This is an optimization exercise on Yosys and OpenROAD, whose aim is small area and a short achievable clock period, not a production implementation.
At most, simulation tests tie the RTL to the original design; equivalence was not proved.
The series may have gaps, and a smaller design here may also do less where the tests do not look.
Only the layout flow was run in runs 2 to 6; the RTL was not checked for function there.

**design.v**
```verilog
`timescale 1ns / 1ps
module Full_Adder(   
	input signed p,
    input signed q,
    input signed cin,
    output signed cout,
    output signed sum
    );
    wire signed w1, w2, w3, w4;
    xor(w1, p, q);
    xor(sum, w1, cin);
    and(w2, p, q);
    and(w3, p, cin);
    and(w4, q, cin);
    or(cout, w2, w3, w4);
endmodule
`timescale 1ns / 1ps
module Adder(
    input signed [15:0] p,
    input signed [15:0] q,
    input signed cin,
    output signed [15:0] sum,
    output signed cout
);
    wire [15:0] t;
    assign t={16{cin}} ^q ;
    wire signed [15:0] carry;
    Full_Adder FA0 (
        .p(p[0]),
        .q(t[0]),
        .cin(cin),
        .sum(sum[0]),
        .cout(carry[0])
    );
    genvar i;
    generate
        for (i = 1; i < 16; i = i + 1) begin : full_adder_chain
            Full_Adder FA (
                .p(p[i]),
                .q(t[i]),
                .cin(carry[i-1]),
                .sum(sum[i]),
                .cout(carry[i])
            );
        end
    endgenerate
    assign cout = carry[15];
endmodule
`timescale 1ns / 1ps
module Hadamard(
    input signed [15:0] a0, a1, a2, a3,
    output signed [15:0] g0, g1, g2, g3
    );
    wire signed [15:0] i0, i1, i2, i3, i4, i5, i6, i7;
    Adder A1 ( .p(a0), .q(a1), .cin(1'd0), .cout(), .sum(i0));
    Adder A2 ( .p(i0), .q(a2), .cin(1'd0), .cout(), .sum(i1));
    Adder A3 ( .p(i1), .q(a3), .cin(1'd0), .cout(), .sum(g0));
   Adder S1 ( .p(a0), .q(a1), .cin(1'd1), .cout(), .sum(i2));
    Adder A4 ( .p(i2), .q(a2), .cin(1'd0), .cout(), .sum(i3));
    Adder S2 ( .p(i3), .q(a3), .cin(1'd1), .cout(), .sum(g1));
    Adder A5 ( .p(a0), .q(a1), .cin(1'd0), .cout(), .sum(i4));
    Adder S3 ( .p(i4), .q(a2), .cin(1'd1), .cout(), .sum(i5));
    Adder S4 ( .p(i5), .q(a3), .cin(1'd1), .cout(), .sum(g2));
    Adder S5 ( .p(a0), .q(a1), .cin(1'd1), .cout(), .sum(i6));
    Adder S6 ( .p(i6), .q(a2), .cin(1'd1), .cout(), .sum(i7));
    Adder A6 ( .p(i7), .q(a3), .cin(1'd0), .cout(), .sum(g3));
endmodule 
`timescale 1ns / 1ps
module Multiplication(
    input signed [15:0] a,
    input signed [15:0] b,
    output reg signed [15:0] out    
);
    reg signed [15:0] accm;
    reg signed [15:0] tempb;
    reg signed [16:0] sum;
    reg signed carry;
    integer i;
    reg [31:0] temmmp;
    always @(*) begin
        accm = 0;
        tempb = b;
        carry = 0;
        for (i = 0; i < 16; i = i + 1) begin
            if (tempb[0] == 0) begin
                tempb = {accm[0], tempb[15:1]};
                accm = {carry, accm[15:1]};
            end
            else begin
                sum = accm + a;
                carry = sum[16];
                accm = sum[15:0];
                tempb = {accm[0], tempb[15:1]};
                accm = {carry, accm[15:1]};
            end
        end
         temmmp= {accm, tempb};
         out=temmmp[15:0];
    end
endmodule
module Algorithmic_Multiplier(
    input signed [15:0] b0, b1, b2, b3,
    input signed [15:0] x0, x1, x2, x3,
    input clk,
    output signed [15:0] y0, y1, y2, y3
);
    wire signed [15:0] s0, s1, s2, s3;
    wire signed [15:0] s4, s5, s6, s7;
    wire signed [15:0] w0, w1, w2, w3;
    wire signed [15:0] z0, z1, z2, z3;
    wire signed [15:0] m0, m1, m2, m3, m4, m5, m6, m7;
    wire signed [15:0] n0, n1, n2, n3;
    assign s4 = b1 <<< 1;
    assign s5 = b3 <<< 1;
    assign s6 = b2 <<< 1;
    assign s7 = b0 <<< 1;
    reg signed [15:0] s4_latch, s5_latch, s6_latch, s7_latch;
    reg signed [15:0] b0_latch, b1_latch, b2_latch, b3_latch;
    reg signed [15:0] x0_latch, x1_latch, x2_latch, x3_latch;
    always @(posedge clk) begin
        s4_latch <= s4;
        s5_latch <= s5;
        s6_latch <= s6;
        s7_latch <= s7;
        b0_latch <= b0;
        b1_latch <= b1;
        b2_latch <= b2;
        b3_latch <= b3;
        x0_latch <= x0;
        x1_latch <= x1;
        x2_latch <= x2;
        x3_latch <= x3;
    end
    Hadamard H1(
        .a0(x0_latch), .a1(x1_latch), .a2(x2_latch), .a3(x3_latch),
        .g0(w0), .g1(w1), .g2(w2), .g3(w3)
    );
    Hadamard H2(
        .a0(b0_latch), .a1(b1_latch), .a2(b2_latch), .a3(b3_latch),
        .g0(s0), .g1(s1), .g2(s2), .g3(s3)
    );
    reg signed [15:0] w0_latch, w1_latch, w2_latch, w3_latch;
    reg signed [15:0] s0_latch, s1_latch, s2_latch, s3_latch;
    reg signed [15:0] s4_latch1, s5_latch1, s6_latch1, s7_latch1;
    reg signed [15:0] x0_latch1, x1_latch1, x2_latch1, x3_latch1;
    always @(posedge clk) begin
        w0_latch <= w0;
        w1_latch <= w1;
        w2_latch <= w2;
        w3_latch <= w3;
        s0_latch <= s0;
        s1_latch <= s1;
        s2_latch <= s2;
        s3_latch <= s3;
        s4_latch1 <= s4_latch;
        s5_latch1 <= s5_latch;
        s6_latch1 <= s6_latch;
        s7_latch1 <= s7_latch;
        x0_latch1 <= x0_latch;
        x1_latch1 <= x1_latch;
        x2_latch1 <= x2_latch;
        x3_latch1 <= x3_latch;
    end
    Multiplication M0 (.a(s0_latch), .b(w0_latch), .out(m0));
    Multiplication M1 (.a(s1_latch), .b(w1_latch), .out(m1));
    Multiplication M2 (.a(s2_latch), .b(w2_latch), .out(m2));
    Multiplication M3 (.a(s3_latch), .b(w3_latch), .out(m3));
    Multiplication M4 (.a(s6_latch1), .b(x1_latch1), .out(m4));
    Multiplication M5 (.a(s4_latch1), .b(x3_latch1), .out(m5));
    Multiplication M6 (.a(s5_latch1), .b(x2_latch1), .out(m6));
    Multiplication M7 (.a(s7_latch1), .b(x0_latch1), .out(m7));
    reg signed [15:0] m0_latch,m1_latch,m2_latch,m3_latch;
    reg signed [15:0] m4_latch,m5_latch,m6_latch,m7_latch;                    
    always @(posedge clk) begin
        m0_latch <= m0;
        m1_latch <= m1;
        m2_latch <= m2;
        m3_latch <= m3;
        m4_latch <= m4;
        m5_latch <= m5;
        m6_latch <= m6;
        m7_latch <= m7;
    end
    Hadamard H3(
        .a0(m0_latch), .a1(m1_latch), .a2(m2_latch), .a3(m3_latch),
        .g0(z0), .g1(z1), .g2(z2), .g3(z3)
    );
    assign n0 = z0 >>> 2;
    assign n1 = z1 >>> 2;
    assign n2 = z2 >>> 2;
    assign n3 = z3 >>> 2;
    reg signed [15:0] n0_latch,n1_latch,n2_latch,n3_latch;
    reg signed [15:0] m4_latch1,m5_latch1,m6_latch1,m7_latch1; 
    always @(posedge clk) begin
        n0_latch<=n0;
        n1_latch<=n1;
        n2_latch<=n2;
        n3_latch<=n3;
        m4_latch1 <= m4_latch;
        m5_latch1 <= m5_latch;
        m6_latch1 <= m6_latch;
        m7_latch1 <= m7_latch;
    end
    Adder S0 (.p(m7_latch1), .q(n0_latch), .cin(1'd1), .sum(y0), .cout());
    Adder S1 (.p(n3_latch), .q(m4_latch1), .cin(1'd1), .sum(y3), .cout());
    Adder S2 (.p(n2_latch), .q(m5_latch1), .cin(1'd1), .sum(y2), .cout());
    Adder S3 (.p(n1_latch), .q(m6_latch1), .cin(1'd1), .sum(y1), .cout());
endmodule
```
**run.sh**
```bash
#!/bin/bash
# synth_recipe.tcl (not shown) runs the flow's synth.tcl, then flattens the netlist and writes it again
# the make line also repeats each setting of config.mk as NAME=value (left out here)
make -C /OpenROAD-flow-scripts/flow DESIGN_CONFIG=/design/flow/config.mk WORK_HOME=/design/flow/orfs CLKGATE_MAP_FILE= SYNTH_SCRIPT=/design/flow/synth_recipe.tcl finish
```
**constraint.sdc**
```tcl
create_clock -name core_clock -period 21.0 [get_ports {clk}]
set_input_delay 4.2000 -clock core_clock [delete_from_list [all_inputs] [get_ports {clk}]]
set_output_delay 4.2000 -clock core_clock [all_outputs]
set_load 0.01 [all_outputs]
```
**config.mk**
```make
export PLATFORM = sky130hd
export DESIGN_NAME = Algorithmic_Multiplier
export DESIGN_NICKNAME = Algorithmic_Multiplier
export VERILOG_FILES = /design/flow/design.v
export SDC_FILE = /design/flow/constraint.sdc
export NUM_CORES = 4
export LEC_CHECK = 0
export CAP_MARGIN = 20
export CORE_MARGIN = 2
export CORE_UTILIZATION = 40
export SLEW_MARGIN = 20
```
### Routed metal, one color a layer, run 1

The bar under the picture is 100 um long. Two of the layers only.
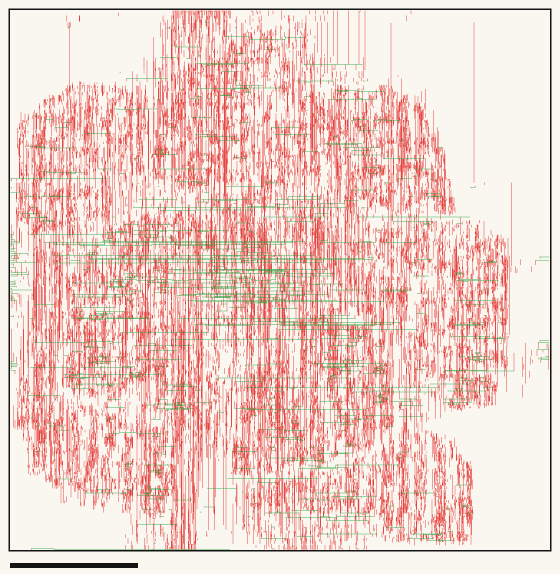
Key: green = met3 [wire length 11,700 um]; red = met2 [wire length 101 mm]

### Pin map, run 1

The bar under the picture is 100 um long. Pins as bars across the die edge, other pins in gray.
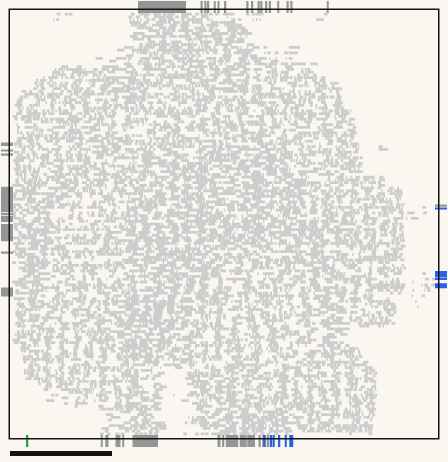
Key: blue = y1 [pins 16, direction output, edge 9 right, 7 bottom]; green = clk [pins 1, direction input, edge bottom]

### Met3 routing, run 1

Cells faint in the background.
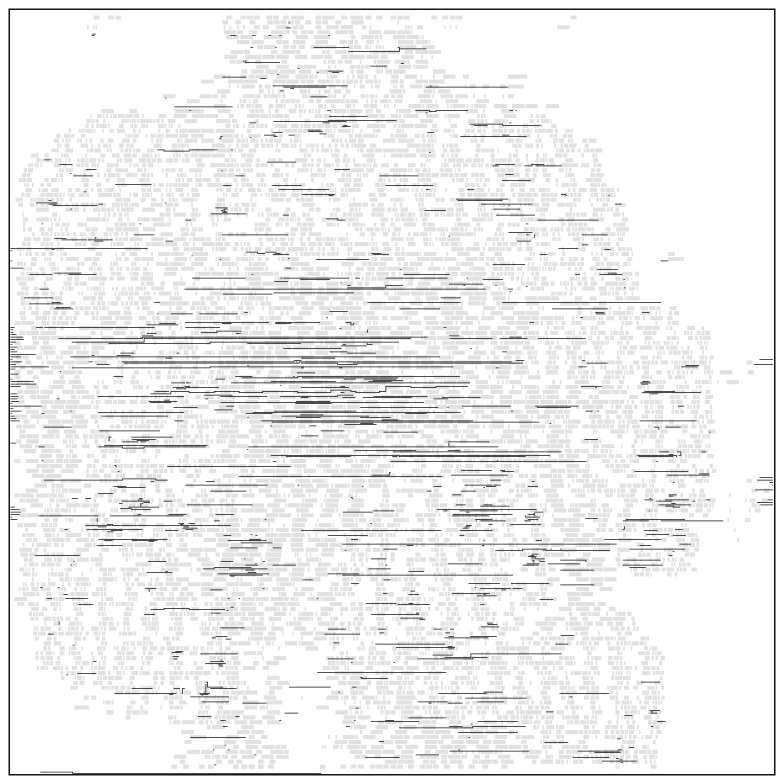
The longest straight run is 204 um. 576 nets have wire on it. The layer holds 5.4% of the routed length. The wires run mostly horizontal. The layer carries 11,700 um of wire.

### I/O nets highlighted, run 1

The bar under the picture is 100 um long.
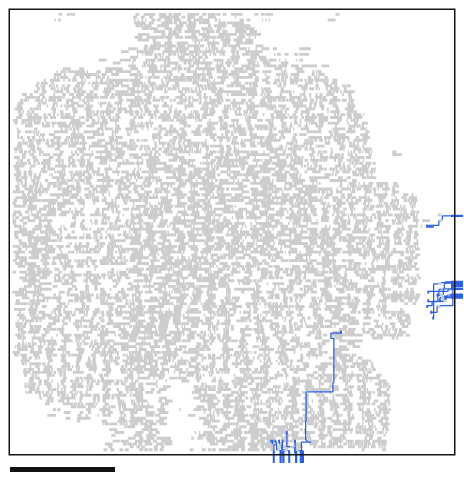
Key: blue = y1 [direction output, edge 9 right, 7 bottom, end cells 16, buffers 16, wire 492 um]
Top-Level Pins: 193
Buffers on Ports: 192

==> flow_metrics.tcl, run 1 <==
set metrics [dict create \
    r2r_slack_ns 2.34 \
    relSlewSlack_pct 30.5 \
    tightest_slew_ns 1.04 \
    die_w_um 422 \
    vias_per_cell 5.42 \
    ctsResizeCount 0 \
    synth_top_cell_area_share_pct 17.7 \
    synth_edf_count 0 \
    antenna_found_initial 16 \
    worstPathMaxFanout 16 \
    maxCapViolCount 0 \
    drc 0 \
    syn-instance-count 8026 \
    grt_usage_pct 24.2 \
    fin_cells 10491 \
    hold_depth 0 \
    drive_above_1_share_pct 5.33 \
    fin_nets 9617 \
    wirelength_um 218000 \
    area_delta_synth_final_pct 9.55 \
    r2r_cells 76 \
    rows 153 \
    cts_buffers 75 \
    synth_commonest_cells "inv_1 (1,020), ha_1 (813), dfxtp_1 (616)" \
    core_area_sq_um 174000 \
    dp_hpwl_um 181000 \
    finalSetupTns_ns 0 \
    status "timing/DRC/antenna clean" \
    grt-ovfl-total 0 \
    place_ws_ns 2.71 \
    cp_common_cell "ha_1" \
    die_h_um 422 \
    ctsHoldBuffers 0 \
    hold_slack_ns 0.313 \
    async_flop_share_pct 0 \
    start_util_pct 40.2 \
    drt_pass1_iterations 5 \
    ant_nets 0 \
    ys.flop_type "dfxtp_1" \
    synth_most_common_cell "inv_1" \
    clock_path_buffers 3 \
    cts_setup_buffers 0 \
    dieArea_sq_um 178000 \
    place_congestion 0.948 \
    root_buffer "clkbuf_16" \
    synth_top_area_cell "dfxtp_1" \
    period_needed_ns 18.66 \
    regToRegStartpoint "s1_latch[1]$_DFF_P_" \
    rsz0062_at_grt "false" \
    hold_path_class "flip-flop to flip-flop" \
    cts_tree "done" \
    post_dp_cell_area_sq_um 73800 \
    wire_per_inst_um 20.8 \
    fin_crit_sh_pct 88.8 \
    min_from "m6_latch[3]$_DFF_P_" \
    timing.final.ws_setup_ns 2.34 \
    arrival_ns 19.22 \
    reg2reg_to "m1_latch[15]$_DFF_P_" \
    drt_iter0_markers 3968 \
    worstHoldEndpoint "m6_latch1[3]$_DFF_P_" \
    vias 56889 \
    crit_path_top_delay_cell "dfxtp_1" \
    required_ns 21.57 \
    syn-mean-instance-area_sq_um 8.69 \
    grt_max_degree 33 \
    ys_seq_elements 616 \
    drv_slew 0 \
    netlist_area_sq_um 69800 \
    finClkSkew_ns 0.0377 \
    worst-setup-path-type "flip-flop to flip-flop" \
    clock_sinks 616 \
    final_area_sq_um 76400 \
    fin_util_pct 44.0 \
    placed_cells 10354 \
    setup_violations 0 \
    grt_pass1_vias 57240 \
    clkLatencyLatePin_ns 0.70 \
    grt_pass1_wl_um 335000 \
    slowest_delay_ns 0.85 \
    synthTopCellsByArea "dfxtp_1 (18%), fa_1 (16%), ha_1 (15%), xnor2_1 (5.8%), inv_1 (5.5%)" \
    synth-warning-count 2 \
    clock.fmax_mhz 53.6 \
    htree_levels 3 \
    cts.clk_slew.worst_paths_ns 0.07 \
    yosysSeqAreaShare_pct 17.7 \
    cp-start-kind "flip-flop" \
    netlist-cell-type-count 105 \
    hold_viol_final 0 \
    cp-end-kind "flip-flop" \
]
[run 1: area by class of cell]
cell class	count	area [sq um]
clock buffer	89	2050
multi-input combinational	6137	52400
fill	16972	97200
inverter	1035	3880
sequential	616	12300
timing repair buffer	241	2290
antenna	3	7.51
tap	2325	2910
clock inverter	45	551
[run 1: critical path, delay by kind of cell, from the launching register on]
| family | cells | cell delay, ns |
|---|---|---|
| adders and majority gates | 14 | 4.99 |
| DFF | 1 | 0.85 |
| AOI/OAI and AO/OA | 22 | 5.44 |
| muxes | 3 | 0.36 |
| and+or+nand+nor | 14 | 2.08 |
| buffers and inverters | 4 | 0.85 |
| xor gates and xnor gates | 19 | 3.95 |
[run 1: layout by cell type (no fill, tap or decap), types with 61 or more instances in the layout]
master	synthesis	final
inv_1	1020	1020
ha_1	813	813
dfxtp_1	616	616
nand2_1	610	610
fa_1	569	569
a21oi_1	549	549
xnor2_1	464	464
o21ai_0	445	445
nor2_1	433	433
a21o_1	249	249
xor2_1	204	204
clkdlybuf4s50_1	0	192
mux2_2	181	181
o21a_1	129	129
nor2b_1	119	119
and2_1	105	105
mux2i_1	103	103
nor3_1	98	98
nand3_1	87	87
nand2b_1	76	76
clkbuf_16	0	76
o21bai_1	65	65
or3_1	61	61
[run 1: flip-flops by register name, summed over array words and instances (netlist names), 16 cells and up]
register	count
m1_latch	16
b2_latch	16
s1_latch	16
b0_latch	16
b1_latch	16
x2_latch	16
s3_latch	16
s2_latch	16
b3_latch	16
w2_latch	16
w1_latch	16
m2_latch	16
m3_latch	16
m0_latch	16
s0_latch	16
x1_latch	16
w0_latch	16
w3_latch	16
x3_latch	16
x0_latch	16
[run 1: per-layer routing]
metal	routed length, um	track usage (%)	vias to the layer above
li1	-	-	27605
met1	94700	31.0	27594
met2	101000	40.1	1373
met3	11700	3.57	309
met4	11100	11.4	8
met5	48	0	-
[run 1: cells by family after synthesis]
kind of cell | count (synthesis) | share of synthesized area [%]
AOI/OAI and AO/OA | 2031 | 19.0
and+or+nand+nor | 1751 | 11.9
adders and majority gates | 1385 | 31.0
buffers and inverters | 1273 | 7.21
xor gates and xnor gates | 684 | 8.90
DFF | 616 | 17.7
muxes | 286 | 4.44
[run 1: how the worst max path moves through the flow]
stage                              startpoint                   end  slack (ns)  depth (start not counted)
after floorplan           w0_latch[0]$_DFF_P_  m0_latch[15]$_DFF_P_        5.31                         77
after global placement    s1_latch[1]$_DFF_P_  m1_latch[15]$_DFF_P_        2.89                         76
after detailed placement  s1_latch[1]$_DFF_P_  m1_latch[15]$_DFF_P_        2.71                         76
after CTS                 s1_latch[1]$_DFF_P_  m1_latch[15]$_DFF_P_        2.57                         76
after global routing      s1_latch[1]$_DFF_P_  m1_latch[15]$_DFF_P_        0.99                         76
final                     s1_latch[1]$_DFF_P_  m1_latch[15]$_DFF_P_        2.34                         76
==> inputs of run 2 (changes only) <==
==> design.v (replaced) <==
module Algorithmic_Multiplier(
    input signed [15:0] b0, b1, b2, b3,
    input signed [15:0] x0, x1, x2, x3,
    input clk,
    output signed [15:0] y0, y1, y2, y3
);
    reg [15:0] xr0, xr1, xr2, xr3, br0, br1, br2, br3;
    always @(posedge clk) begin
        xr0 <= x0; xr1 <= x1; xr2 <= x2; xr3 <= x3;
        br0 <= b0; br1 <= b1; br2 <= b2; br3 <= b3;
    end
    wire [15:0] xp01 = xr0 + xr1, xm01 = xr0 - xr1, xp23 = xr2 + xr3, xm23 = xr2 - xr3;
    wire [15:0] bp01 = br0 + br1, bm01 = br0 - br1, bp23 = br2 + br3, bm23 = br2 - br3;
    reg [15:0] w0, w1, w2, w3, s0, s1, s2, s3;
    reg [14:0] p4, p5, p6, p7;
    always @(posedge clk) begin
        w0 <= xp01 + xp23; w1 <= xm01 + xm23; w2 <= xp01 - xp23; w3 <= xm01 - xm23;
        s0 <= bp01 + bp23; s1 <= bm01 + bm23; s2 <= bp01 - bp23; s3 <= bm01 - bm23;
        p4 <= br2[14:0] * xr1[14:0];
        p5 <= br1[14:0] * xr3[14:0];
        p6 <= br3[14:0] * xr2[14:0];
        p7 <= br0[14:0] * xr0[14:0];
    end
    reg [15:0] m0, m1, m2, m3;
    reg [14:0] q4, q5, q6, q7;
    always @(posedge clk) begin
        m0 <= s0 * w0; m1 <= s1 * w1; m2 <= s2 * w2; m3 <= s3 * w3;
        q4 <= p4; q5 <= p5; q6 <= p6; q7 <= p7;
    end
    wire [15:0] zp01 = m0 + m1, zm01 = m0 - m1, zp23 = m2 + m3, zm23 = m2 - m3;
    wire [15:0] z0 = zp01 + zp23, z1 = zm01 + zm23, z2 = zp01 - zp23, z3 = zm01 - zm23;
    wire [15:0] n0 = {{2{z0[15]}}, z0[15:2]};
    wire [15:0] n1 = {{2{z1[15]}}, z1[15:2]};
    wire [15:0] n2 = {{2{z2[15]}}, z2[15:2]};
    wire [15:0] n3 = {{2{z3[15]}}, z3[15:2]};
    reg [15:0] r0, r1, r2, r3;
    always @(posedge clk) begin
        r0 <= {q7, 1'b0} - n0;
        r1 <= n1 - {q6, 1'b0};
        r2 <= n2 - {q5, 1'b0};
        r3 <= n3 - {q4, 1'b0};
    end
    assign y0 = r0; assign y1 = r1; assign y2 = r2; assign y3 = r3;
endmodule
### Routed metal, one color a layer, run 2

The bar under the picture is 100 um long. Two of the layers only.
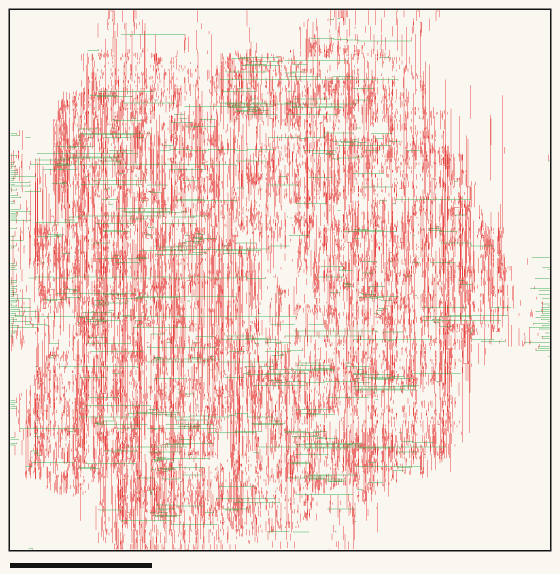
Key: green = met3 [wire length 8,900 um]; red = met2 [wire length 74.2 mm]

### I/O nets highlighted, run 2

The bar under the picture is 100 um long.
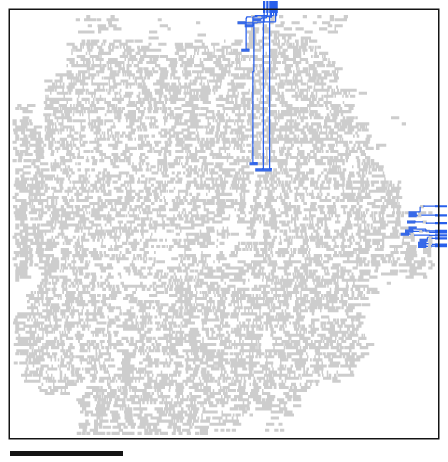
Key: blue = y1 [direction output, edge 9 right, 7 top, end cells 16, buffers 16, wire 699 um]

==> run 2 against run 1 <==
  * Register-to-register slack improved by 13 ns
  * Routed wire length decreased by 25%
  * Die area decreased by 19%
  * Setup slack improved by 13 ns
  * First-iteration DRC count decreased by 32%
  * Count of clock-buffer cells in the layout decreased by 18
  * Non-clock buffer count decreased by 24
  * Global-route usage decreased by 1.4 points
  * Area after synthesis decreased by 19%
  * Critical path type is now flip-flop to output port
==> flow_metrics.tcl, run 2 <==
set metrics [dict create \
    synth_edf_count 0 \
    ys_seq_elements 498 \
    synthTopCellsByArea "fa_1 (22%), dfxtp_1 (18%), ha_1 (17%), inv_1 (8.1%), xnor2_1 (8.1%)" \
    worstPathMaxFanout 1 \
    netlist-cell-type-count 83 \
    htree_levels 2 \
    fin_nets 8063 \
    die_h_um 380 \
    dp_hpwl_um 136000 \
    highest-signal-layer "met4" \
    ios 193 \
    drt_pass1_iterations 5 \
    cts.clk_slew.worst_paths_ns 0.06 \
    dieArea_sq_um 144000 \
    final_cell_mix "inv_1 (1,225), ha_1 (773), fa_1 (616), nand2_1 (578), xnor2_1 (523)" \
    vias 41933 \
    syn-mean-instance-area_sq_um 8.77 \
    ant_nets 0 \
    core_area_sq_um 140000 \
    async_flop_share_pct 0 \
    start_util_pct 40.4 \
    critical_path.top_delay_family "buffers and inverters" \
    met1_length_um 73100 \
    finalSetupTns_ns 0 \
    period_needed_ns 6.07 \
    finClkSkew_ns 0.0305 \
    hold_path_class "flip-flop to flip-flop" \
    drive_above_1_share_pct 2.87 \
    synth_commonest_cells "inv_1 (1,225), ha_1 (773), fa_1 (616)" \
    relSlewSlack_pct 29.4 \
    placed_cells 8359 \
    rsz0062_at_grt "false" \
    fin_crit_sh_pct 28.9 \
    place_congestion 0.947 \
    yosysSeqAreaShare_pct 17.6 \
    clock.fmax_mhz 165 \
    slowest_delay_ns 0.63 \
    grt_usage_pct 22.8 \
    clock_sinks 498 \
    grt_pass1_wl_um 254000 \
    wirelength_um 163000 \
    fillers 13811 \
    cts_setup_buffers 0 \
    ys.flop_type "dfxtp_1" \
    antenna_found_initial 16 \
    wire_per_inst_um 19.3 \
    cp-start-kind "flip-flop" \
    cts_buffers 60 \
    cp_num_buf_inv 1 \
    clock_path_buffers 3 \
    grt_max_degree 32 \
    setup_violations 0 \
    synth_top_area_cell "fa_1" \
    grt-ovfl-total 0 \
    area_delta_synth_final_pct 10.3 \
    rows 137 \
    crit_path_top_delay_cell "clkdlybuf4s50_1" \
    drv_slew 0 \
    worstPathCellList "clkdlybuf4s50_1" \
    clkLatencyLatePin_ns 0.70 \
    cp-end-kind "output port" \
    synth-warning-count 1 \
    status "timing/DRC/antenna clean" \
    final_common_cell "inv_1" \
    tightest_slew_ns 1.06 \
    netlist_area_sq_um 56500 \
    ctsHoldBuffers 0 \
    io_buffer_count 192 \
    synth_most_common_cell "inv_1" \
    grt_pass1_vias 42982 \
    die_w_um 380 \
    synth_top_cell_area_share_pct 21.8 \
    maxCapViolCount 0 \
    drc 0 \
    vias_per_cell 4.95 \
    wl_met3_um 8900 \
    met2_length_um 74200 \
    required_ns 16.80 \
    drt_iter0_markers 2702 \
    fin_cells 8473 \
    worst-setup-path-type "flip-flop to output port" \
    root_buffer "clkbuf_16" \
    hold_slack_ns 0.324 \
    cts_tree "done" \
    arrival_ns 1.87 \
    hold_viol_final 0 \
    ctsResizeCount 0 \
    syn-instance-count 6446 \
]
### Pin map, run 2

The bar under the picture is 100 um long. Pins as bars across the die edge, other pins in gray.
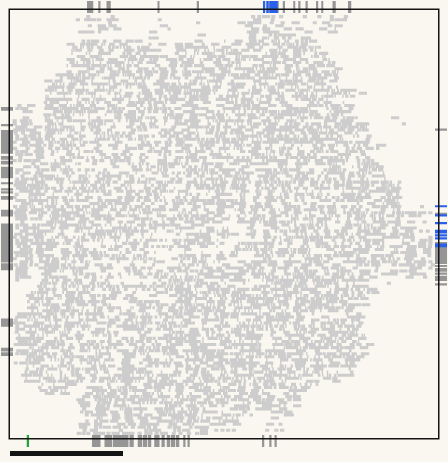
Key: blue = y1 [pins 16, direction output, edge 9 right, 7 top]; green = clk [pins 1, direction input, edge bottom]
All pins by edge: 76 left, 55 bottom, 31 top, 31 right.

[run 2: changes by cell type after synthesis, sizes merged, moves of 70 or more]
cell / before / now
a21o: 249 / 59
a21oi: 550 / 276
and2: 105 / 459
dfxtp: 616 / 498
inv: 1022 / 1227
mux2: 182 / 0
mux2i: 104 / 7
nor2: 433 / 363
o21a: 129 / 19
o21ai: 461 / 123
[run 2: worst paths after layout]
path / startpoint / end / slack (ns) / depth (start not counted)
min: p7[11]$_DFF_P_ / q7[11]$_DFF_P_ / 0.32 / 0
min reg2reg: p7[11]$_DFF_P_ / q7[11]$_DFF_P_ / 0.32 / 0
max: r3[15]$_DFF_P_ / y3[15] / 14.93 / 1
max reg2reg: m3[0]$_DFF_P_ / r0[15]$_DFF_P_ / 14.96 / 25
[run 2: kinds of logic (layout without fill, tap and decap cells)]
logic type	count (synthesis)	in the layout	share of synthesized area (%)
flops	498	498	17.6
other cells	0	1	0
buf+inv	1408	1558	9.38
compound gates	768	768	8.93
mux	7	7	0.124
xor+xnor	673	673	10.5
simple gates	1703	1703	14.5
fa+ha+maj	1389	1389	38.9
[run 2: area by class of cell]
cell class,count,area (sq um),share of cell area [%]
Multi-Input combinational cell,4540,41200,66.1
Sequential cell,498,9970,16.0
Timing Repair Buffer,217,2110,3.38
Antenna cell,1,2.50,0.00401
Clock buffer,71,1590,2.55
Clock inverter,42,479,0.769
Inverter,1228,4610,7.39
Tap cell,1876,2350,3.76
[run 2: stage by stage]
step / setup WS, ns / utilization, % / instance area (sq um)
after floorplan: 15.77 / - / 56500
after global placement: 14.94 / 43.1 / 60300
after detailed placement: 14.94 / 43.1 / 60300
after CTS: 14.89 / 44.6 / 62400
after global routing: 14.50 / 44.6 / 62400
final: 14.93 / 44.6 / 62400
[run 2: routing by layer]
layer  track usage (%)  vias to the layer above
met5                 0                        -
met4              8.89                        0
met3              2.69                      238
met2              37.3                     1124
met1              30.8                    20389
li1                  -                    20182
### Met3 routing, run 2

Cells faint in the background.
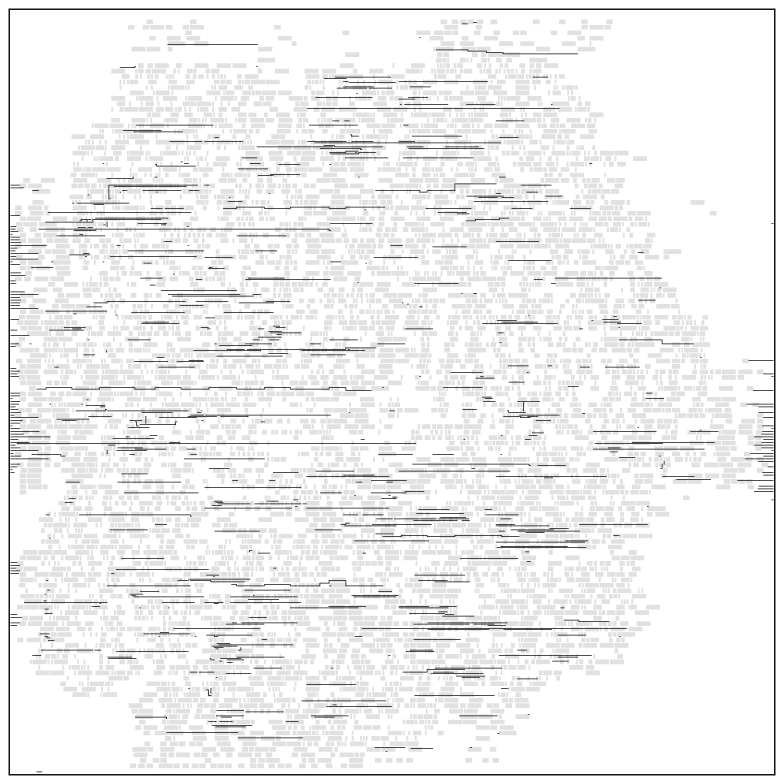

==> run 3: too many edits to list; what changed since run 2 <==
design.v: 44 -> 4807 lines; modules unchanged: 0
  Algorithmic_Multiplier: edited, 44 -> 4799 lines
  Full_Adder: new, 4 lines
  Half_Adder: new, 4 lines
==> module Half_Adder as of run 3 <==
module Half_Adder(input p, q, output sum, cout);
    assign sum = p ^ q;
    assign cout = p & q;
endmodule
==> module Full_Adder as of run 3 <==
module Full_Adder(input p, q, cin, output sum, cout);
    assign sum = p ^ q ^ cin;
    assign cout = (p & q) | (p & cin) | (q & cin);
endmodule
==> flow/run.sh (new file) <==
#!/bin/bash
# Standard ORFS layout, with the port buffers chosen here instead of by buffer_ports' default.
set -euo pipefail
W=$PWD
export DONT_BUFFER_PORTS=1
export PRE_GLOBAL_PLACE_TCL=$W/flow/ports.tcl
export SETUP_SLACK_MARGIN=15.7
bash standard.sh > $W/standard_make.log 2>&1
==> flow/ports.tcl (new file) <==
# Buffer every input and output port: small buffers on the inputs, a stronger one on the outputs.
buffer_ports -inputs -buffer_cell sky130_fd_sc_hd__buf_1
buffer_ports -outputs -buffer_cell sky130_fd_sc_hd__buf_4
==> standard.sh (new file) <==
#!/bin/bash
# synth_recipe.tcl (not shown) runs the flow's synth.tcl, then flattens the netlist and writes it again
# the make line also repeats each setting of config.mk as NAME=value (left out here)
make -C /OpenROAD-flow-scripts/flow DESIGN_CONFIG=/design/flow/config.mk WORK_HOME=/design/flow/orfs CLKGATE_MAP_FILE= SYNTH_SCRIPT=/design/flow/synth_recipe.tcl "${@:-finish}"
--- a/config.mk
+++ b/config.mk
@@ -10,2 +10,4 @@
 export CORE_UTILIZATION = 40
 export SLEW_MARGIN = 20
+export SYNTH_HIERARCHICAL = 1
+export SYNTH_MINIMUM_KEEP_SIZE = 0
removed: run.sh
### Met3 routing, run 3

Cells faint in the background.
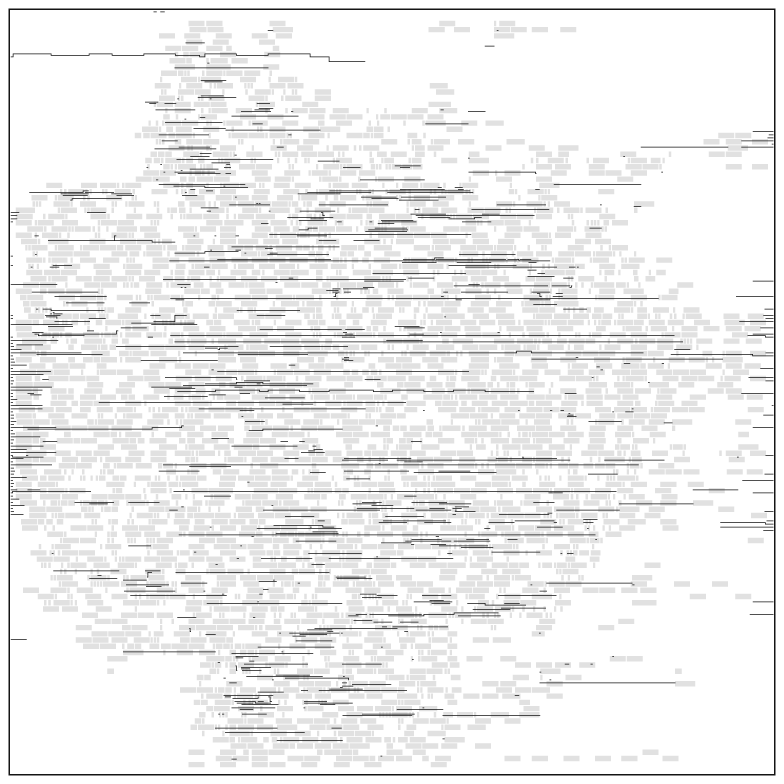
413 nets have wire on it. The layer holds 8.0% of the routed length.

### I/O nets highlighted, run 3

The bar under the picture is 100 um long.
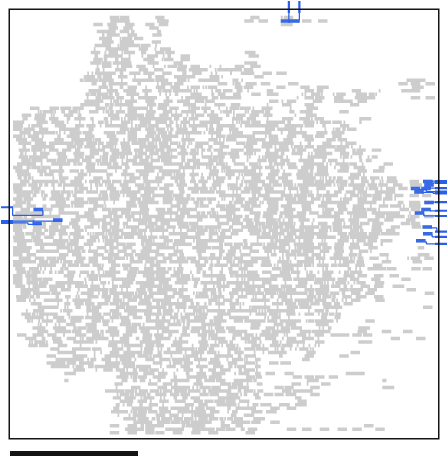
Key: blue = y1 [direction output, edge 11 right, 3 left, 2 top, end cells 16, buffers 0, wire 206 um]

### Routed metal, one color a layer, run 3

The bar under the picture is 100 um long. Two of the layers only.
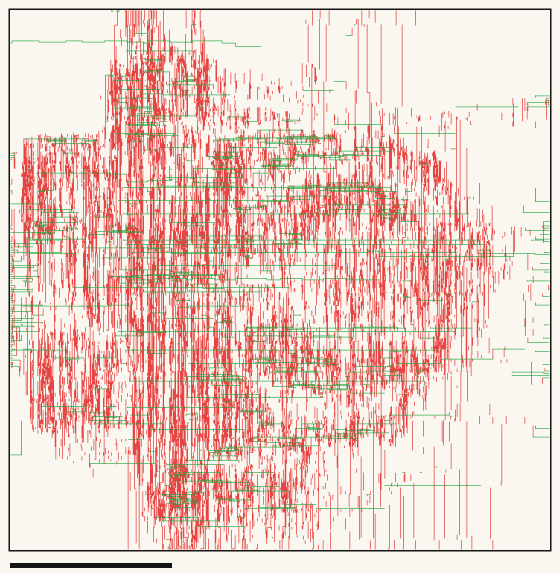
Key: green = met3 [wire length 9,410 um]; red = met2 [wire length 54.5 mm]

==> run 3 against run 2 <==
  * Setup slack gained 0.65 ns
  * First-iteration DRC count is 33% lower
  * Area after synthesis shrank 23%
  * Critical path depth up 14
  * Critical path type is now flip-flop to flip-flop
==> flow_metrics.tcl, run 3 <==
set metrics [dict create \
    dp_hpwl_um 94900 \
    drive_above_1_share_pct 10.4 \
    place_congestion 0.951 \
    cp-start-kind "flip-flop" \
    syn-mean-instance-area_sq_um 11.9 \
    min_from "x196_r1$_DFF_P_" \
    drt_iter0_markers 1807 \
    tightest_slew_ns 0.982 \
    finalSetupTns_ns 0 \
    syn-instance-count 3665 \
    io_buffer_count 192 \
    grt_pass1_wl_um 177000 \
    multiInputGateArea_sq_um 29800 \
    die_w_um 334 \
    wirelength_um 117000 \
    hold_slack_ns 0.316 \
    synthTopCellsByArea "fa_1 (49%), dfxtp_1 (27%), nand2_1 (8.7%), ha_1 (3.8%), xnor2_1 (3.5%)" \
    fin_cells 5082 \
    netlist-cell-type-count 16 \
    ant_nets 0 \
    status "timing/DRC/antenna clean" \
    drv_slew 0 \
    synth_top_cell_area_share_pct 49.1 \
    async_flop_share_pct 0 \
    ys.flop_type "dfxtp_1" \
    clock_path_buffers 3 \
    synth_commonest_cells "fa_1 (1,065), nand2_1 (1,007), dfxtp_1 (578)" \
    placed_cells 4903 \
    synth_top_area_cell "fa_1" \
    drt_pass1_iterations 6 \
    area_delta_synth_final_pct 10.5 \
    netlist_area_sq_um 43500 \
    die_h_um 334 \
    cts_buffers 73 \
    fin_crit_sh_pct 25.8 \
    worst-setup-path-type "flip-flop to flip-flop" \
    register_area_sq_um 11600 \
    cts_tree "done" \
    r2r_cells 15 \
    clock_sinks 578 \
    maxCapViolCount 0 \
    synth_most_common_cell "fa_1" \
    synth-warning-count 7 \
    hold_path_class "flip-flop to flip-flop" \
    root_buffer "clkbuf_16" \
    worstPathCellList "fa_2 > inv_2 > fa_2 > nand2_2 > fa_1 > fa_1 > fa_1 > fa_1 > fa_2 > fa_2 > xor2_1 > xnor2_1 > xnor2_1 > xnor2_1 > xnor3_1" \
    fillers 9722 \
    clock.fmax_mhz 185 \
    grt-ovfl-total 0 \
    grt_pass1_vias 28602 \
    critical_path.top_delay_family "adder cells" \
    worstPathMaxFanout 3 \
    relSlewSlack_pct 34.4 \
    hold_viol_final 0 \
    slowest_delay_ns 0.64 \
    crit_path_top_delay_cell "fa_2" \
    vias 25077 \
    rows 120 \
    wire_per_inst_um 23.0 \
    vias_per_cell 4.93 \
    htree_levels 3 \
    r2r_slack_ns 15.58 \
    cts.clk_slew.worst_paths_ns 0.06 \
    start_util_pct 40.5 \
    regToRegStartpoint "n2244_r1$_DFF_P_" \
    hold_depth 0 \
    drc 0 \
    grt_usage_pct 21.7 \
    required_ns 21.53 \
    arrival_ns 5.95 \
    rsz0062_at_grt "true" \
    dieArea_sq_um 111000 \
    clkLatencyLatePin_ns 0.65 \
    setup_violations 0 \
    ios 193 \
    synth_edf_count 0 \
    ctsHoldBuffers 0 \
    fin_nets 4937 \
    finClkSkew_ns 0.0352 \
    period_needed_ns 5.42 \
    core_area_sq_um 107000 \
    path_depth 15 \
    cp_num_buf_inv 1 \
    yosysSeqAreaShare_pct 26.6 \
    reg2reg_to "x4338_r2$_DFF_P_" \
    antenna_found_initial 10 \
    ys_seq_elements 578 \
    grt_max_degree 18 \
    final_common_cell "nand2_1" \
    cp-end-kind "flip-flop" \
    final_cell_mix "nand2_1 (1,004), fa_1 (963), dfxtp_1 (543), inv_1 (384), xnor2_1 (168)" \
    worstHoldEndpoint "x196_r2$_DFF_P_" \
]
[run 3: final cells by class]
cell class | count | area share (%)
Clock buffer | 93 | 4.32
Multi-Input combinational cell | 2483 | 62.1
Tap cell | 1403 | 3.65
Clock inverter | 41 | 1.11
Inverter | 396 | 3.09
Antenna cell | 9 | 0.0469
Timing Repair Buffer | 79 | 1.42
Sequential cell | 578 | 24.2
[run 3: worst register-to-register path, stage by stage (launching register included)]
cell and delay, ns:
dfxtp_1 0.32, fa_2 0.61, inv_2 0.05, fa_2 0.64, nand2_2 0.08, fa_1 0.54
fa_1 0.45, fa_1 0.54, fa_1 0.45, fa_2 0.38, fa_2 0.35, xor2_1 0.16
xnor2_1 0.17, xnor2_1 0.16, xnor2_1 0.16, xnor3_1 0.23
[run 3: kinds of logic after synthesis]
kind of cell	count (synthesis)	share of synthesized area (%)
adder cells (fa/ha/maj)	1197	52.9
AND/OR/NAND/NOR	1034	9.07
flip-flops	578	26.6
buffers and inverters	604	5.77
multiplexers	8	0.184
XOR/XNOR	244	5.50
[run 3: routing by layer]
layer	share of wire (%)	global-route usage, %	up-vias
met5	0.018	0	-
met4	5.5	11.4	4
met3	8.0	5.19	248
met2	47	34.3	1070
met1	40	27.7	13229
li1	-	-	10526
[run 3: worst max-delay path by stage]
stage	startpoint	to
after floorplan	xr0_10_r1$_DFF_P_	x2940_r2$_DFF_P_
after global placement	fc2761_r2$_DFF_P_	x4909_r3$_DFF_P_
after detailed placement	fc2761_r2$_DFF_P_	x4909_r3$_DFF_P_
after CTS	fc3227_r2$_DFF_P_	x4909_r3$_DFF_P_
after global routing	fs2135_r1$_DFF_P_	x4338_r2$_DFF_P_
final	n2244_r1$_DFF_P_	x4338_r2$_DFF_P_
[run 3: per-stage QoR]
| stage | setup WS (ns) | cell area [sq um] | util (%) |
|---|---|---|---|
| after floorplan | 15.68 | 43500 | - |
| after global placement | 15.03 | 44500 | 41.5 |
| after detailed placement | 14.98 | 44500 | 41.5 |
| after CTS | 15.50 | 47600 | 44.4 |
| after global routing | 15.38 | 48000 | 44.7 |
| final | 15.58 | 48000 | 44.8 |
[run 3: repair_timing]
item | 4_1_cts | 5_1_grt
buffers inserted | 28 | 8
endpoints found under the setup margin | 32 | 21
resized for setup | 108 | 94
pin swaps | 77 | 49
[run 3: Yosys stat by module (local to each module, per instance)]
module | flops+latches | copies in the design | cells inside
Algorithmic_Multiplier | 578 | 1 | 2591
Full_Adder | 0 | 1065 | 1
Half_Adder | 0 | 9 | 1
### Pin map, run 3

The bar under the picture is 100 um long. Pins as bars across the die edge, other pins in gray.
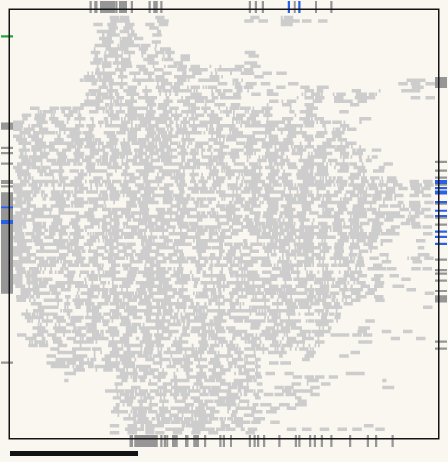

==> inputs of run 4 (changes only) <==
--- a/config.mk
+++ b/config.mk
@@ -8,6 +8,8 @@
 export CAP_MARGIN = 20
 export CORE_MARGIN = 2
 export CORE_UTILIZATION = 40
+export CTS_CLUSTER_DIAMETER = 100
+export CTS_CLUSTER_SIZE = 30
 export SLEW_MARGIN = 20
 export SYNTH_HIERARCHICAL = 1
 export SYNTH_MINIMUM_KEEP_SIZE = 0
### Pin map, run 4

The bar under the picture is 100 um long. Pins as bars across the die edge, other pins in gray.
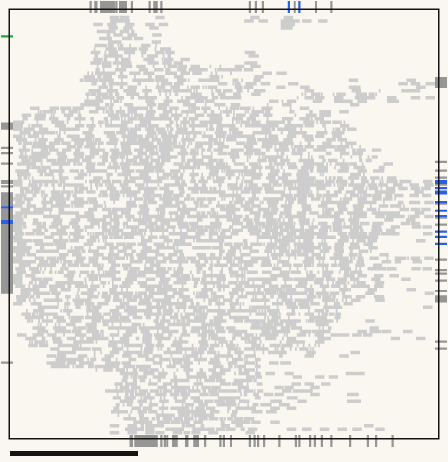
Key: blue = y1 [pins 16, direction output, edge 11 right, 3 left, 2 top]; green = clk [pins 1, direction input, edge left]
All pins by edge: 70 left, 53 bottom, 35 top, 35 right.

### Routed metal, one color a layer, run 4

The bar under the picture is 100 um long. Two of the layers only.
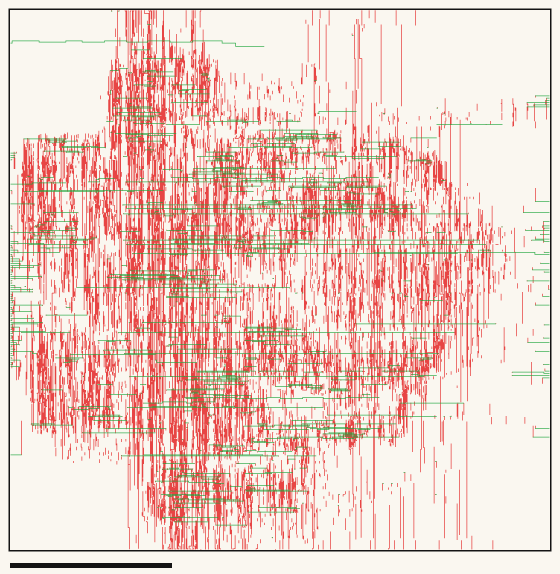
Key: red = met2 [wire length 53.6 mm]; green = met3 [wire length 9,870 um]
drt wl/cell: 23.1 um
total number of vias: 24,705
All-Layer GR Usage: 21.4%

==> run 4 against run 3 <==
  * Cell area shrank 2.7%
  * Routed wire length down 0.98%
  * Register-to-register slack worse by 0.02 ns
  * Global-route usage down 0.30 points
==> flow_metrics.tcl, run 4 <==
set metrics [dict create \
    final_cell_mix "nand2_1 (1,003), fa_1 (965), dfxtp_1 (539), inv_1 (387), xnor2_1 (168)" \
    die_h_um 334 \
    syn-instance-count 3665 \
    r2r_slack_ns 15.56 \
    root_buffer "clkbuf_16" \
    drive_above_1_share_pct 8.72 \
    area_delta_synth_final_pct 7.53 \
    yosysSeqAreaShare_pct 26.6 \
    dieArea_sq_um 111000 \
    place_ws_ns 14.98 \
    syn-mean-instance-area_sq_um 11.9 \
    required_ns 21.51 \
    netlist_area_sq_um 43500 \
    hold_path_class "flip-flop to flip-flop" \
    synthTopCellsByArea "fa_1 (49%), dfxtp_1 (27%), nand2_1 (8.7%), ha_1 (3.8%), xnor2_1 (3.5%)" \
    synth_commonest_cells "fa_1 (1,065), nand2_1 (1,007), dfxtp_1 (578)" \
    vias_per_cell 4.93 \
    dp_hpwl_um 94900 \
    clock_path_buffers 3 \
    drt_pass1_iterations 6 \
    ant_nets 0 \
    place_congestion 0.951 \
    synth_edf_count 0 \
    htree_levels 2 \
    ios 193 \
    status "timing/DRC/antenna clean" \
    fin_nets 4901 \
    netlist-cell-type-count 16 \
    synth_top_area_cell "fa_1" \
    async_flop_share_pct 0 \
    worstPathMaxFanout 4 \
    clkLatencyLatePin_ns 0.64 \
    grt_pass1_vias 27998 \
    maxCapViolCount 0 \
    synth_most_common_cell "fa_1" \
    timing.final.ws_setup_ns 15.56 \
    period_needed_ns 5.44 \
    io_buffer_count 192 \
    final_common_cell "nand2_1" \
    arrival_ns 5.95 \
    ys.flop_type "dfxtp_1" \
    ctsHoldBuffers 0 \
    grt_pass1_wl_um 175000 \
    hold_viol_final 0 \
    core_area_sq_um 107000 \
    cts_tree "done" \
    fin_util_pct 43.5 \
    worst-setup-path-type "flip-flop to flip-flop" \
    antenna_found_initial 10 \
    finClkSkew_ns 0.0404 \
    rsz0062_at_grt "true" \
    ys_seq_elements 578 \
    tightest_slew_ns 0.920 \
    finalSetupTns_ns 0 \
    wirelength_um 116000 \
    grt-ovfl-total 0 \
    die_w_um 334 \
    clock.fmax_mhz 184 \
    start_util_pct 40.5 \
    synth_top_cell_area_share_pct 49.1 \
    drv_slew 0 \
    cp-start-kind "flip-flop" \
    fin_crit_sh_pct 25.9 \
    drc 0 \
    drt_iter0_markers 1869 \
    relSlewSlack_pct 38.6 \
    cts_buffers 34 \
    setup_violations 0 \
    grt_max_degree 31 \
    cp-end-kind "flip-flop" \
    clock_sinks 578 \
    rows 120 \
    cts.clk_slew.worst_paths_ns 0.11 \
    synth-warning-count 7 \
]
### I/O nets highlighted, run 4

The bar under the picture is 100 um long.
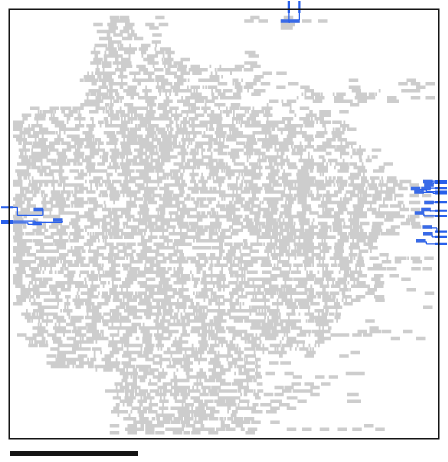
Key: blue = y1 [direction output, edge 11 right, 3 left, 2 top, end cells 16, buffers 0, wire 209 um]

==> run 4: cell counts after synthesis <==
Identical to the previous run, type by type.
==> run 4: area by class of cell <==
cell class                 count  area (sq um)
fill                        9832         60600
multi-input combinational   2483         29800
tap                         1403          1760
clock buffer                  39           953
inverter                     396          1490
antenna                        9          22.5
sequential                   578         11600
timing repair buffer          82           743
clock inverter                21           324
==> run 4: kinds of logic after synthesis <==
group	Yosys count	synth area share, %
fa+ha+maj	1197	52.9
simple gates	1034	9.07
buf+inv	604	5.77
flops	578	26.6
xor+xnor	244	5.50
mux	8	0.184
==> run 4: layer usage <==
layer  routed length [um]  up-vias  GRT usage (%)
met1                45700    12990           27.4
met2                53600     1060           33.7
li1                     -    10420              -
met5                   34        -              0
met4                 6630        6           11.0
met3                 9870      229           5.26
==> run 4: final timing paths <==
path / start / endpoint / depth (start not counted)
hold reg to reg: x196_r1$_DFF_P_ / x196_r2$_DFF_P_ / 0
setup / recovery: br2_10_r1$_DFF_P_ / x2940_r2$_DFF_P_ / 15
setup reg to reg: br2_10_r1$_DFF_P_ / x2940_r2$_DFF_P_ / 15
hold / removal: x196_r1$_DFF_P_ / x196_r2$_DFF_P_ / 0
==> run 4: timing repair <==
action / in CTS / in global routing
buffers inserted: 27 / 11
pin swaps: 69 / 52
cloned: 0 / 1
endpoints found under the setup margin: 32 / 23
gates resized for setup: 108 / 98
==> run 4: modules after synthesis (local to each module, per instance) <==
module / flops+latches / cells / area, sq um
Full_Adder: 0 / 1 / 20.0
Algorithmic_Multiplier: 578 / 2591 / 22000
Half_Adder: 0 / 1 / 12.5
==> run 4: stage by stage <==
| step | hold slack [ns] | cell area, sq um | instances |
|---|---|---|---|
| floorplan | 0.310 | 43500 | 3665 |
| global placement | 0.311 | 44500 | 4903 |
| detailed placement | 0.312 | 44500 | 4903 |
| CTS | 0.331 | 46300 | 4990 |
| global route | 0.333 | 46700 | 5009 |
| finish | 0.330 | 46700 | 5011 |
==> run 4: critical path, stage by stage (launching register included) <==
cell	delay, ns
dfxtp_4	0.38
fa_1	0.49
buf_4	0.17
fa_2	0.62
nand2_2	0.08
fa_1	0.53
fa_1	0.44
fa_1	0.53
fa_1	0.44
fa_2	0.36
fa_2	0.36
xor2_2	0.19
xnor2_1	0.17
xnor2_1	0.15
xnor2_1	0.15
xnor3_1	0.23
### Met3 routing, run 4

Cells faint in the background.
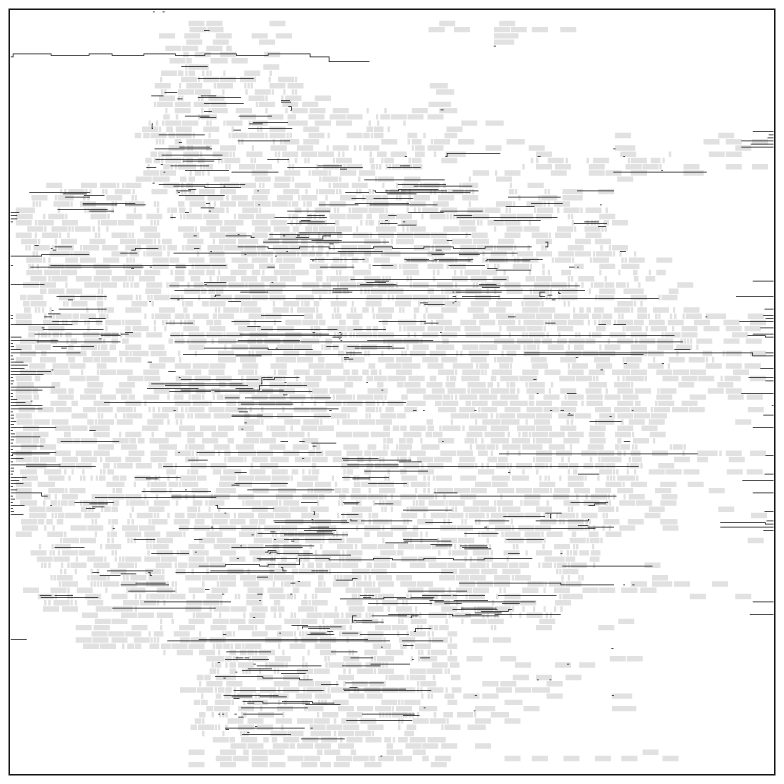

==> inputs of run 5 (changes only) <==
--- a/config.mk
+++ b/config.mk
@@ -7,9 +7,7 @@
 export LEC_CHECK = 0
 export CAP_MARGIN = 20
 export CORE_MARGIN = 2
-export CORE_UTILIZATION = 40
-export CTS_CLUSTER_DIAMETER = 100
-export CTS_CLUSTER_SIZE = 30
+export CORE_UTILIZATION = 60
 export SLEW_MARGIN = 20
 export SYNTH_HIERARCHICAL = 1
 export SYNTH_MINIMUM_KEEP_SIZE = 0
### Met3 routing, run 5

Cells faint in the background.
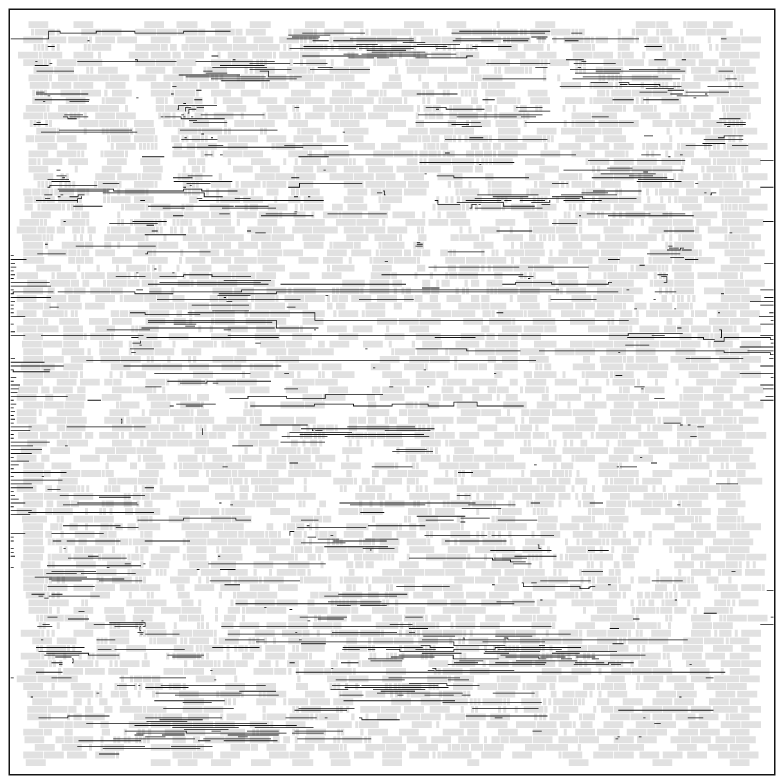
The layer holds 8.8% of the routed length. 449 nets have wire on it. The layer carries 10,600 um of wire.
total number of vias: 25,595
GR Util met3: 7.57%
wirelength, routed: 121,000 um

### I/O nets highlighted, run 5

The bar under the picture is 100 um long.
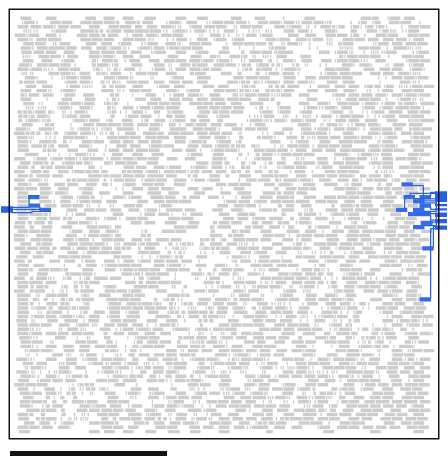
Key: blue = y1 [direction output, edge 13 right, 3 left, end cells 16, buffers 0, wire 289 um]

==> run 5 against run 4 <==
  * Worst hold slack got worse by 0.026 ns
  * Routed wire length increased by 4.5%
  * Maximum frequency is 0.96% higher
  * Via count is 3.6% higher
  * Critical path type unchanged
  * Non-clock buffer count shrank 17
  * Still clean
  * Cell area rose by 0.51%
  * Utilization grew 22 points
  * Count of clock-buffer cells in the layout grew 49
  * Register-to-register slack gained 0.05 ns
==> flow_metrics.tcl, run 5 <==
set metrics [dict create \
    clock_sinks 578 \
    met1_length_um 46500 \
    clock.fmax_mhz 186 \
    dp_hpwl_um 99200 \
    final_common_cell "nand2_1" \
    rows 98 \
    syn-instance-count 3665 \
    period_needed_ns 5.39 \
    relSlewSlack_pct 30.0 \
    syn-mean-instance-area_sq_um 11.9 \
    io_buffer_count 192 \
    rsz0062_at_grt "true" \
    dieArea_sq_um 74600 \
    async_flop_share_pct 0 \
    die_w_um 273 \
    final_cell_mix "nand2_1 (1,001), fa_1 (977), dfxtp_1 (524), inv_1 (387), xnor2_1 (169)" \
    fillers 5451 \
    synth_commonest_cells "fa_1 (1,065), nand2_1 (1,007), dfxtp_1 (578)" \
    wl_met3_um 10600 \
    fin_crit_sh_pct 25.6 \
    cp-endpoint "x3872_r2$_DFF_P_" \
    r2r_slack_ns 15.61 \
    clkLatencyLatePin_ns 0.62 \
    ctsHoldBuffers 0 \
    grt_usage_pct 33.9 \
    core_area_sq_um 71600 \
    yosysSeqAreaShare_pct 26.6 \
    cts_tree "done" \
    finalSetupTns_ns 0 \
    synth_edf_count 0 \
    status "timing/DRC/antenna clean" \
    hold_path_class "flip-flop to flip-flop" \
    synthTopCellsByArea "fa_1 (49%), dfxtp_1 (27%), nand2_1 (8.7%), ha_1 (3.8%), xnor2_1 (3.5%)" \
    antenna_cells 0 \
    root_buffer "clkbuf_16" \
    cp-end-kind "flip-flop" \
    synth_top_cell_area_share_pct 49.1 \
    maxCapViolCount 0 \
    setup_violations 0 \
    cp-start-kind "flip-flop" \
    antenna_found_initial 3 \
    worst-setup-path-type "flip-flop to flip-flop" \
    start_util_pct 60.7 \
    synth-warning-count 7 \
    met2_length_um 56800 \
    worstPathMaxFanout 7 \
    drt_iter0_markers 2040 \
    highest-signal-layer "met4" \
    hold_viol_final 0 \
    clock_path_buffers 3 \
    netlist_area_sq_um 43500 \
    drc 0 \
    grt_pass1_vias 29131 \
    ys.flop_type "dfxtp_1" \
    die_h_um 273 \
    ys_seq_elements 578 \
    wire_per_inst_um 26.4 \
    drv_slew 0 \
    required_ns 21.48 \
    ant_nets 0 \
    r2r_cells 14 \
    ios 193 \
    grt_max_degree 18 \
    hold_slack_ns 0.304 \
    cts.clk_slew.worst_paths_ns 0.06 \
    finClkSkew_ns 0.0291 \
    cts_buffers 66 \
    area_delta_synth_final_pct 8.08 \
    regToRegStartpoint "fs2080_r1$_DFF_P_" \
    netlist-cell-type-count 16 \
    place_congestion 0.974 \
    fin_nets 4916 \
    grt-ovfl-total 0 \
    synth_top_area_cell "fa_1" \
    worstSetupStartpoint "fs2080_r1$_DFF_P_" \
    drive_above_1_share_pct 9.70 \
    drt_pass1_iterations 5 \
    synth_most_common_cell "fa_1" \
    htree_levels 3 \
    reg2reg_to "x3872_r2$_DFF_P_" \
    vias_per_cell 5.58 \
    tightest_slew_ns 1.05 \
    grt_pass1_wl_um 181000 \
    arrival_ns 5.86 \
]
### Routed metal, one color a layer, run 5

The bar under the picture is 100 um long. Two of the layers only.
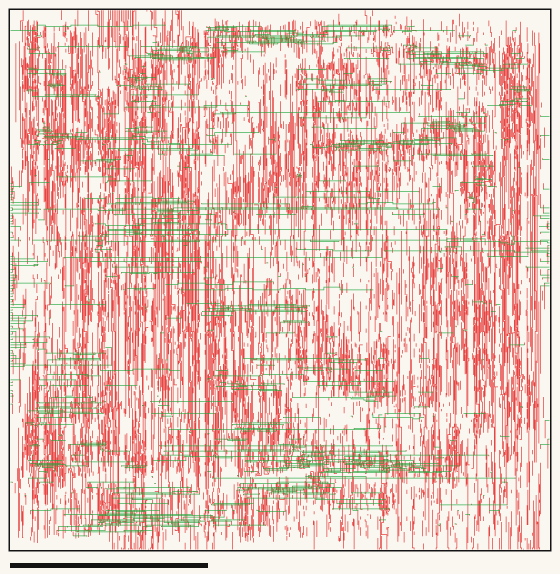
Key: green = met3 [wire length 10,600 um]; red = met2 [wire length 56.8 mm]

==> run 5: worst min path at each step <==
stage                            startpoint           endpoint  slack (ns)  cells after the start
after floorplan           fs4603_r2$_DFF_P_  fs4603_r3$_DFF_P_        0.31                      0
after global placement    fs4710_r2$_DFF_P_  fs4710_r3$_DFF_P_        0.31                      0
after detailed placement  fs4710_r2$_DFF_P_  fs4710_r3$_DFF_P_        0.31                      0
after CTS                   x990_r1$_DFF_P_    x990_r2$_DFF_P_        0.32                      0
after global routing        x990_r1$_DFF_P_    x990_r2$_DFF_P_        0.32                      0
final                       x990_r1$_DFF_P_    x990_r2$_DFF_P_        0.30                      0
==> run 5: logic make-up (layout without fill, tap and decap cells) <==
group,after synthesis,in the layout,synth area share [%]
XOR/XNOR,244,244,5.50
adder cells (fa/ha/maj),1197,1197,52.9
buffers and inverters,604,578,5.77
multiplexers,8,8,0.184
flip-flops,578,578,26.6
AND/OR/NAND/NOR,1034,1034,9.07
==> run 5: layer usage <==
metal / up-vias / GRT usage (%)
li1: 10483 / -
met1: 13471 / 44.7
met2: 1376 / 53.3
met3: 265 / 7.57
met4: 0 / 17.3
met5: - / 0
==> run 5: layout make-up <==
| class | instances | area (sq um) | area share [%] |
|---|---|---|---|
| Timing Repair Buffer | 65 | 539 | 1.15 |
| Multi-Input combinational cell | 2483 | 29900 | 63.6 |
| Sequential cell | 578 | 11700 | 24.8 |
| Inverter | 396 | 1490 | 3.16 |
| Tap cell | 950 | 1190 | 2.53 |
| Clock buffer | 88 | 1840 | 3.91 |
| Clock inverter | 29 | 394 | 0.839 |
==> run 5: worst max-delay path, cell delays in order (launching register included) <==
cell and delay, ns:
dfxtp_1 0.34, fa_1 0.75, nand2_1 0.13, fa_1 0.49, fa_1 0.57, fa_1 0.43
fa_1 0.51, fa_1 0.43, fa_2 0.37, fa_2 0.37, xor2_2 0.17, xnor2_2 0.14
xnor2_1 0.14, xnor2_1 0.19, xnor3_1 0.23
==> run 5: per-stage QoR <==
step | area [sq um] | setup slack [ns] | utilization [%] | std cells
6_report | 47000 | 15.61 | 65.6 | 4589
5_1_grt | 47000 | 15.47 | 65.6 | 4589
4_1_cts | 46600 | 15.45 | 65.1 | 4580
2_1_floorplan | 43500 | 15.68 | - | 3665
3_3_place_gp | 43900 | 15.01 | 61.3 | 4441
3_5_place_dp | 43900 | 14.95 | 61.3 | 4441
==> run 5: per-module statistics from Yosys, one instance, submodules excluded <==
module / cell area (sq um) / cells
Full_Adder: 20.0 / 1
Algorithmic_Multiplier: 22000 / 2591
Half_Adder: 12.5 / 1
==> run 5: repair_timing <==
action | 4_1_cts | 5_1_grt
gates resized for setup | 110 | 103
setup endpoints to repair | 33 | 29
cloned | 0 | 1
pin swaps | 62 | 62
setup buffers | 22 | 8
### Pin map, run 5

The bar under the picture is 100 um long. Pins as bars across the die edge, other pins in gray.
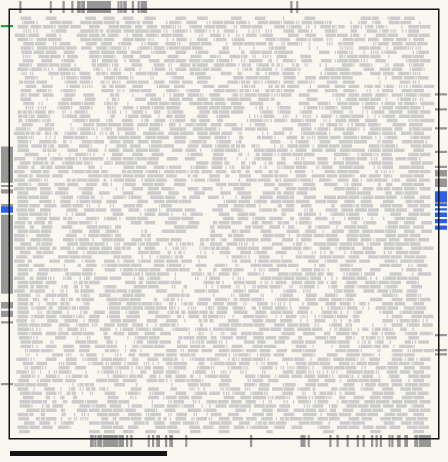

--- run 6: outline of the changes from run 5 ---
design.v: 4807 -> 4800 lines; modules unchanged: 2
  Algorithmic_Multiplier: edited, 4799 -> 4792 lines
==> flow/run.sh (replaced) <==
#!/bin/bash
# Standard ORFS layout, with the port buffers chosen here (flow/ports.tcl) and timing repair
# aimed at a period well below the design's, so that it sizes the critical paths.
set -euo pipefail
W=$PWD
export DONT_BUFFER_PORTS=1
export PRE_GLOBAL_PLACE_TCL=$W/flow/ports.tcl
export SKIP_BUFFER_REMOVAL=1
export SETUP_SLACK_MARGIN=15.8
export CTS_ARGS="-sink_clustering_enable -repair_clock_nets -sink_clustering_size 25 -sink_clustering_max_diameter 80 -dont_use_dummy_load"
bash standard.sh > $W/standard_make.log 2>&1
==> flow/ports.tcl (replaced) <==
# Buffer every input and output port (as the standard flow does), with small buffers on the
# inputs and a stronger one on the outputs, and keep those buffers through timing repair.
# Synthesis' pass-through buffers (flip-flop to output port) go first.
remove_buffers
buffer_ports -inputs -buffer_cell sky130_fd_sc_hd__buf_1
buffer_ports -outputs -buffer_cell sky130_fd_sc_hd__buf_4
set kept 0
foreach bt [[ord::get_db_block] getBTerms] {
  set net [$bt getNet]
  if {[$net getSigType] eq "CLOCK" || [$bt getName] eq "clk"} { continue }
  foreach it [$net getITerms] {
    set inst [$it getInst]
    if {[string match "sky130_fd_sc_hd__buf_*" [[$inst getMaster] getName]]} {
      $inst setDoNotTouch 1
      incr kept
    }
  }
}
puts "port buffers kept: $kept"
--- a/config.mk
+++ b/config.mk
@@ -8,5 +8,7 @@
 export CAP_MARGIN = 20
 export CORE_MARGIN = 2
-export CORE_UTILIZATION = 60
+export CORE_UTILIZATION = 70
+export CTS_CLUSTER_DIAMETER = 80
+export CTS_CLUSTER_SIZE = 25
 export SLEW_MARGIN = 20
 export SYNTH_HIERARCHICAL = 1
### Pin map, run 6

The bar under the picture is 100 um long. Pins as bars across the die edge, other pins in gray.
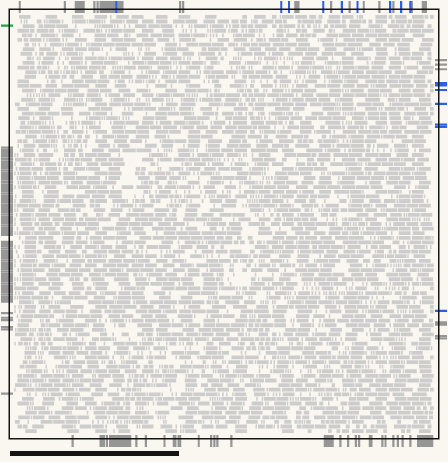
Key: green = clk [pins 1, direction input, edge left]; blue = y1 [pins 16, direction output, edge 9 top, 7 right]

### Met3 routing, run 6

Cells faint in the background.
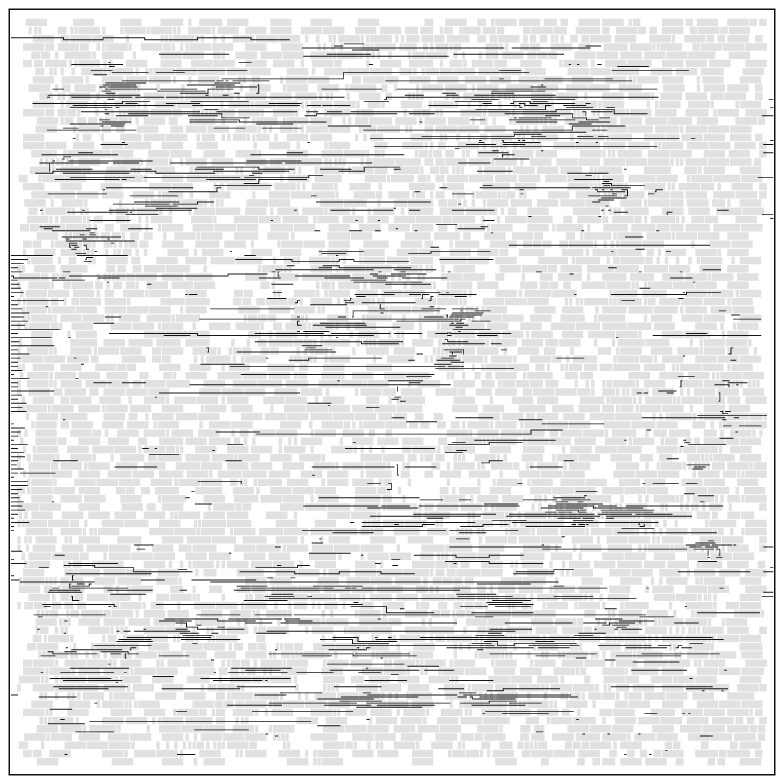
540 nets have wire on it. The longest straight run is 121 um. The wires run mostly horizontal. The layer holds 10% of the routed length. The layer carries 11,400 um of wire.

### I/O nets highlighted, run 6

The bar under the picture is 100 um long.
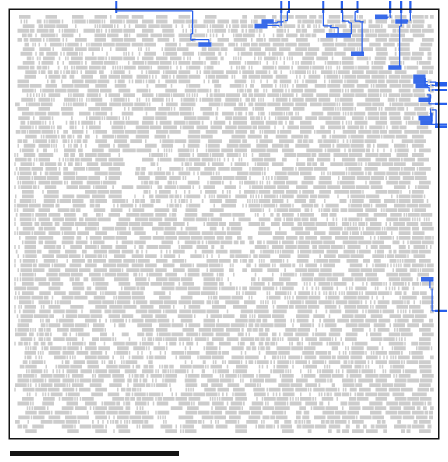
Key: blue = y1 [direction output, edge 9 top, 7 right, end cells 16, buffers 16, wire 327 um]

==> run 6 against run 5 <==
  * Die area is 14% lower
  * Cell area is 1.5% lower
  * Highest routed layer is now met5
  * Critical endpoint is now y3[13]
  * Maximum frequency is 2.5% higher
==> flow_metrics.tcl, run 6 <==
set metrics [dict create \
    maxCapViolCount 0 \
    slowest_delay_ns 0.36 \
    netlist-cell-type-count 22 \
    synth_commonest_cells "fa_1 (1,051), nand2_1 (1,002), dfxtp_1 (590)" \
    clock_sinks 590 \
    drc 0 \
    relSlewSlack_pct 34.4 \
    grt-ovfl-total 0 \
    wirelength_um 114000 \
    cts_tree "done" \
    rsz0062_at_grt "true" \
    hold_path_class "flip-flop to flip-flop" \
    root_buffer "clkbuf_16" \
    drive_above_1_share_pct 10.3 \
    syn-instance-count 3666 \
    async_flop_share_pct 0 \
    dieArea_sq_um 64000 \
    vias 26236 \
    timing.final.ws_setup_ns 15.75 \
    required_ns 16.80 \
    grt_max_degree 39 \
    netlist_area_sq_um 43400 \
    place_ws_ns 15.30 \
    htree_levels 2 \
    cts_buffers 39 \
    met1_length_um 40700 \
    fin_util_pct 75.3 \
    cp-end-kind "output port" \
    dp_hpwl_um 91600 \
    critical_path.top_delay_family "flip-flops" \
    final_common_cell "nand2_1" \
    wire_per_inst_um 25.2 \
    antenna_found_initial 2 \
    crit_path_top_delay_cell "dfxtp_2" \
    yosysSeqAreaShare_pct 27.2 \
    grt_usage_pct 37.4 \
    synth_most_common_cell "fa_1" \
    status "timing/DRC/antenna clean" \
    setup_violations 0 \
    vias_per_cell 5.81 \
    grt_pass1_vias 29858 \
    finalSetupTns_ns 0 \
    tightest_slew_ns 0.982 \
    finClkSkew_ns 0.0597 \
    hold_slack_ns 0.317 \
    ys.flop_type "dfxtp_1" \
    die_w_um 253 \
    worstPathCellList "buf_4" \
    hold_viol_final 0 \
    clock.fmax_mhz 190 \
    fin_nets 5032 \
    start_util_pct 70.6 \
    period_needed_ns 5.25 \
    highest-signal-layer "met5" \
    synth_edf_count 0 \
    ant_nets 0 \
    synth_top_area_cell "fa_1" \
    fin_crit_sh_pct 25.0 \
    io_buffer_count 192 \
    drv_slew 0 \
    cp_num_buf_inv 1 \
    syn-mean-instance-area_sq_um 11.8 \
    die_h_um 253 \
    rows 91 \
    synth-warning-count 7 \
    worstPathMaxFanout 1 \
    arrival_ns 1.05 \
    cts.clk_slew.worst_paths_ns 0.09 \
    drt_pass1_iterations 6 \
    worst-setup-path-type "flip-flop to output port" \
    met2_length_um 52800 \
    synthTopCellsByArea "fa_1 (48%), dfxtp_1 (27%), nand2_1 (8.7%), xnor2_1 (3.9%), ha_1 (3.7%)" \
    ctsHoldBuffers 0 \
    ios 193 \
    wl_met3_um 11400 \
    ys_seq_elements 590 \
    drt_iter0_markers 2363 \
    place_congestion 1.03 \
    cp-start-kind "flip-flop" \
    clkLatencyLatePin_ns 0.60 \
    area_delta_synth_final_pct 6.67 \
    clock_path_buffers 3 \
    grt_pass1_wl_um 173000 \
    synth_top_cell_area_share_pct 48.5 \
    core_area_sq_um 61500 \
    final_cell_mix "nand2_1 (998), fa_1 (928), dfxtp_1 (508), inv_1 (366), xnor2_1 (189)" \
]
[run 6: cell types whose count changed in the layout (fill, tap and decap cells not counted), moves of 16 or more]
cell,previous run,this run
buf_1,0,128
buf_4,54,95
clkbuf_16,68,39
dfxtp_1,524,508
dfxtp_4,13,30
fa_1,977,928
fa_2,88,123
inv_1,387,366
xnor2_1,169,189
xor2_1,49,65
[run 6: layer usage]
layer | track usage (%) | vias to the layer above
met1 | 48.4 | 13483
met2 | 58.3 | 1652
li1 | - | 10704
met3 | 8.38 | 395
met5 | 0 | -
met4 | 22.8 | 2
[run 6: timing repair]
item                                    4_1_cts  5_1_grt
setup buffers                                 4       13
resized for setup                           125      150
pin swaps                                    29       66
endpoints found under the setup margin       93       88
[run 6: logic make-up after synthesis]
kind of cell | after synthesis | synth area share [%]
adders and majority gates | 1178 | 52.2
xor gates and xnor gates | 266 | 5.66
muxes | 8 | 0.185
DFF | 590 | 27.2
and+or+nand+nor | 1035 | 9.13
buffers and inverters | 588 | 5.64
other | 1 | 0.00864
[run 6: worst paths after layout]
kind                     startpoint          endpoint  slack, ns  cells past startpoint
hold / removal      x948_r1$_DFF_P_   x948_r2$_DFF_P_       0.32                      0
setup reg to reg  fc4114_r2$_DFF_P_  k4906_r3$_DFF_P_      15.79                     15
setup / recovery   k4904_r3$_DFF_P_            y3[13]      15.75                      1
hold reg to reg     x948_r1$_DFF_P_   x948_r2$_DFF_P_       0.32                      0
[run 6: layout make-up]
cell class                 count  area [sq um]
antenna                        2          5.00
inverter                     378          1420
multi-input combinational   2489         29700
sequential                   590         12000
fill                        4114         15200
timing repair buffer         227          1240
tap                          790           988
clock buffer                  39           976
[run 6: through the flow]
stage | std cells | instance area [sq um]
after floorplan | 3667 | 43400
after global placement | 4457 | 44500
after detailed placement | 4457 | 44500
after CTS | 4500 | 45700
after global routing | 4513 | 46300
final | 4515 | 46300
[run 6: modules after synthesis (local to each module, per instance)]
module,copies in the design,cells inside,flip-flops and latches
Half_Adder,6,1,0
Full_Adder,1051,1,0
Algorithmic_Multiplier,1,2609,590
### Routed metal, one color a layer, run 6

The bar under the picture is 100 um long. Two of the layers only.
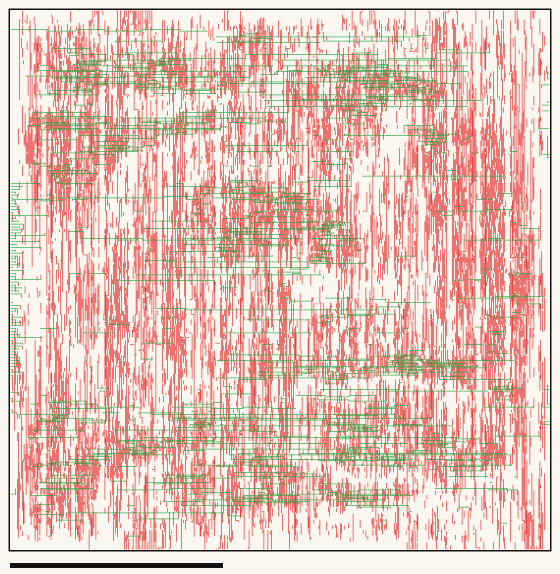

--- run 7: outline of the changes from run 6 ---
design.v: 4800 -> 6021 lines; modules unchanged: 2
  Algorithmic_Multiplier: edited, 4792 -> 6013 lines
==> run.sh (new file) <==
#!/bin/bash
# synth_recipe.tcl (not shown) runs the flow's synth.tcl, then flattens the netlist and writes it again
# the make line also repeats each setting of config.mk as NAME=value (left out here)
make -C /OpenROAD-flow-scripts/flow DESIGN_CONFIG=/design/flow/config.mk WORK_HOME=/design/flow/orfs CLKGATE_MAP_FILE= SYNTH_SCRIPT=/design/flow/synth_recipe.tcl finish
--- a/config.mk
+++ b/config.mk
@@ -8,7 +8,5 @@
 export CAP_MARGIN = 20
 export CORE_MARGIN = 2
-export CORE_UTILIZATION = 70
-export CTS_CLUSTER_DIAMETER = 80
-export CTS_CLUSTER_SIZE = 25
+export CORE_UTILIZATION = 40
 export SLEW_MARGIN = 20
 export SYNTH_HIERARCHICAL = 1
removed: flow/run.sh
removed: flow/ports.tcl
removed: standard.sh
### Routed metal, one color a layer, run 7

The bar under the picture is 100 um long. Two of the layers only.
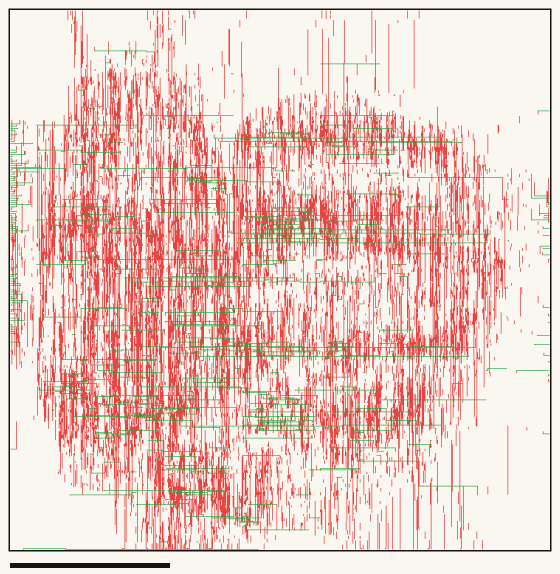
Key: green = met3 [wire length 8,270 um]; red = met2 [wire length 58.5 mm]

### Met3 routing, run 7

Cells faint in the background.
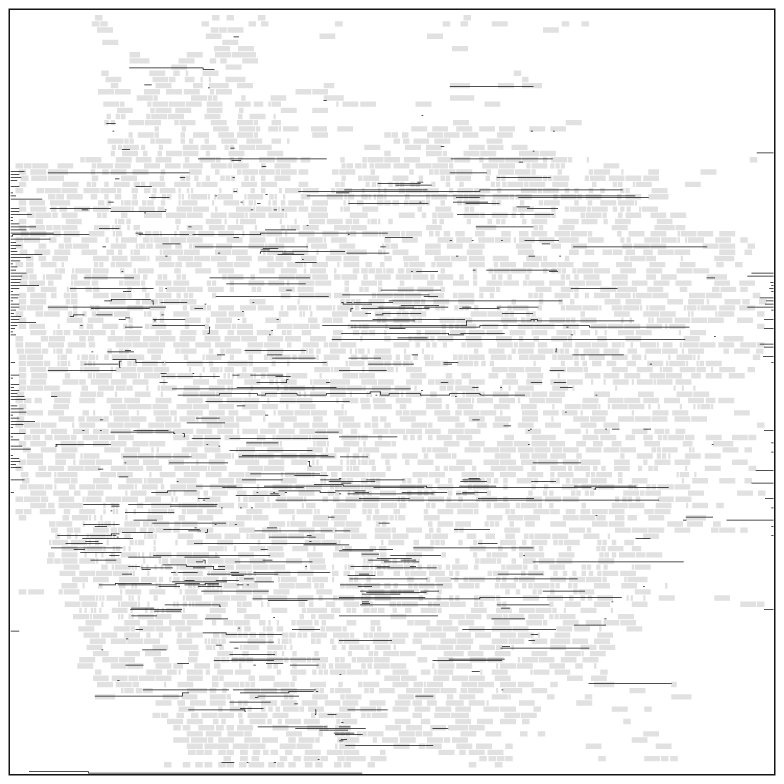
The wires run mostly horizontal. The layer carries 8,270 um of wire. 391 nets have wire on it. The longest straight run is 169 um.

==> run 7 against run 6 <==
  * Register-to-register slack lost 0.81 ns
  * Sequential share of layout area shrank 3.6 points
  * Utilization shrank 30 points
  * Critical endpoint is now fs2412_r1$_DFF_P_
==> flow_metrics.tcl, run 7 <==
set metrics [dict create \
    slowest_delay_ns 0.79 \
    maxCapViolCount 0 \
    cp-end-kind "flip-flop" \
    grt_max_degree 18 \
    synth_edf_count 0 \
    wire_per_inst_um 24.3 \
    synth_top_area_cell "fa_1" \
    drive_above_1_share_pct 3.58 \
    fin_nets 4907 \
    antenna_found_initial 5 \
    ctsHoldBuffers 0 \
    cp-start-kind "flip-flop" \
    synth_most_common_cell "fa_1" \
    io_buffer_count 192 \
    dieArea_sq_um 113000 \
    clock_path_buffers 3 \
    ys_seq_elements 554 \
    worstPathMaxFanout 17 \
    cp_common_cell "fa_1" \
    required_ns 21.51 \
    grt_pass1_vias 28925 \
    worst-setup-path-type "flip-flop to flip-flop" \
    regToRegStartpoint "br1[0]$_DFF_P_" \
    critical_path.top_delay_family "adder cells" \
    root_buffer "clkbuf_16" \
    netlist-cell-type-count 20 \
    final_common_cell "fa_1" \
    r2r_slack_ns 14.98 \
    place_congestion 0.941 \
    relSlewSlack_pct 24.5 \
    min_from "n5037_r1$_DFF_P_" \
    status "timing/DRC/antenna clean" \
    worstPathCellList "ha_1 > inv_1 > fa_1 > fa_1 > fa_1 > fa_1 > fa_1 > fa_1 > fa_1 > fa_1 > fa_1 > fa_1 > fa_1" \
    ctsResizeCount 0 \
    synth_top_cell_area_share_pct 48.2 \
    cts_tree "done" \
    cts.clk_slew.worst_paths_ns 0.06 \
    final_cell_mix "fa_1 (1,065), and2_1 (790), dfxtp_1 (554), inv_1 (258), clkdlybuf4s50_1 (192)" \
    hold_path_class "flip-flop to flip-flop" \
    cts_setup_buffers 0 \
    crit_path_top_delay_cell "dfxtp_1" \
    dp_hpwl_um 104000 \
    finClkSkew_ns 0.0463 \
    syn-mean-instance-area_sq_um 12.8 \
    final_area_sq_um 49700 \
    grt-ovfl-total 0 \
    cts_buffers 69 \
    clkLatencyLatePin_ns 0.67 \
    netlist_area_sq_um 44200 \
    rows 122 \
    yosysSeqAreaShare_pct 25.1 \
    vias 24822 \
    clock_sinks 554 \
    start_util_pct 40.1 \
    hold_depth 0 \
    area_delta_synth_final_pct 12.3 \
    ant_nets 0 \
    synthTopCellsByArea "fa_1 (48%), dfxtp_1 (25%), and2_1 (11%), ha_1 (3.8%), xnor2_1 (3.6%)" \
    worstHoldEndpoint "n5037_r2$_DFF_P_" \
    wirelength_um 124000 \
    setup_violations 0 \
    rsz0062_at_grt "false" \
    hold_viol_final 0 \
    synth-warning-count 7 \
    drc 0 \
    ios 193 \
    drv_slew 0 \
    r2r_cells 13 \
    fin_crit_sh_pct 28.7 \
    arrival_ns 6.54 \
    vias_per_cell 4.85 \
    synth_commonest_cells "fa_1 (1,065), and2_1 (790), dfxtp_1 (554)" \
    cp_num_buf_inv 1 \
    grt_usage_pct 23.0 \
    htree_levels 3 \
    syn-instance-count 3454 \
    ys.flop_type "dfxtp_1" \
    drt_iter0_markers 1737 \
    tightest_slew_ns 1.12 \
    clock.fmax_mhz 166 \
    drt_pass1_iterations 5 \
    period_needed_ns 6.02 \
    reg2reg_to "fs2412_r1$_DFF_P_" \
    post_dp_cell_area_sq_um 47300 \
    async_flop_share_pct 0 \
    grt_pass1_wl_um 187000 \
    core_area_sq_um 110000 \
    finalSetupTns_ns 0 \
    path_depth 13 \
]
### Pin map, run 7

The bar under the picture is 100 um long. Pins as bars across the die edge, other pins in gray.
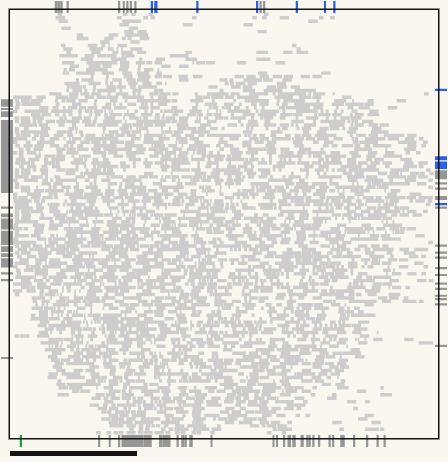
Key: green = clk [pins 1, direction input, edge bottom]; blue = y1 [pins 16, direction output, edge 8 right, 8 top]
All pins by edge: 80 left, 64 bottom, 29 right, 20 top.
die width: 337 um
Die Y-Extent: 337 um

run 7: cell types whose count changed after synthesis, sizes merged, moves of 14 or more:
cell and change:
and2 +773, clkbuf -62, dfxtp -36, fa +14, inv -118, nand2 -872
nor2 +105, xor2 -19
run 7: worst max-delay path by stage:
stage,startpoint,end
after floorplan,hs2335_r1$_DFF_P_,n4916_r2$_DFF_P_
after global placement,br1[0]$_DFF_P_,fs2412_r1$_DFF_P_
after detailed placement,xr2[0]$_DFF_P_,fs1976_r1$_DFF_P_
after CTS,br1[0]$_DFF_P_,fs2412_r1$_DFF_P_
after global routing,br1[0]$_DFF_P_,fs2412_r1$_DFF_P_
final,br1[0]$_DFF_P_,fs2412_r1$_DFF_P_
run 7: final cells by class:
cell class	count	area (sq um)
inverter	264	991
clock inverter	34	493
clock buffer	86	1880
tap	1488	1860
timing repair buffer	205	2020
multi-input combinational	2486	31400
sequential	554	11100
fill	10135	60500
antenna	4	10.0
run 7: kinds of logic after synthesis:
| logic type | synth area share (%) |
|---|---|
| XOR/XNOR | 5.46 |
| adder cells (fa/ha/maj) | 51.9 |
| buffers and inverters | 4.05 |
| flip-flops | 25.1 |
| multiplexers | 0.181 |
| AND/OR/NAND/NOR | 13.3 |
run 7: routing by layer:
| metal | wire length [um] | vias up | track usage (%) |
|---|---|---|---|
| met5 | 0 | - | 0 |
| met4 | 7210 | 0 | 12.2 |
| met3 | 8270 | 245 | 4.17 |
| met2 | 58500 | 907 | 36.9 |
| met1 | 50400 | 13221 | 29.8 |
| li1 | - | 10449 | - |
run 7: per-module statistics from Yosys, one instance, submodules excluded:
module	copies in the design	flip-flops and latches
Half_Adder	120	0
Full_Adder	1065	0
Algorithmic_Multiplier	1	554
run 7: through the flow:
step,instances,util (%),setup WS [ns],hold WS [ns]
floorplan,3454,-,15.50,0.310
global placement,4997,42.9,15.08,0.310
detailed placement,4997,42.9,15.04,0.312
CTS,5117,45.1,15.01,0.325
global route,5117,45.1,14.79,0.330
finish,5121,45.1,14.98,0.325
### I/O nets highlighted, run 7

The bar under the picture is 100 um long.
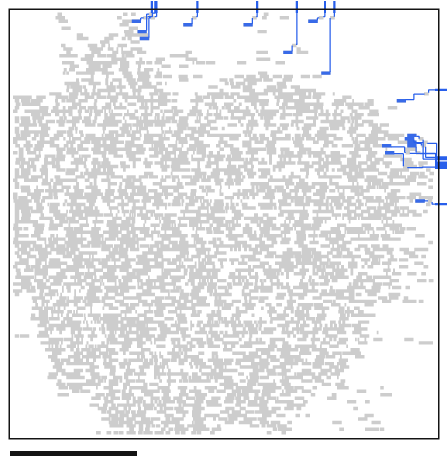

==> inputs of run 8 (changes only) <==
==> flow/run.sh (new file) <==
#!/bin/bash
# Standard ORFS layout, with the port buffers chosen here instead of by buffer_ports' default.
set -euo pipefail
W=$PWD
export DONT_BUFFER_PORTS=1
export PRE_GLOBAL_PLACE_TCL=$W/flow/ports.tcl
bash standard.sh > $W/standard_make.log 2>&1
==> flow/ports.tcl (new file) <==
# Buffer every input and output port: small buffers on the inputs, a stronger one on the outputs.
buffer_ports -inputs -buffer_cell sky130_fd_sc_hd__buf_1
buffer_ports -outputs -buffer_cell sky130_fd_sc_hd__buf_4
==> standard.sh (new file) <==
#!/bin/bash
# synth_recipe.tcl (not shown) runs the flow's synth.tcl, then flattens the netlist and writes it again
# the make line also repeats each setting of config.mk as NAME=value (left out here)
make -C /OpenROAD-flow-scripts/flow DESIGN_CONFIG=/design/flow/config.mk WORK_HOME=/design/flow/orfs CLKGATE_MAP_FILE= SYNTH_SCRIPT=/design/flow/synth_recipe.tcl "${@:-finish}"
removed: run.sh
### I/O nets highlighted, run 8

The bar under the picture is 100 um long.
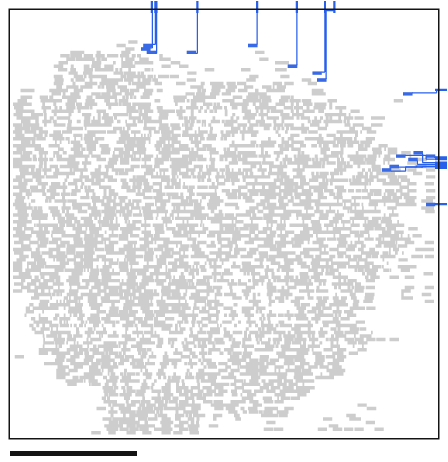
Key: blue = y1 [direction output, edge 8 right, 8 top, end cells 16, buffers 0, wire 476 um]

### Pin map, run 8

The bar under the picture is 100 um long. Pins as bars across the die edge, other pins in gray.
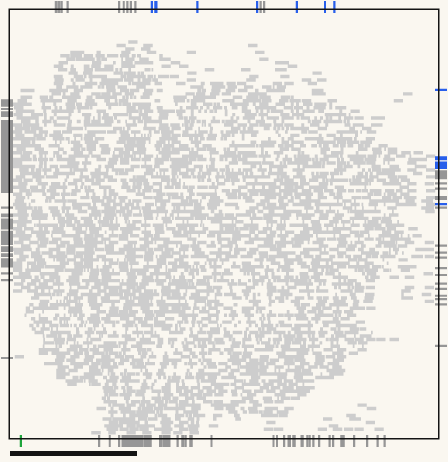
Key: blue = y1 [pins 16, direction output, edge 8 right, 8 top]; green = clk [pins 1, direction input, edge bottom]
All pins by edge: 80 left, 64 bottom, 29 right, 20 top.

==> run 8 against run 7 <==
  * First-iteration DRC count is 4.5% lower
  * Setup slack worse by 0.0068 ns
  * Maximum frequency is 0.11% lower
  * Area after synthesis stayed put
  * Via count is 3.0% lower
  * Non-clock buffer count is 185 lower
  * Sequential share of layout area is 0.79 points higher
  * Critical path depth is 1 higher
  * Count of clock-buffer cells in the layout is 6 lower
  * Flip-flop and latch count stayed put
==> flow_metrics.tcl, run 8 <==
set metrics [dict create \
    worstPathCellList "inv_1 > ha_1 > inv_1 > fa_1 > fa_1 > fa_1 > fa_1 > fa_1 > fa_1 > fa_1 > fa_1 > fa_1 > fa_1 > fa_1" \
    synth_edf_count 0 \
    synth_most_common_cell "fa_1" \
    rsz0062_at_grt "false" \
    dp_hpwl_um 101000 \
    die_w_um 337 \
    arrival_ns 6.58 \
    synth-xor-area-share_pct 5.46 \
    wire_per_inst_um 24.6 \
    clkLatencyLatePin_ns 0.67 \
    clock.fmax_mhz 166 \
    cp_common_cell "fa_1" \
    crit_path_top_delay_cell "dfxtp_1" \
    area_delta_synth_final_pct 8.51 \
    grt_pass1_vias 27609 \
    timing.final.ws_setup_ns 14.97 \
    synth_top_area_cell "fa_1" \
    ys_seq_elements 554 \
    netlist-cell-type-count 20 \
    maxCapViolCount 0 \
    tightest_slew_ns 0.978 \
    wirelength_um 121000 \
    drv_slew 0 \
    io_buffer_count 192 \
    worst-setup-path-type "flip-flop to flip-flop" \
    ctsHoldBuffers 0 \
    drive_above_1_share_pct 4.18 \
    clock_path_buffers 3 \
    grt-ovfl-total 0 \
    netlist_area_sq_um 44200 \
    cts_buffers 67 \
    required_ns 21.55 \
    cts_tree "done" \
    ios 193 \
    fin_crit_sh_pct 28.7 \
    syn-mean-instance-area_sq_um 12.8 \
    fin_nets 4720 \
    worstPathMaxFanout 14 \
    final_area_sq_um 48000 \
    final_common_cell "fa_1" \
    synth-compound-area-share_pct 0 \
    cts.clk_slew.worst_paths_ns 0.07 \
    placed_cells 4812 \
    synth_top_cell_area_share_pct 48.2 \
    grt_usage_pct 22.5 \
    yosysSeqAreaShare_pct 25.1 \
    synth-warning-count 7 \
    drc 0 \
    yosys.area_share.simple_pct 13.3 \
    drt_pass1_iterations 5 \
    root_buffer "clkbuf_16" \
    grt_max_degree 18 \
    rows 122 \
    ys.flop_type "dfxtp_1" \
    grt_pass1_wl_um 183000 \
    slowest_delay_ns 0.62 \
    fillers 10179 \
    cp-end-kind "flip-flop" \
    fin_util_pct 43.6 \
    final_cell_mix "fa_1 (1,065), and2_1 (790), dfxtp_1 (554), inv_1 (258), xnor2_1 (181)" \
    drt_iter0_markers 1659 \
    antenna_found_initial 6 \
    synth_commonest_cells "fa_1 (1,065), and2_1 (790), dfxtp_1 (554)" \
    finalSetupTns_ns 0 \
    period_needed_ns 6.03 \
    ctsResizeCount 0 \
    dieArea_sq_um 113000 \
    place_ws_ns 14.96 \
    cp-start-kind "flip-flop" \
    hold_viol_final 0 \
    ant_nets 0 \
    setup_violations 0 \
    synthAdderAreaFrac_pct 51.9 \
    fin_cells 4938 \
    clock_sinks 554 \
    status "timing/DRC/antenna clean" \
    start_util_pct 40.1 \
    hold_slack_ns 0.323 \
    place_congestion 0.929 \
    vias 24075 \
    cts_setup_buffers 0 \
    relSlewSlack_pct 34.7 \
    htree_levels 3 \
    synth_top_family_by_area "adder cells" \
    synthMuxAreaShare_pct 0.181 \
    die_h_um 337 \
    async_flop_share_pct 0 \
    vias_per_cell 4.88 \
    synthTopCellsByArea "fa_1 (48%), dfxtp_1 (25%), and2_1 (11%), ha_1 (3.8%), xnor2_1 (3.6%)" \
    finClkSkew_ns 0.0546 \
    syn-instance-count 3454 \
    post_dp_cell_area_sq_um 45500 \
    hold_path_class "flip-flop to flip-flop" \
    core_area_sq_um 110000 \
]
### Met3 routing, run 8

Cells faint in the background.
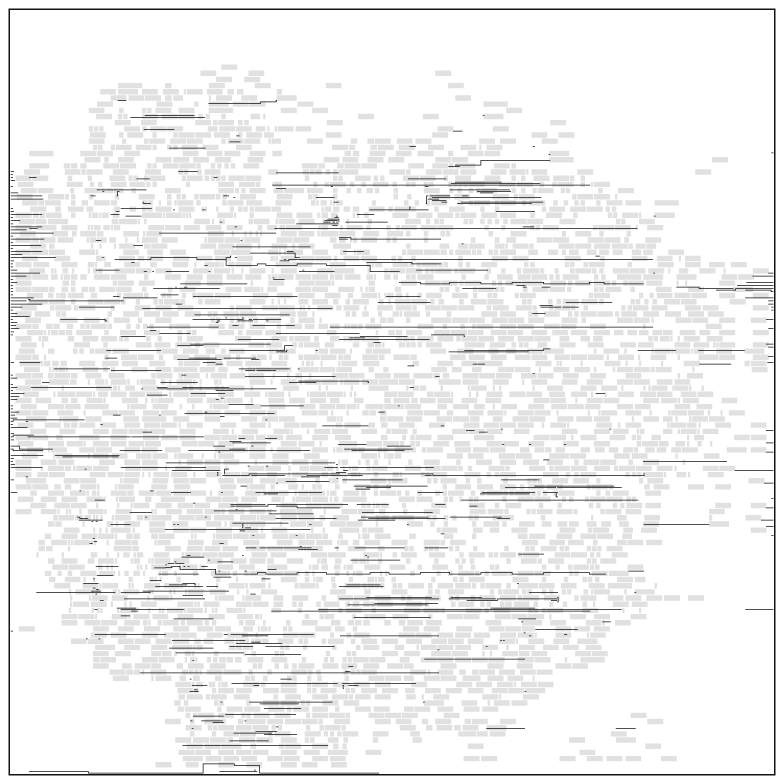
The wires run mostly horizontal. The layer carries 7,850 um of wire. The longest straight run is 160 um. The layer holds 6.5% of the routed length.

[run 8: cell counts after synthesis]
Identical to the previous run, type by type.
[run 8: metal layers]
layer,wire length (um),global-route usage [%]
met5,12,0
met4,6560,10.5
met3,7850,4.36
met2,56700,35.8
met1,50200,29.6
[run 8: kinds of logic after synthesis]
logic type	after synthesis
AND/OR/NAND/NOR	1034
flip-flops	554
multiplexers	8
buffers and inverters	414
XOR/XNOR	246
adder cells (fa/ha/maj)	1198
[run 8: final cells by class]
class / instances / area [sq um] / area share (%)
clock buffer: 80 / 1840 / 3.83
inverter: 264 / 991 / 2.06
timing repair buffer: 20 / 150 / 0.313
clock inverter: 41 / 708 / 1.47
tap: 1488 / 1860 / 3.88
antenna: 5 / 12.5 / 0.0261
multi-input combinational: 2486 / 31400 / 65.3
sequential: 554 / 11100 / 23.1
[run 8: per-module statistics from Yosys, one instance, submodules excluded]
| module | copies in the design | flops+latches |
|---|---|---|
| Algorithmic_Multiplier | 1 | 554 |
| Full_Adder | 1065 | 0 |
| Half_Adder | 120 | 0 |
[run 8: worst max-delay path, delay by kind of cell, from the launching register on]
kind       cells  cell delay, ns
flops          1            0.62
buf+inv        2            0.48
fa+ha+maj     12            4.81
[run 8: final timing paths]
path	startpoint	endpoint	slack [ns]	cells past startpoint
hold reg to reg	n4977_r1$_DFF_P_	n4977_r2$_DFF_P_	0.32	0
setup reg to reg	xr2[0]$_DFF_P_	fs1976_r1$_DFF_P_	14.97	14
hold / removal	n4977_r1$_DFF_P_	n4977_r2$_DFF_P_	0.32	0
setup / recovery	xr2[0]$_DFF_P_	fs1976_r1$_DFF_P_	14.97	14
### Routed metal, one color a layer, run 8

The bar under the picture is 100 um long. Two of the layers only.
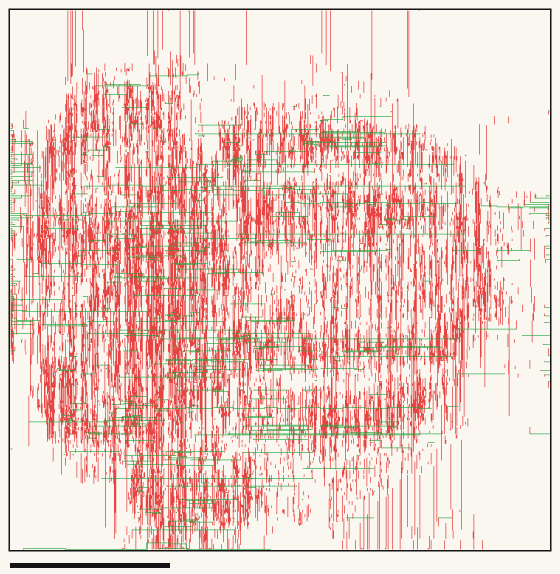

==> inputs of run 9 (changes only) <==
--- a/flow/run.sh
+++ b/flow/run.sh
@@ -4,4 +4,5 @@
 W=$PWD
 export DONT_BUFFER_PORTS=1
 export PRE_GLOBAL_PLACE_TCL=$W/flow/ports.tcl
+export SETUP_SLACK_MARGIN=15.5
 bash standard.sh > $W/standard_make.log 2>&1
### Routed metal, one color a layer, run 9

The bar under the picture is 100 um long. Two of the layers only.
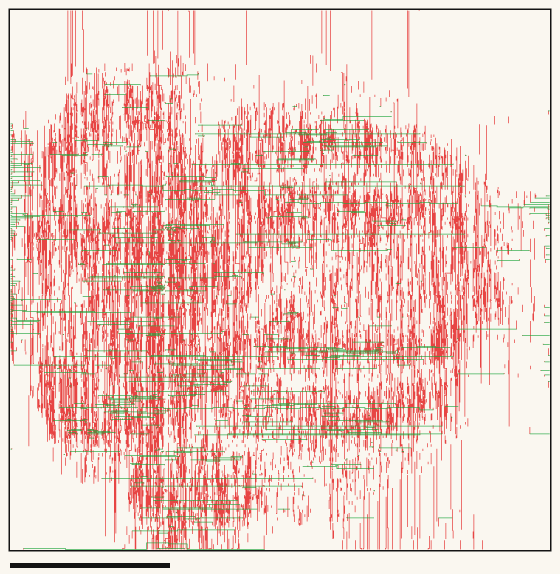
Key: red = met2 [wire length 57.3 mm]; green = met3 [wire length 8,460 um]
wirelength, routed: 124,000 um
drt wl/cell: 24.9 um

### Met3 routing, run 9

Cells faint in the background.
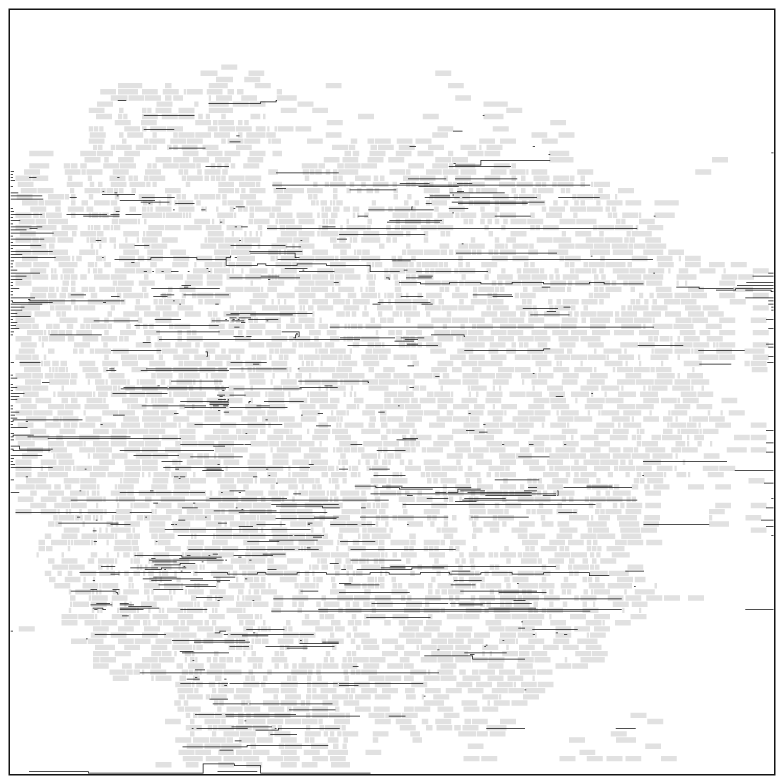
The wires run mostly horizontal. 389 nets have wire on it. The longest straight run is 165 um.
GR Util met3: 4.65%
total number of vias: 24,445

### Pin map, run 9

The bar under the picture is 100 um long. Pins as bars across the die edge, other pins in gray.
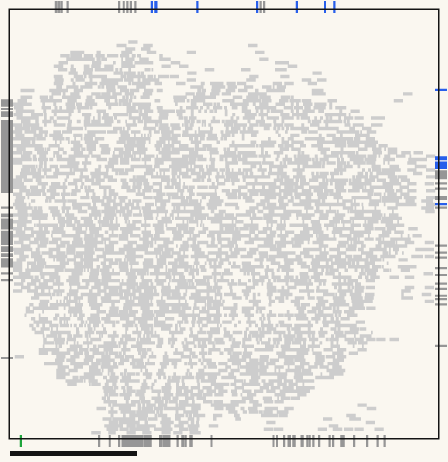
Key: blue = y1 [pins 16, direction output, edge 8 right, 8 top]; green = clk [pins 1, direction input, edge bottom]

==> run 9 against run 8 <==
  * Final cell count is 1.0% higher
  * Worst hold slack hardly changed
  * Maximum frequency is 11% higher
  * Critical path type unchanged
  * Highest routed layer unchanged
  * Still clean on timing, DRC and antenna
  * Critical endpoint unchanged
  * Count of clock-buffer cells in the layout stayed put
  * Cell area is 2.6% higher
  * Flip-flop and latch count stayed put
==> flow_metrics.tcl, run 9 <==
set metrics [dict create \
    yosysSeqAreaShare_pct 25.1 \
    finalSetupTns_ns 0 \
    timing.final.ws_setup_ns 15.55 \
    maxCapViolCount 0 \
    fin_crit_sh_pct 26.0 \
    clock_sinks 554 \
    clock.fmax_mhz 183 \
    netlist_area_sq_um 44200 \
    cts_buffers 67 \
    period_needed_ns 5.45 \
    netlist-cell-type-count 20 \
    cts.clk_slew.worst_paths_ns 0.07 \
    grt_pass1_vias 27814 \
    place_congestion 0.929 \
    hold_viol_final 0 \
    async_flop_share_pct 0 \
    htree_levels 3 \
    ctsHoldBuffers 0 \
    syn-instance-count 3454 \
    cts_tree "done" \
    ant_nets 0 \
    r2r_cells 14 \
    drt_pass1_iterations 5 \
    setup_violations 0 \
    min_from "x5043_r2$_DFF_P_" \
    start_util_pct 40.1 \
    hold_path_class "flip-flop to flip-flop" \
    synth_top_cell_area_share_pct 48.2 \
    grt_pass1_wl_um 185000 \
    die_w_um 337 \
    synthTopCellsByArea "fa_1 (48%), dfxtp_1 (25%), and2_1 (11%), ha_1 (3.8%), xnor2_1 (3.6%)" \
    grt_usage_pct 22.8 \
    hold_depth 0 \
    critical_path.top_delay_family "adder cells" \
    finClkSkew_ns 0.0555 \
    worstPathCellList "clkinvlp_4 > ha_1 > inv_1 > fa_2 > fa_1 > fa_1 > fa_1 > fa_1 > fa_1 > fa_1 > fa_1 > fa_1 > fa_1 > fa_1" \
    worst-setup-path-type "flip-flop to flip-flop" \
    worstSetupStartpoint "xr2[0]$_DFF_P_" \
    synth_edf_count 0 \
    crit_path_top_delay_cell "fa_2" \
    drv_slew 0 \
    regToRegStartpoint "xr2[0]$_DFF_P_" \
    grt_max_degree 18 \
    ys_seq_elements 554 \
    status "timing/DRC/antenna clean" \
    vias_per_cell 4.90 \
    required_ns 21.55 \
    core_area_sq_um 110000 \
    clkLatencyLatePin_ns 0.67 \
    place_ws_ns 14.96 \
    cp-end-kind "flip-flop" \
    arrival_ns 6.01 \
    grt-ovfl-total 0 \
    io_buffer_count 192 \
    synth_top_area_cell "fa_1" \
    relSlewSlack_pct 36.1 \
    drt_iter0_markers 1639 \
    clock_path_buffers 3 \
    path_depth 14 \
    syn-mean-instance-area_sq_um 12.8 \
    final_common_cell "fa_1" \
    fin_util_pct 44.7 \
    dieArea_sq_um 113000 \
    root_buffer "clkbuf_16" \
    drive_above_1_share_pct 11.2 \
    worstPathMaxFanout 4 \
    fin_nets 4772 \
    ios 193 \
]
[run 9: changes by cell type in the layout (fill, tap and decap cells not counted), sizes merged]
| cell | change |
|---|---|
| buf | +51 |
| clkinvlp | +10 |
| inv | -8 |
| clkinv | -2 |
| clkbuf | +1 |
| diode | -1 |
[run 9: layout make-up]
type,count,area (sq um)
fillers,10046,61000
clock buffers,80,1840
clock inverters,41,708
repair buffers,72,587
multi-input cells,2486,32000
flip-flops and latches,554,11300
inverters,264,1030
diodes,4,10.0
well taps,1488,1860
[run 9: layer usage]
layer	GRT usage (%)	routed length, um
met5	0	26
met4	10.9	6910
met3	4.65	8460
met2	36.0	57300
met1	30.2	51400
[run 9: stage by stage]
stage,hold WS [ns],area (sq um),cells
after floorplan,0.310,44200,3454
after global placement,0.310,45500,4812
after detailed placement,0.312,45500,4812
after CTS,0.324,48700,4955
after global routing,0.328,49200,4986
final,0.324,49200,4989
[run 9: logic make-up (layout without fill, tap and decap cells)]
logic type | after synthesis | count (layout) | synth area share (%)
and+or+nand+nor | 1034 | 1034 | 13.3
other | 0 | 4 | 0
muxes | 8 | 8 | 0.181
buffers and inverters | 414 | 457 | 4.05
adders and majority gates | 1198 | 1198 | 51.9
DFF | 554 | 554 | 25.1
xor gates and xnor gates | 246 | 246 | 5.46
[run 9: final timing paths]
| kind | endpoint | slack (ns) |
|---|---|---|
| min | x5043_r3$_DFF_P_ | 0.32 |
| max | fs1976_r1$_DFF_P_ | 15.55 |
| max reg2reg | fs1976_r1$_DFF_P_ | 15.55 |
| min reg2reg | x5043_r3$_DFF_P_ | 0.32 |
[run 9: per-module statistics from Yosys (local to each module, per instance)]
module                  cell area, sq um  flip-flops and latches
Algorithmic_Multiplier             21400                     554
Full_Adder                          20.0                       0
Half_Adder                          12.5                       0
[run 9: timing repair]
action,CTS,global route
gates resized for setup,137,115
setup endpoints to repair,78,40
setup buffers,22,30
pin swaps,14,29
### I/O nets highlighted, run 9

The bar under the picture is 100 um long.
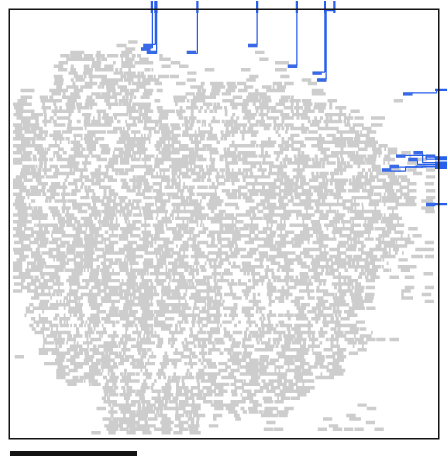

==> run 10: too many edits to list; what changed since run 9 <==
design.v: 6021 -> 4936 lines; modules unchanged: 2
  Algorithmic_Multiplier: edited, 6013 -> 4922 lines
  Or_Gate: new, 3 lines
  And_Gate: new, 3 lines
==> module And_Gate as of run 10 <==
module And_Gate(input p, q, output y);
    assign y = p & q;
endmodule
==> module Or_Gate as of run 10 <==
module Or_Gate(input p, q, output y);
    assign y = p | q;
endmodule
==> flow/run.sh (replaced) <==
#!/bin/bash
# Standard ORFS layout, with the port buffers chosen here (flow/ports.tcl) and timing repair
# aimed at a period well below the design's, so that it sizes the critical paths.
set -euo pipefail
W=$PWD
export DONT_BUFFER_PORTS=1
export PRE_GLOBAL_PLACE_TCL=$W/flow/ports.tcl
export SKIP_BUFFER_REMOVAL=1
export SETUP_SLACK_MARGIN=15.8
export CTS_ARGS="-sink_clustering_enable -repair_clock_nets -sink_clustering_size 25 -sink_clustering_max_diameter 80 -dont_use_dummy_load"
bash standard.sh > $W/standard_make.log 2>&1
==> flow/ports.tcl (replaced) <==
# Buffer every input and output port (as the standard flow does), with small buffers on the
# inputs and a stronger one on the outputs, and keep those buffers through timing repair.
# Synthesis' pass-through buffers (flip-flop to output port) go first.
remove_buffers
buffer_ports -inputs -buffer_cell sky130_fd_sc_hd__buf_1
buffer_ports -outputs -buffer_cell sky130_fd_sc_hd__buf_4
# connect the new buffers to the power grid before they are marked don't-touch
global_connect
set kept 0
foreach bt [[ord::get_db_block] getBTerms] {
  set net [$bt getNet]
  if {[$net getSigType] eq "CLOCK" || [$bt getName] eq "clk"} { continue }
  foreach it [$net getITerms] {
    set inst [$it getInst]
    if {[string match "sky130_fd_sc_hd__buf_*" [[$inst getMaster] getName]]} {
      $inst setDoNotTouch 1
      incr kept
    }
  }
}
puts "port buffers kept: $kept"
--- a/config.mk
+++ b/config.mk
@@ -8,5 +8,7 @@
 export CAP_MARGIN = 20
 export CORE_MARGIN = 2
-export CORE_UTILIZATION = 40
+export CORE_UTILIZATION = 70
+export CTS_CLUSTER_DIAMETER = 80
+export CTS_CLUSTER_SIZE = 25
 export SLEW_MARGIN = 20
 export SYNTH_HIERARCHICAL = 1
### I/O nets highlighted, run 10

The bar under the picture is 100 um long.
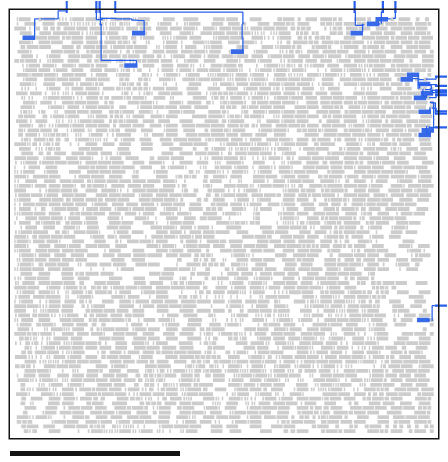
Key: blue = y1 [direction output, edge 9 right, 7 top, end cells 16, buffers 16, wire 400 um]

### Met3 routing, run 10

Cells faint in the background.
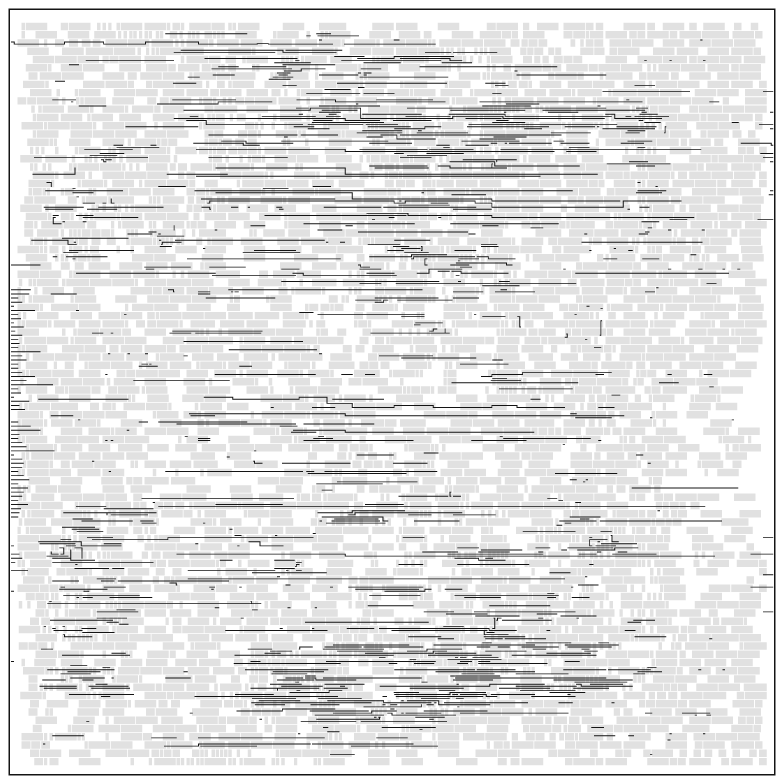
539 nets have wire on it. The layer holds 10% of the routed length. The longest straight run is 180 um.

### Pin map, run 10

The bar under the picture is 100 um long. Pins as bars across the die edge, other pins in gray.
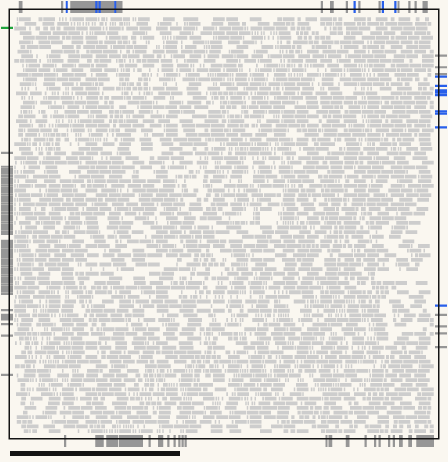
Key: blue = y1 [pins 16, direction output, edge 9 right, 7 top]; green = clk [pins 1, direction input, edge left]
All pins by edge: 63 left, 62 bottom, 52 top, 16 right.
Die Y-Extent: 252 um
die width: 252 um

==> run 10 against run 9 <==
  * Clock skew rose by 0.025 ns
  * Critical path depth fell by 13
  * Register-to-register slack improved by 0.31 ns
  * Non-clock buffer count rose by 170
  * Routed wire length fell by 9.1%
==> flow_metrics.tcl, run 10 <==
set metrics [dict create \
    status "timing/DRC/antenna clean" \
    hold_path_class "flip-flop to flip-flop" \
    root_buffer "clkbuf_16" \
    crit_path_top_delay_cell "dfxtp_4" \
    vias 26020 \
    wire_per_inst_um 25.4 \
    final_common_cell "nand2_1" \
    place_ws_ns 15.43 \
    cts.clk_slew.worst_paths_ns 0.10 \
    grt_pass1_wl_um 171000 \
    cts_buffers 38 \
    cts_tree "done" \
    post_dp_cell_area_sq_um 43900 \
    hold_depth 0 \
    start_util_pct 71.0 \
    netlist-cell-type-count 21 \
    core_area_sq_um 60500 \
    clkLatencyLatePin_ns 0.60 \
    setup_violations 0 \
    synth_edf_count 0 \
    vias_per_cell 5.86 \
    grt_pass1_vias 29609 \
    place_congestion 0.959 \
    finalSetupTns_ns 0 \
    r2r_cells 13 \
    io_buffer_count 192 \
    worstSetupStartpoint "fs5025_r3$_DFF_P_" \
    relSlewSlack_pct 35.2 \
    syn-mean-instance-area_sq_um 12.0 \
    fin_cells 4437 \
    path_depth 1 \
    worst-setup-path-type "flip-flop to output port" \
    htree_levels 2 \
    clock_sinks 590 \
    worstPathCellList "buf_4" \
    clock_path_buffers 3 \
    drt_pass1_iterations 8 \
    period_needed_ns 5.28 \
    ios 193 \
    required_ns 16.80 \
    dieArea_sq_um 63300 \
    critical_path.top_delay_family "flip-flops" \
    min_from "x163_r1$_DFF_P_" \
    timing.final.ws_setup_ns 15.72 \
    synth_top_area_cell "fa_1" \
    wirelength_um 113000 \
    fin_nets 4850 \
    hold_viol_final 0 \
    ant_nets 0 \
    cp-end-kind "output port" \
    synthTopCellsByArea "fa_1 (49%), dfxtp_1 (28%), nand2_1 (8.9%), xnor2_1 (5.5%), xor2_1 (2.0%)" \
    drt_iter0_markers 2536 \
    synth_top_cell_area_share_pct 49.0 \
    clock.fmax_mhz 189 \
    grt-ovfl-total 0 \
    maxCapViolCount 0 \
    drv_slew 0 \
    yosysSeqAreaShare_pct 27.5 \
]
-- run 10: cell count changes in the layout (fill, tap and decap cells not counted), sizes merged, moves of 77 or more --
| cell | delta |
|---|---|
| nand2 | +888 |
| xnor2 | +89 |
| or2 | +121 |
| nor2 | -105 |
| ha | -119 |
| and2 | -789 |
| inv | -77 |
| buf | +171 |
-- run 10: repair_timing --
| item | in CTS | in global routing |
|---|---|---|
| hold buffers | 0 | 0 |
| resized for setup | 134 | 153 |
| buffers inserted | 6 | 34 |
| endpoints found under the setup margin | 80 | 88 |
| pin swaps | 26 | 66 |
-- run 10: final timing paths --
kind,end,slack (ns)
setup / recovery,y3[12],15.72
hold reg to reg,x163_r2$_DFF_P_,0.29
hold / removal,x163_r2$_DFF_P_,0.29
setup reg to reg,k4944_r3$_DFF_P_,15.86
-- run 10: metal layers --
layer	routed length (um)	track usage, %	up-vias
met4	7670	21.9	4
li1	-	-	10558
met5	21	0	-
met3	11800	9.05	350
met1	38600	46.4	13525
met2	54800	60.5	1583
-- run 10: Yosys stat by module, one instance, submodules excluded --
module | cell area, sq um | times used | cells | flops+latches
Full_Adder | 20.0 | 1051 | 1 | 0
Algorithmic_Multiplier | 21000 | 1 | 2408 | 590
Or_Gate | 6.26 | 121 | 1 | 0
Half_Adder | 12.5 | 6 | 1 | 0
-- run 10: per-stage QoR --
step                      utilization [%]  hold slack [ns]
after global routing                 75.9            0.281
after floorplan                         -            0.310
after detailed placement             72.6            0.312
after global placement               72.6            0.311
final                                76.0            0.290
after CTS                            74.8            0.289
-- run 10: cells by family after synthesis --
| logic type | after synthesis | synth area share [%] |
|---|---|---|
| xor gates and xnor gates | 379 | 8.04 |
| adders and majority gates | 1065 | 49.4 |
| buffers and inverters | 394 | 4.01 |
| DFF | 590 | 27.5 |
| muxes | 8 | 0.187 |
| and+or+nand+nor | 1150 | 10.8 |
-- run 10: layout make-up --
| type | instances | area [sq um] |
|---|---|---|
| Antenna cell | 1 | 2.50 |
| Clock buffer | 38 | 951 |
| Inverter | 182 | 683 |
| Sequential cell | 590 | 12000 |
| Fill cell | 3887 | 14500 |
| Multi-Input combinational cell | 2602 | 29900 |
| Tap cell | 782 | 978 |
| Timing Repair Buffer | 242 | 1350 |

[port drivers added, routing unchanged]
How much do the figures lean on ideal ports? The routed layouts below were timed once more, with nothing changed but the port constraints. Step 1 sets driving cells, clkbuf_16 on the clock port and buf_2 on the other inputs (assumed; they add their load-dependent delay and slew). Step 2 moves the port delays by t, midway between the first and last clock arrival at a register: inputs arrive t later, outputs are due t later. That takes back most of the time a late clock gives input paths. Slacks: ideal ports / drivers / drivers and shift; pairs: ideal ports / drivers.
| run | t (ns) | slack for setup (ns) | hold WS [ns] | latest minus earliest clock arrival (ns) |
|---|---|---|---|---|
| run 1 | 0.754 | 2.344 / 2.344 / 2.344 | 0.313 / 0.313 / 0.313 | 0.039 / 0.039 |
| run 2 | 0.766 | 14.935 / 14.853 / 14.959 | 0.324 / 0.324 / 0.324 | 0.038 / 0.037 |
| run 3 | 0.707 | 15.583 / 15.583 / 15.583 | 0.316 / 0.316 / 0.316 | 0.036 / 0.036 |
| run 4 | 0.695 | 15.562 / 15.562 / 15.562 | 0.330 / 0.330 / 0.330 | 0.048 / 0.048 |
| run 5 | 0.679 | 15.614 / 15.614 / 15.614 | 0.304 / 0.304 / 0.304 | 0.029 / 0.030 |
| run 6 | 0.634 | 15.745 / 15.682 / 15.791 | 0.317 / 0.317 / 0.317 | 0.060 / 0.060 |
| run 7 | 0.716 | 14.977 / 14.977 / 14.977 | 0.325 / 0.325 / 0.325 | 0.047 / 0.047 |
| run 8 | 0.709 | 14.971 / 14.971 / 14.971 | 0.323 / 0.323 / 0.323 | 0.056 / 0.055 |
| run 9 | 0.713 | 15.548 / 15.548 / 15.548 | 0.324 / 0.324 / 0.324 | 0.057 / 0.057 |
| run 10 | 0.622 | 15.717 / 15.652 / 15.860 | 0.290 / 0.290 / 0.290 | 0.081 / 0.080 |
After both steps setup and hold are still met in every run listed.
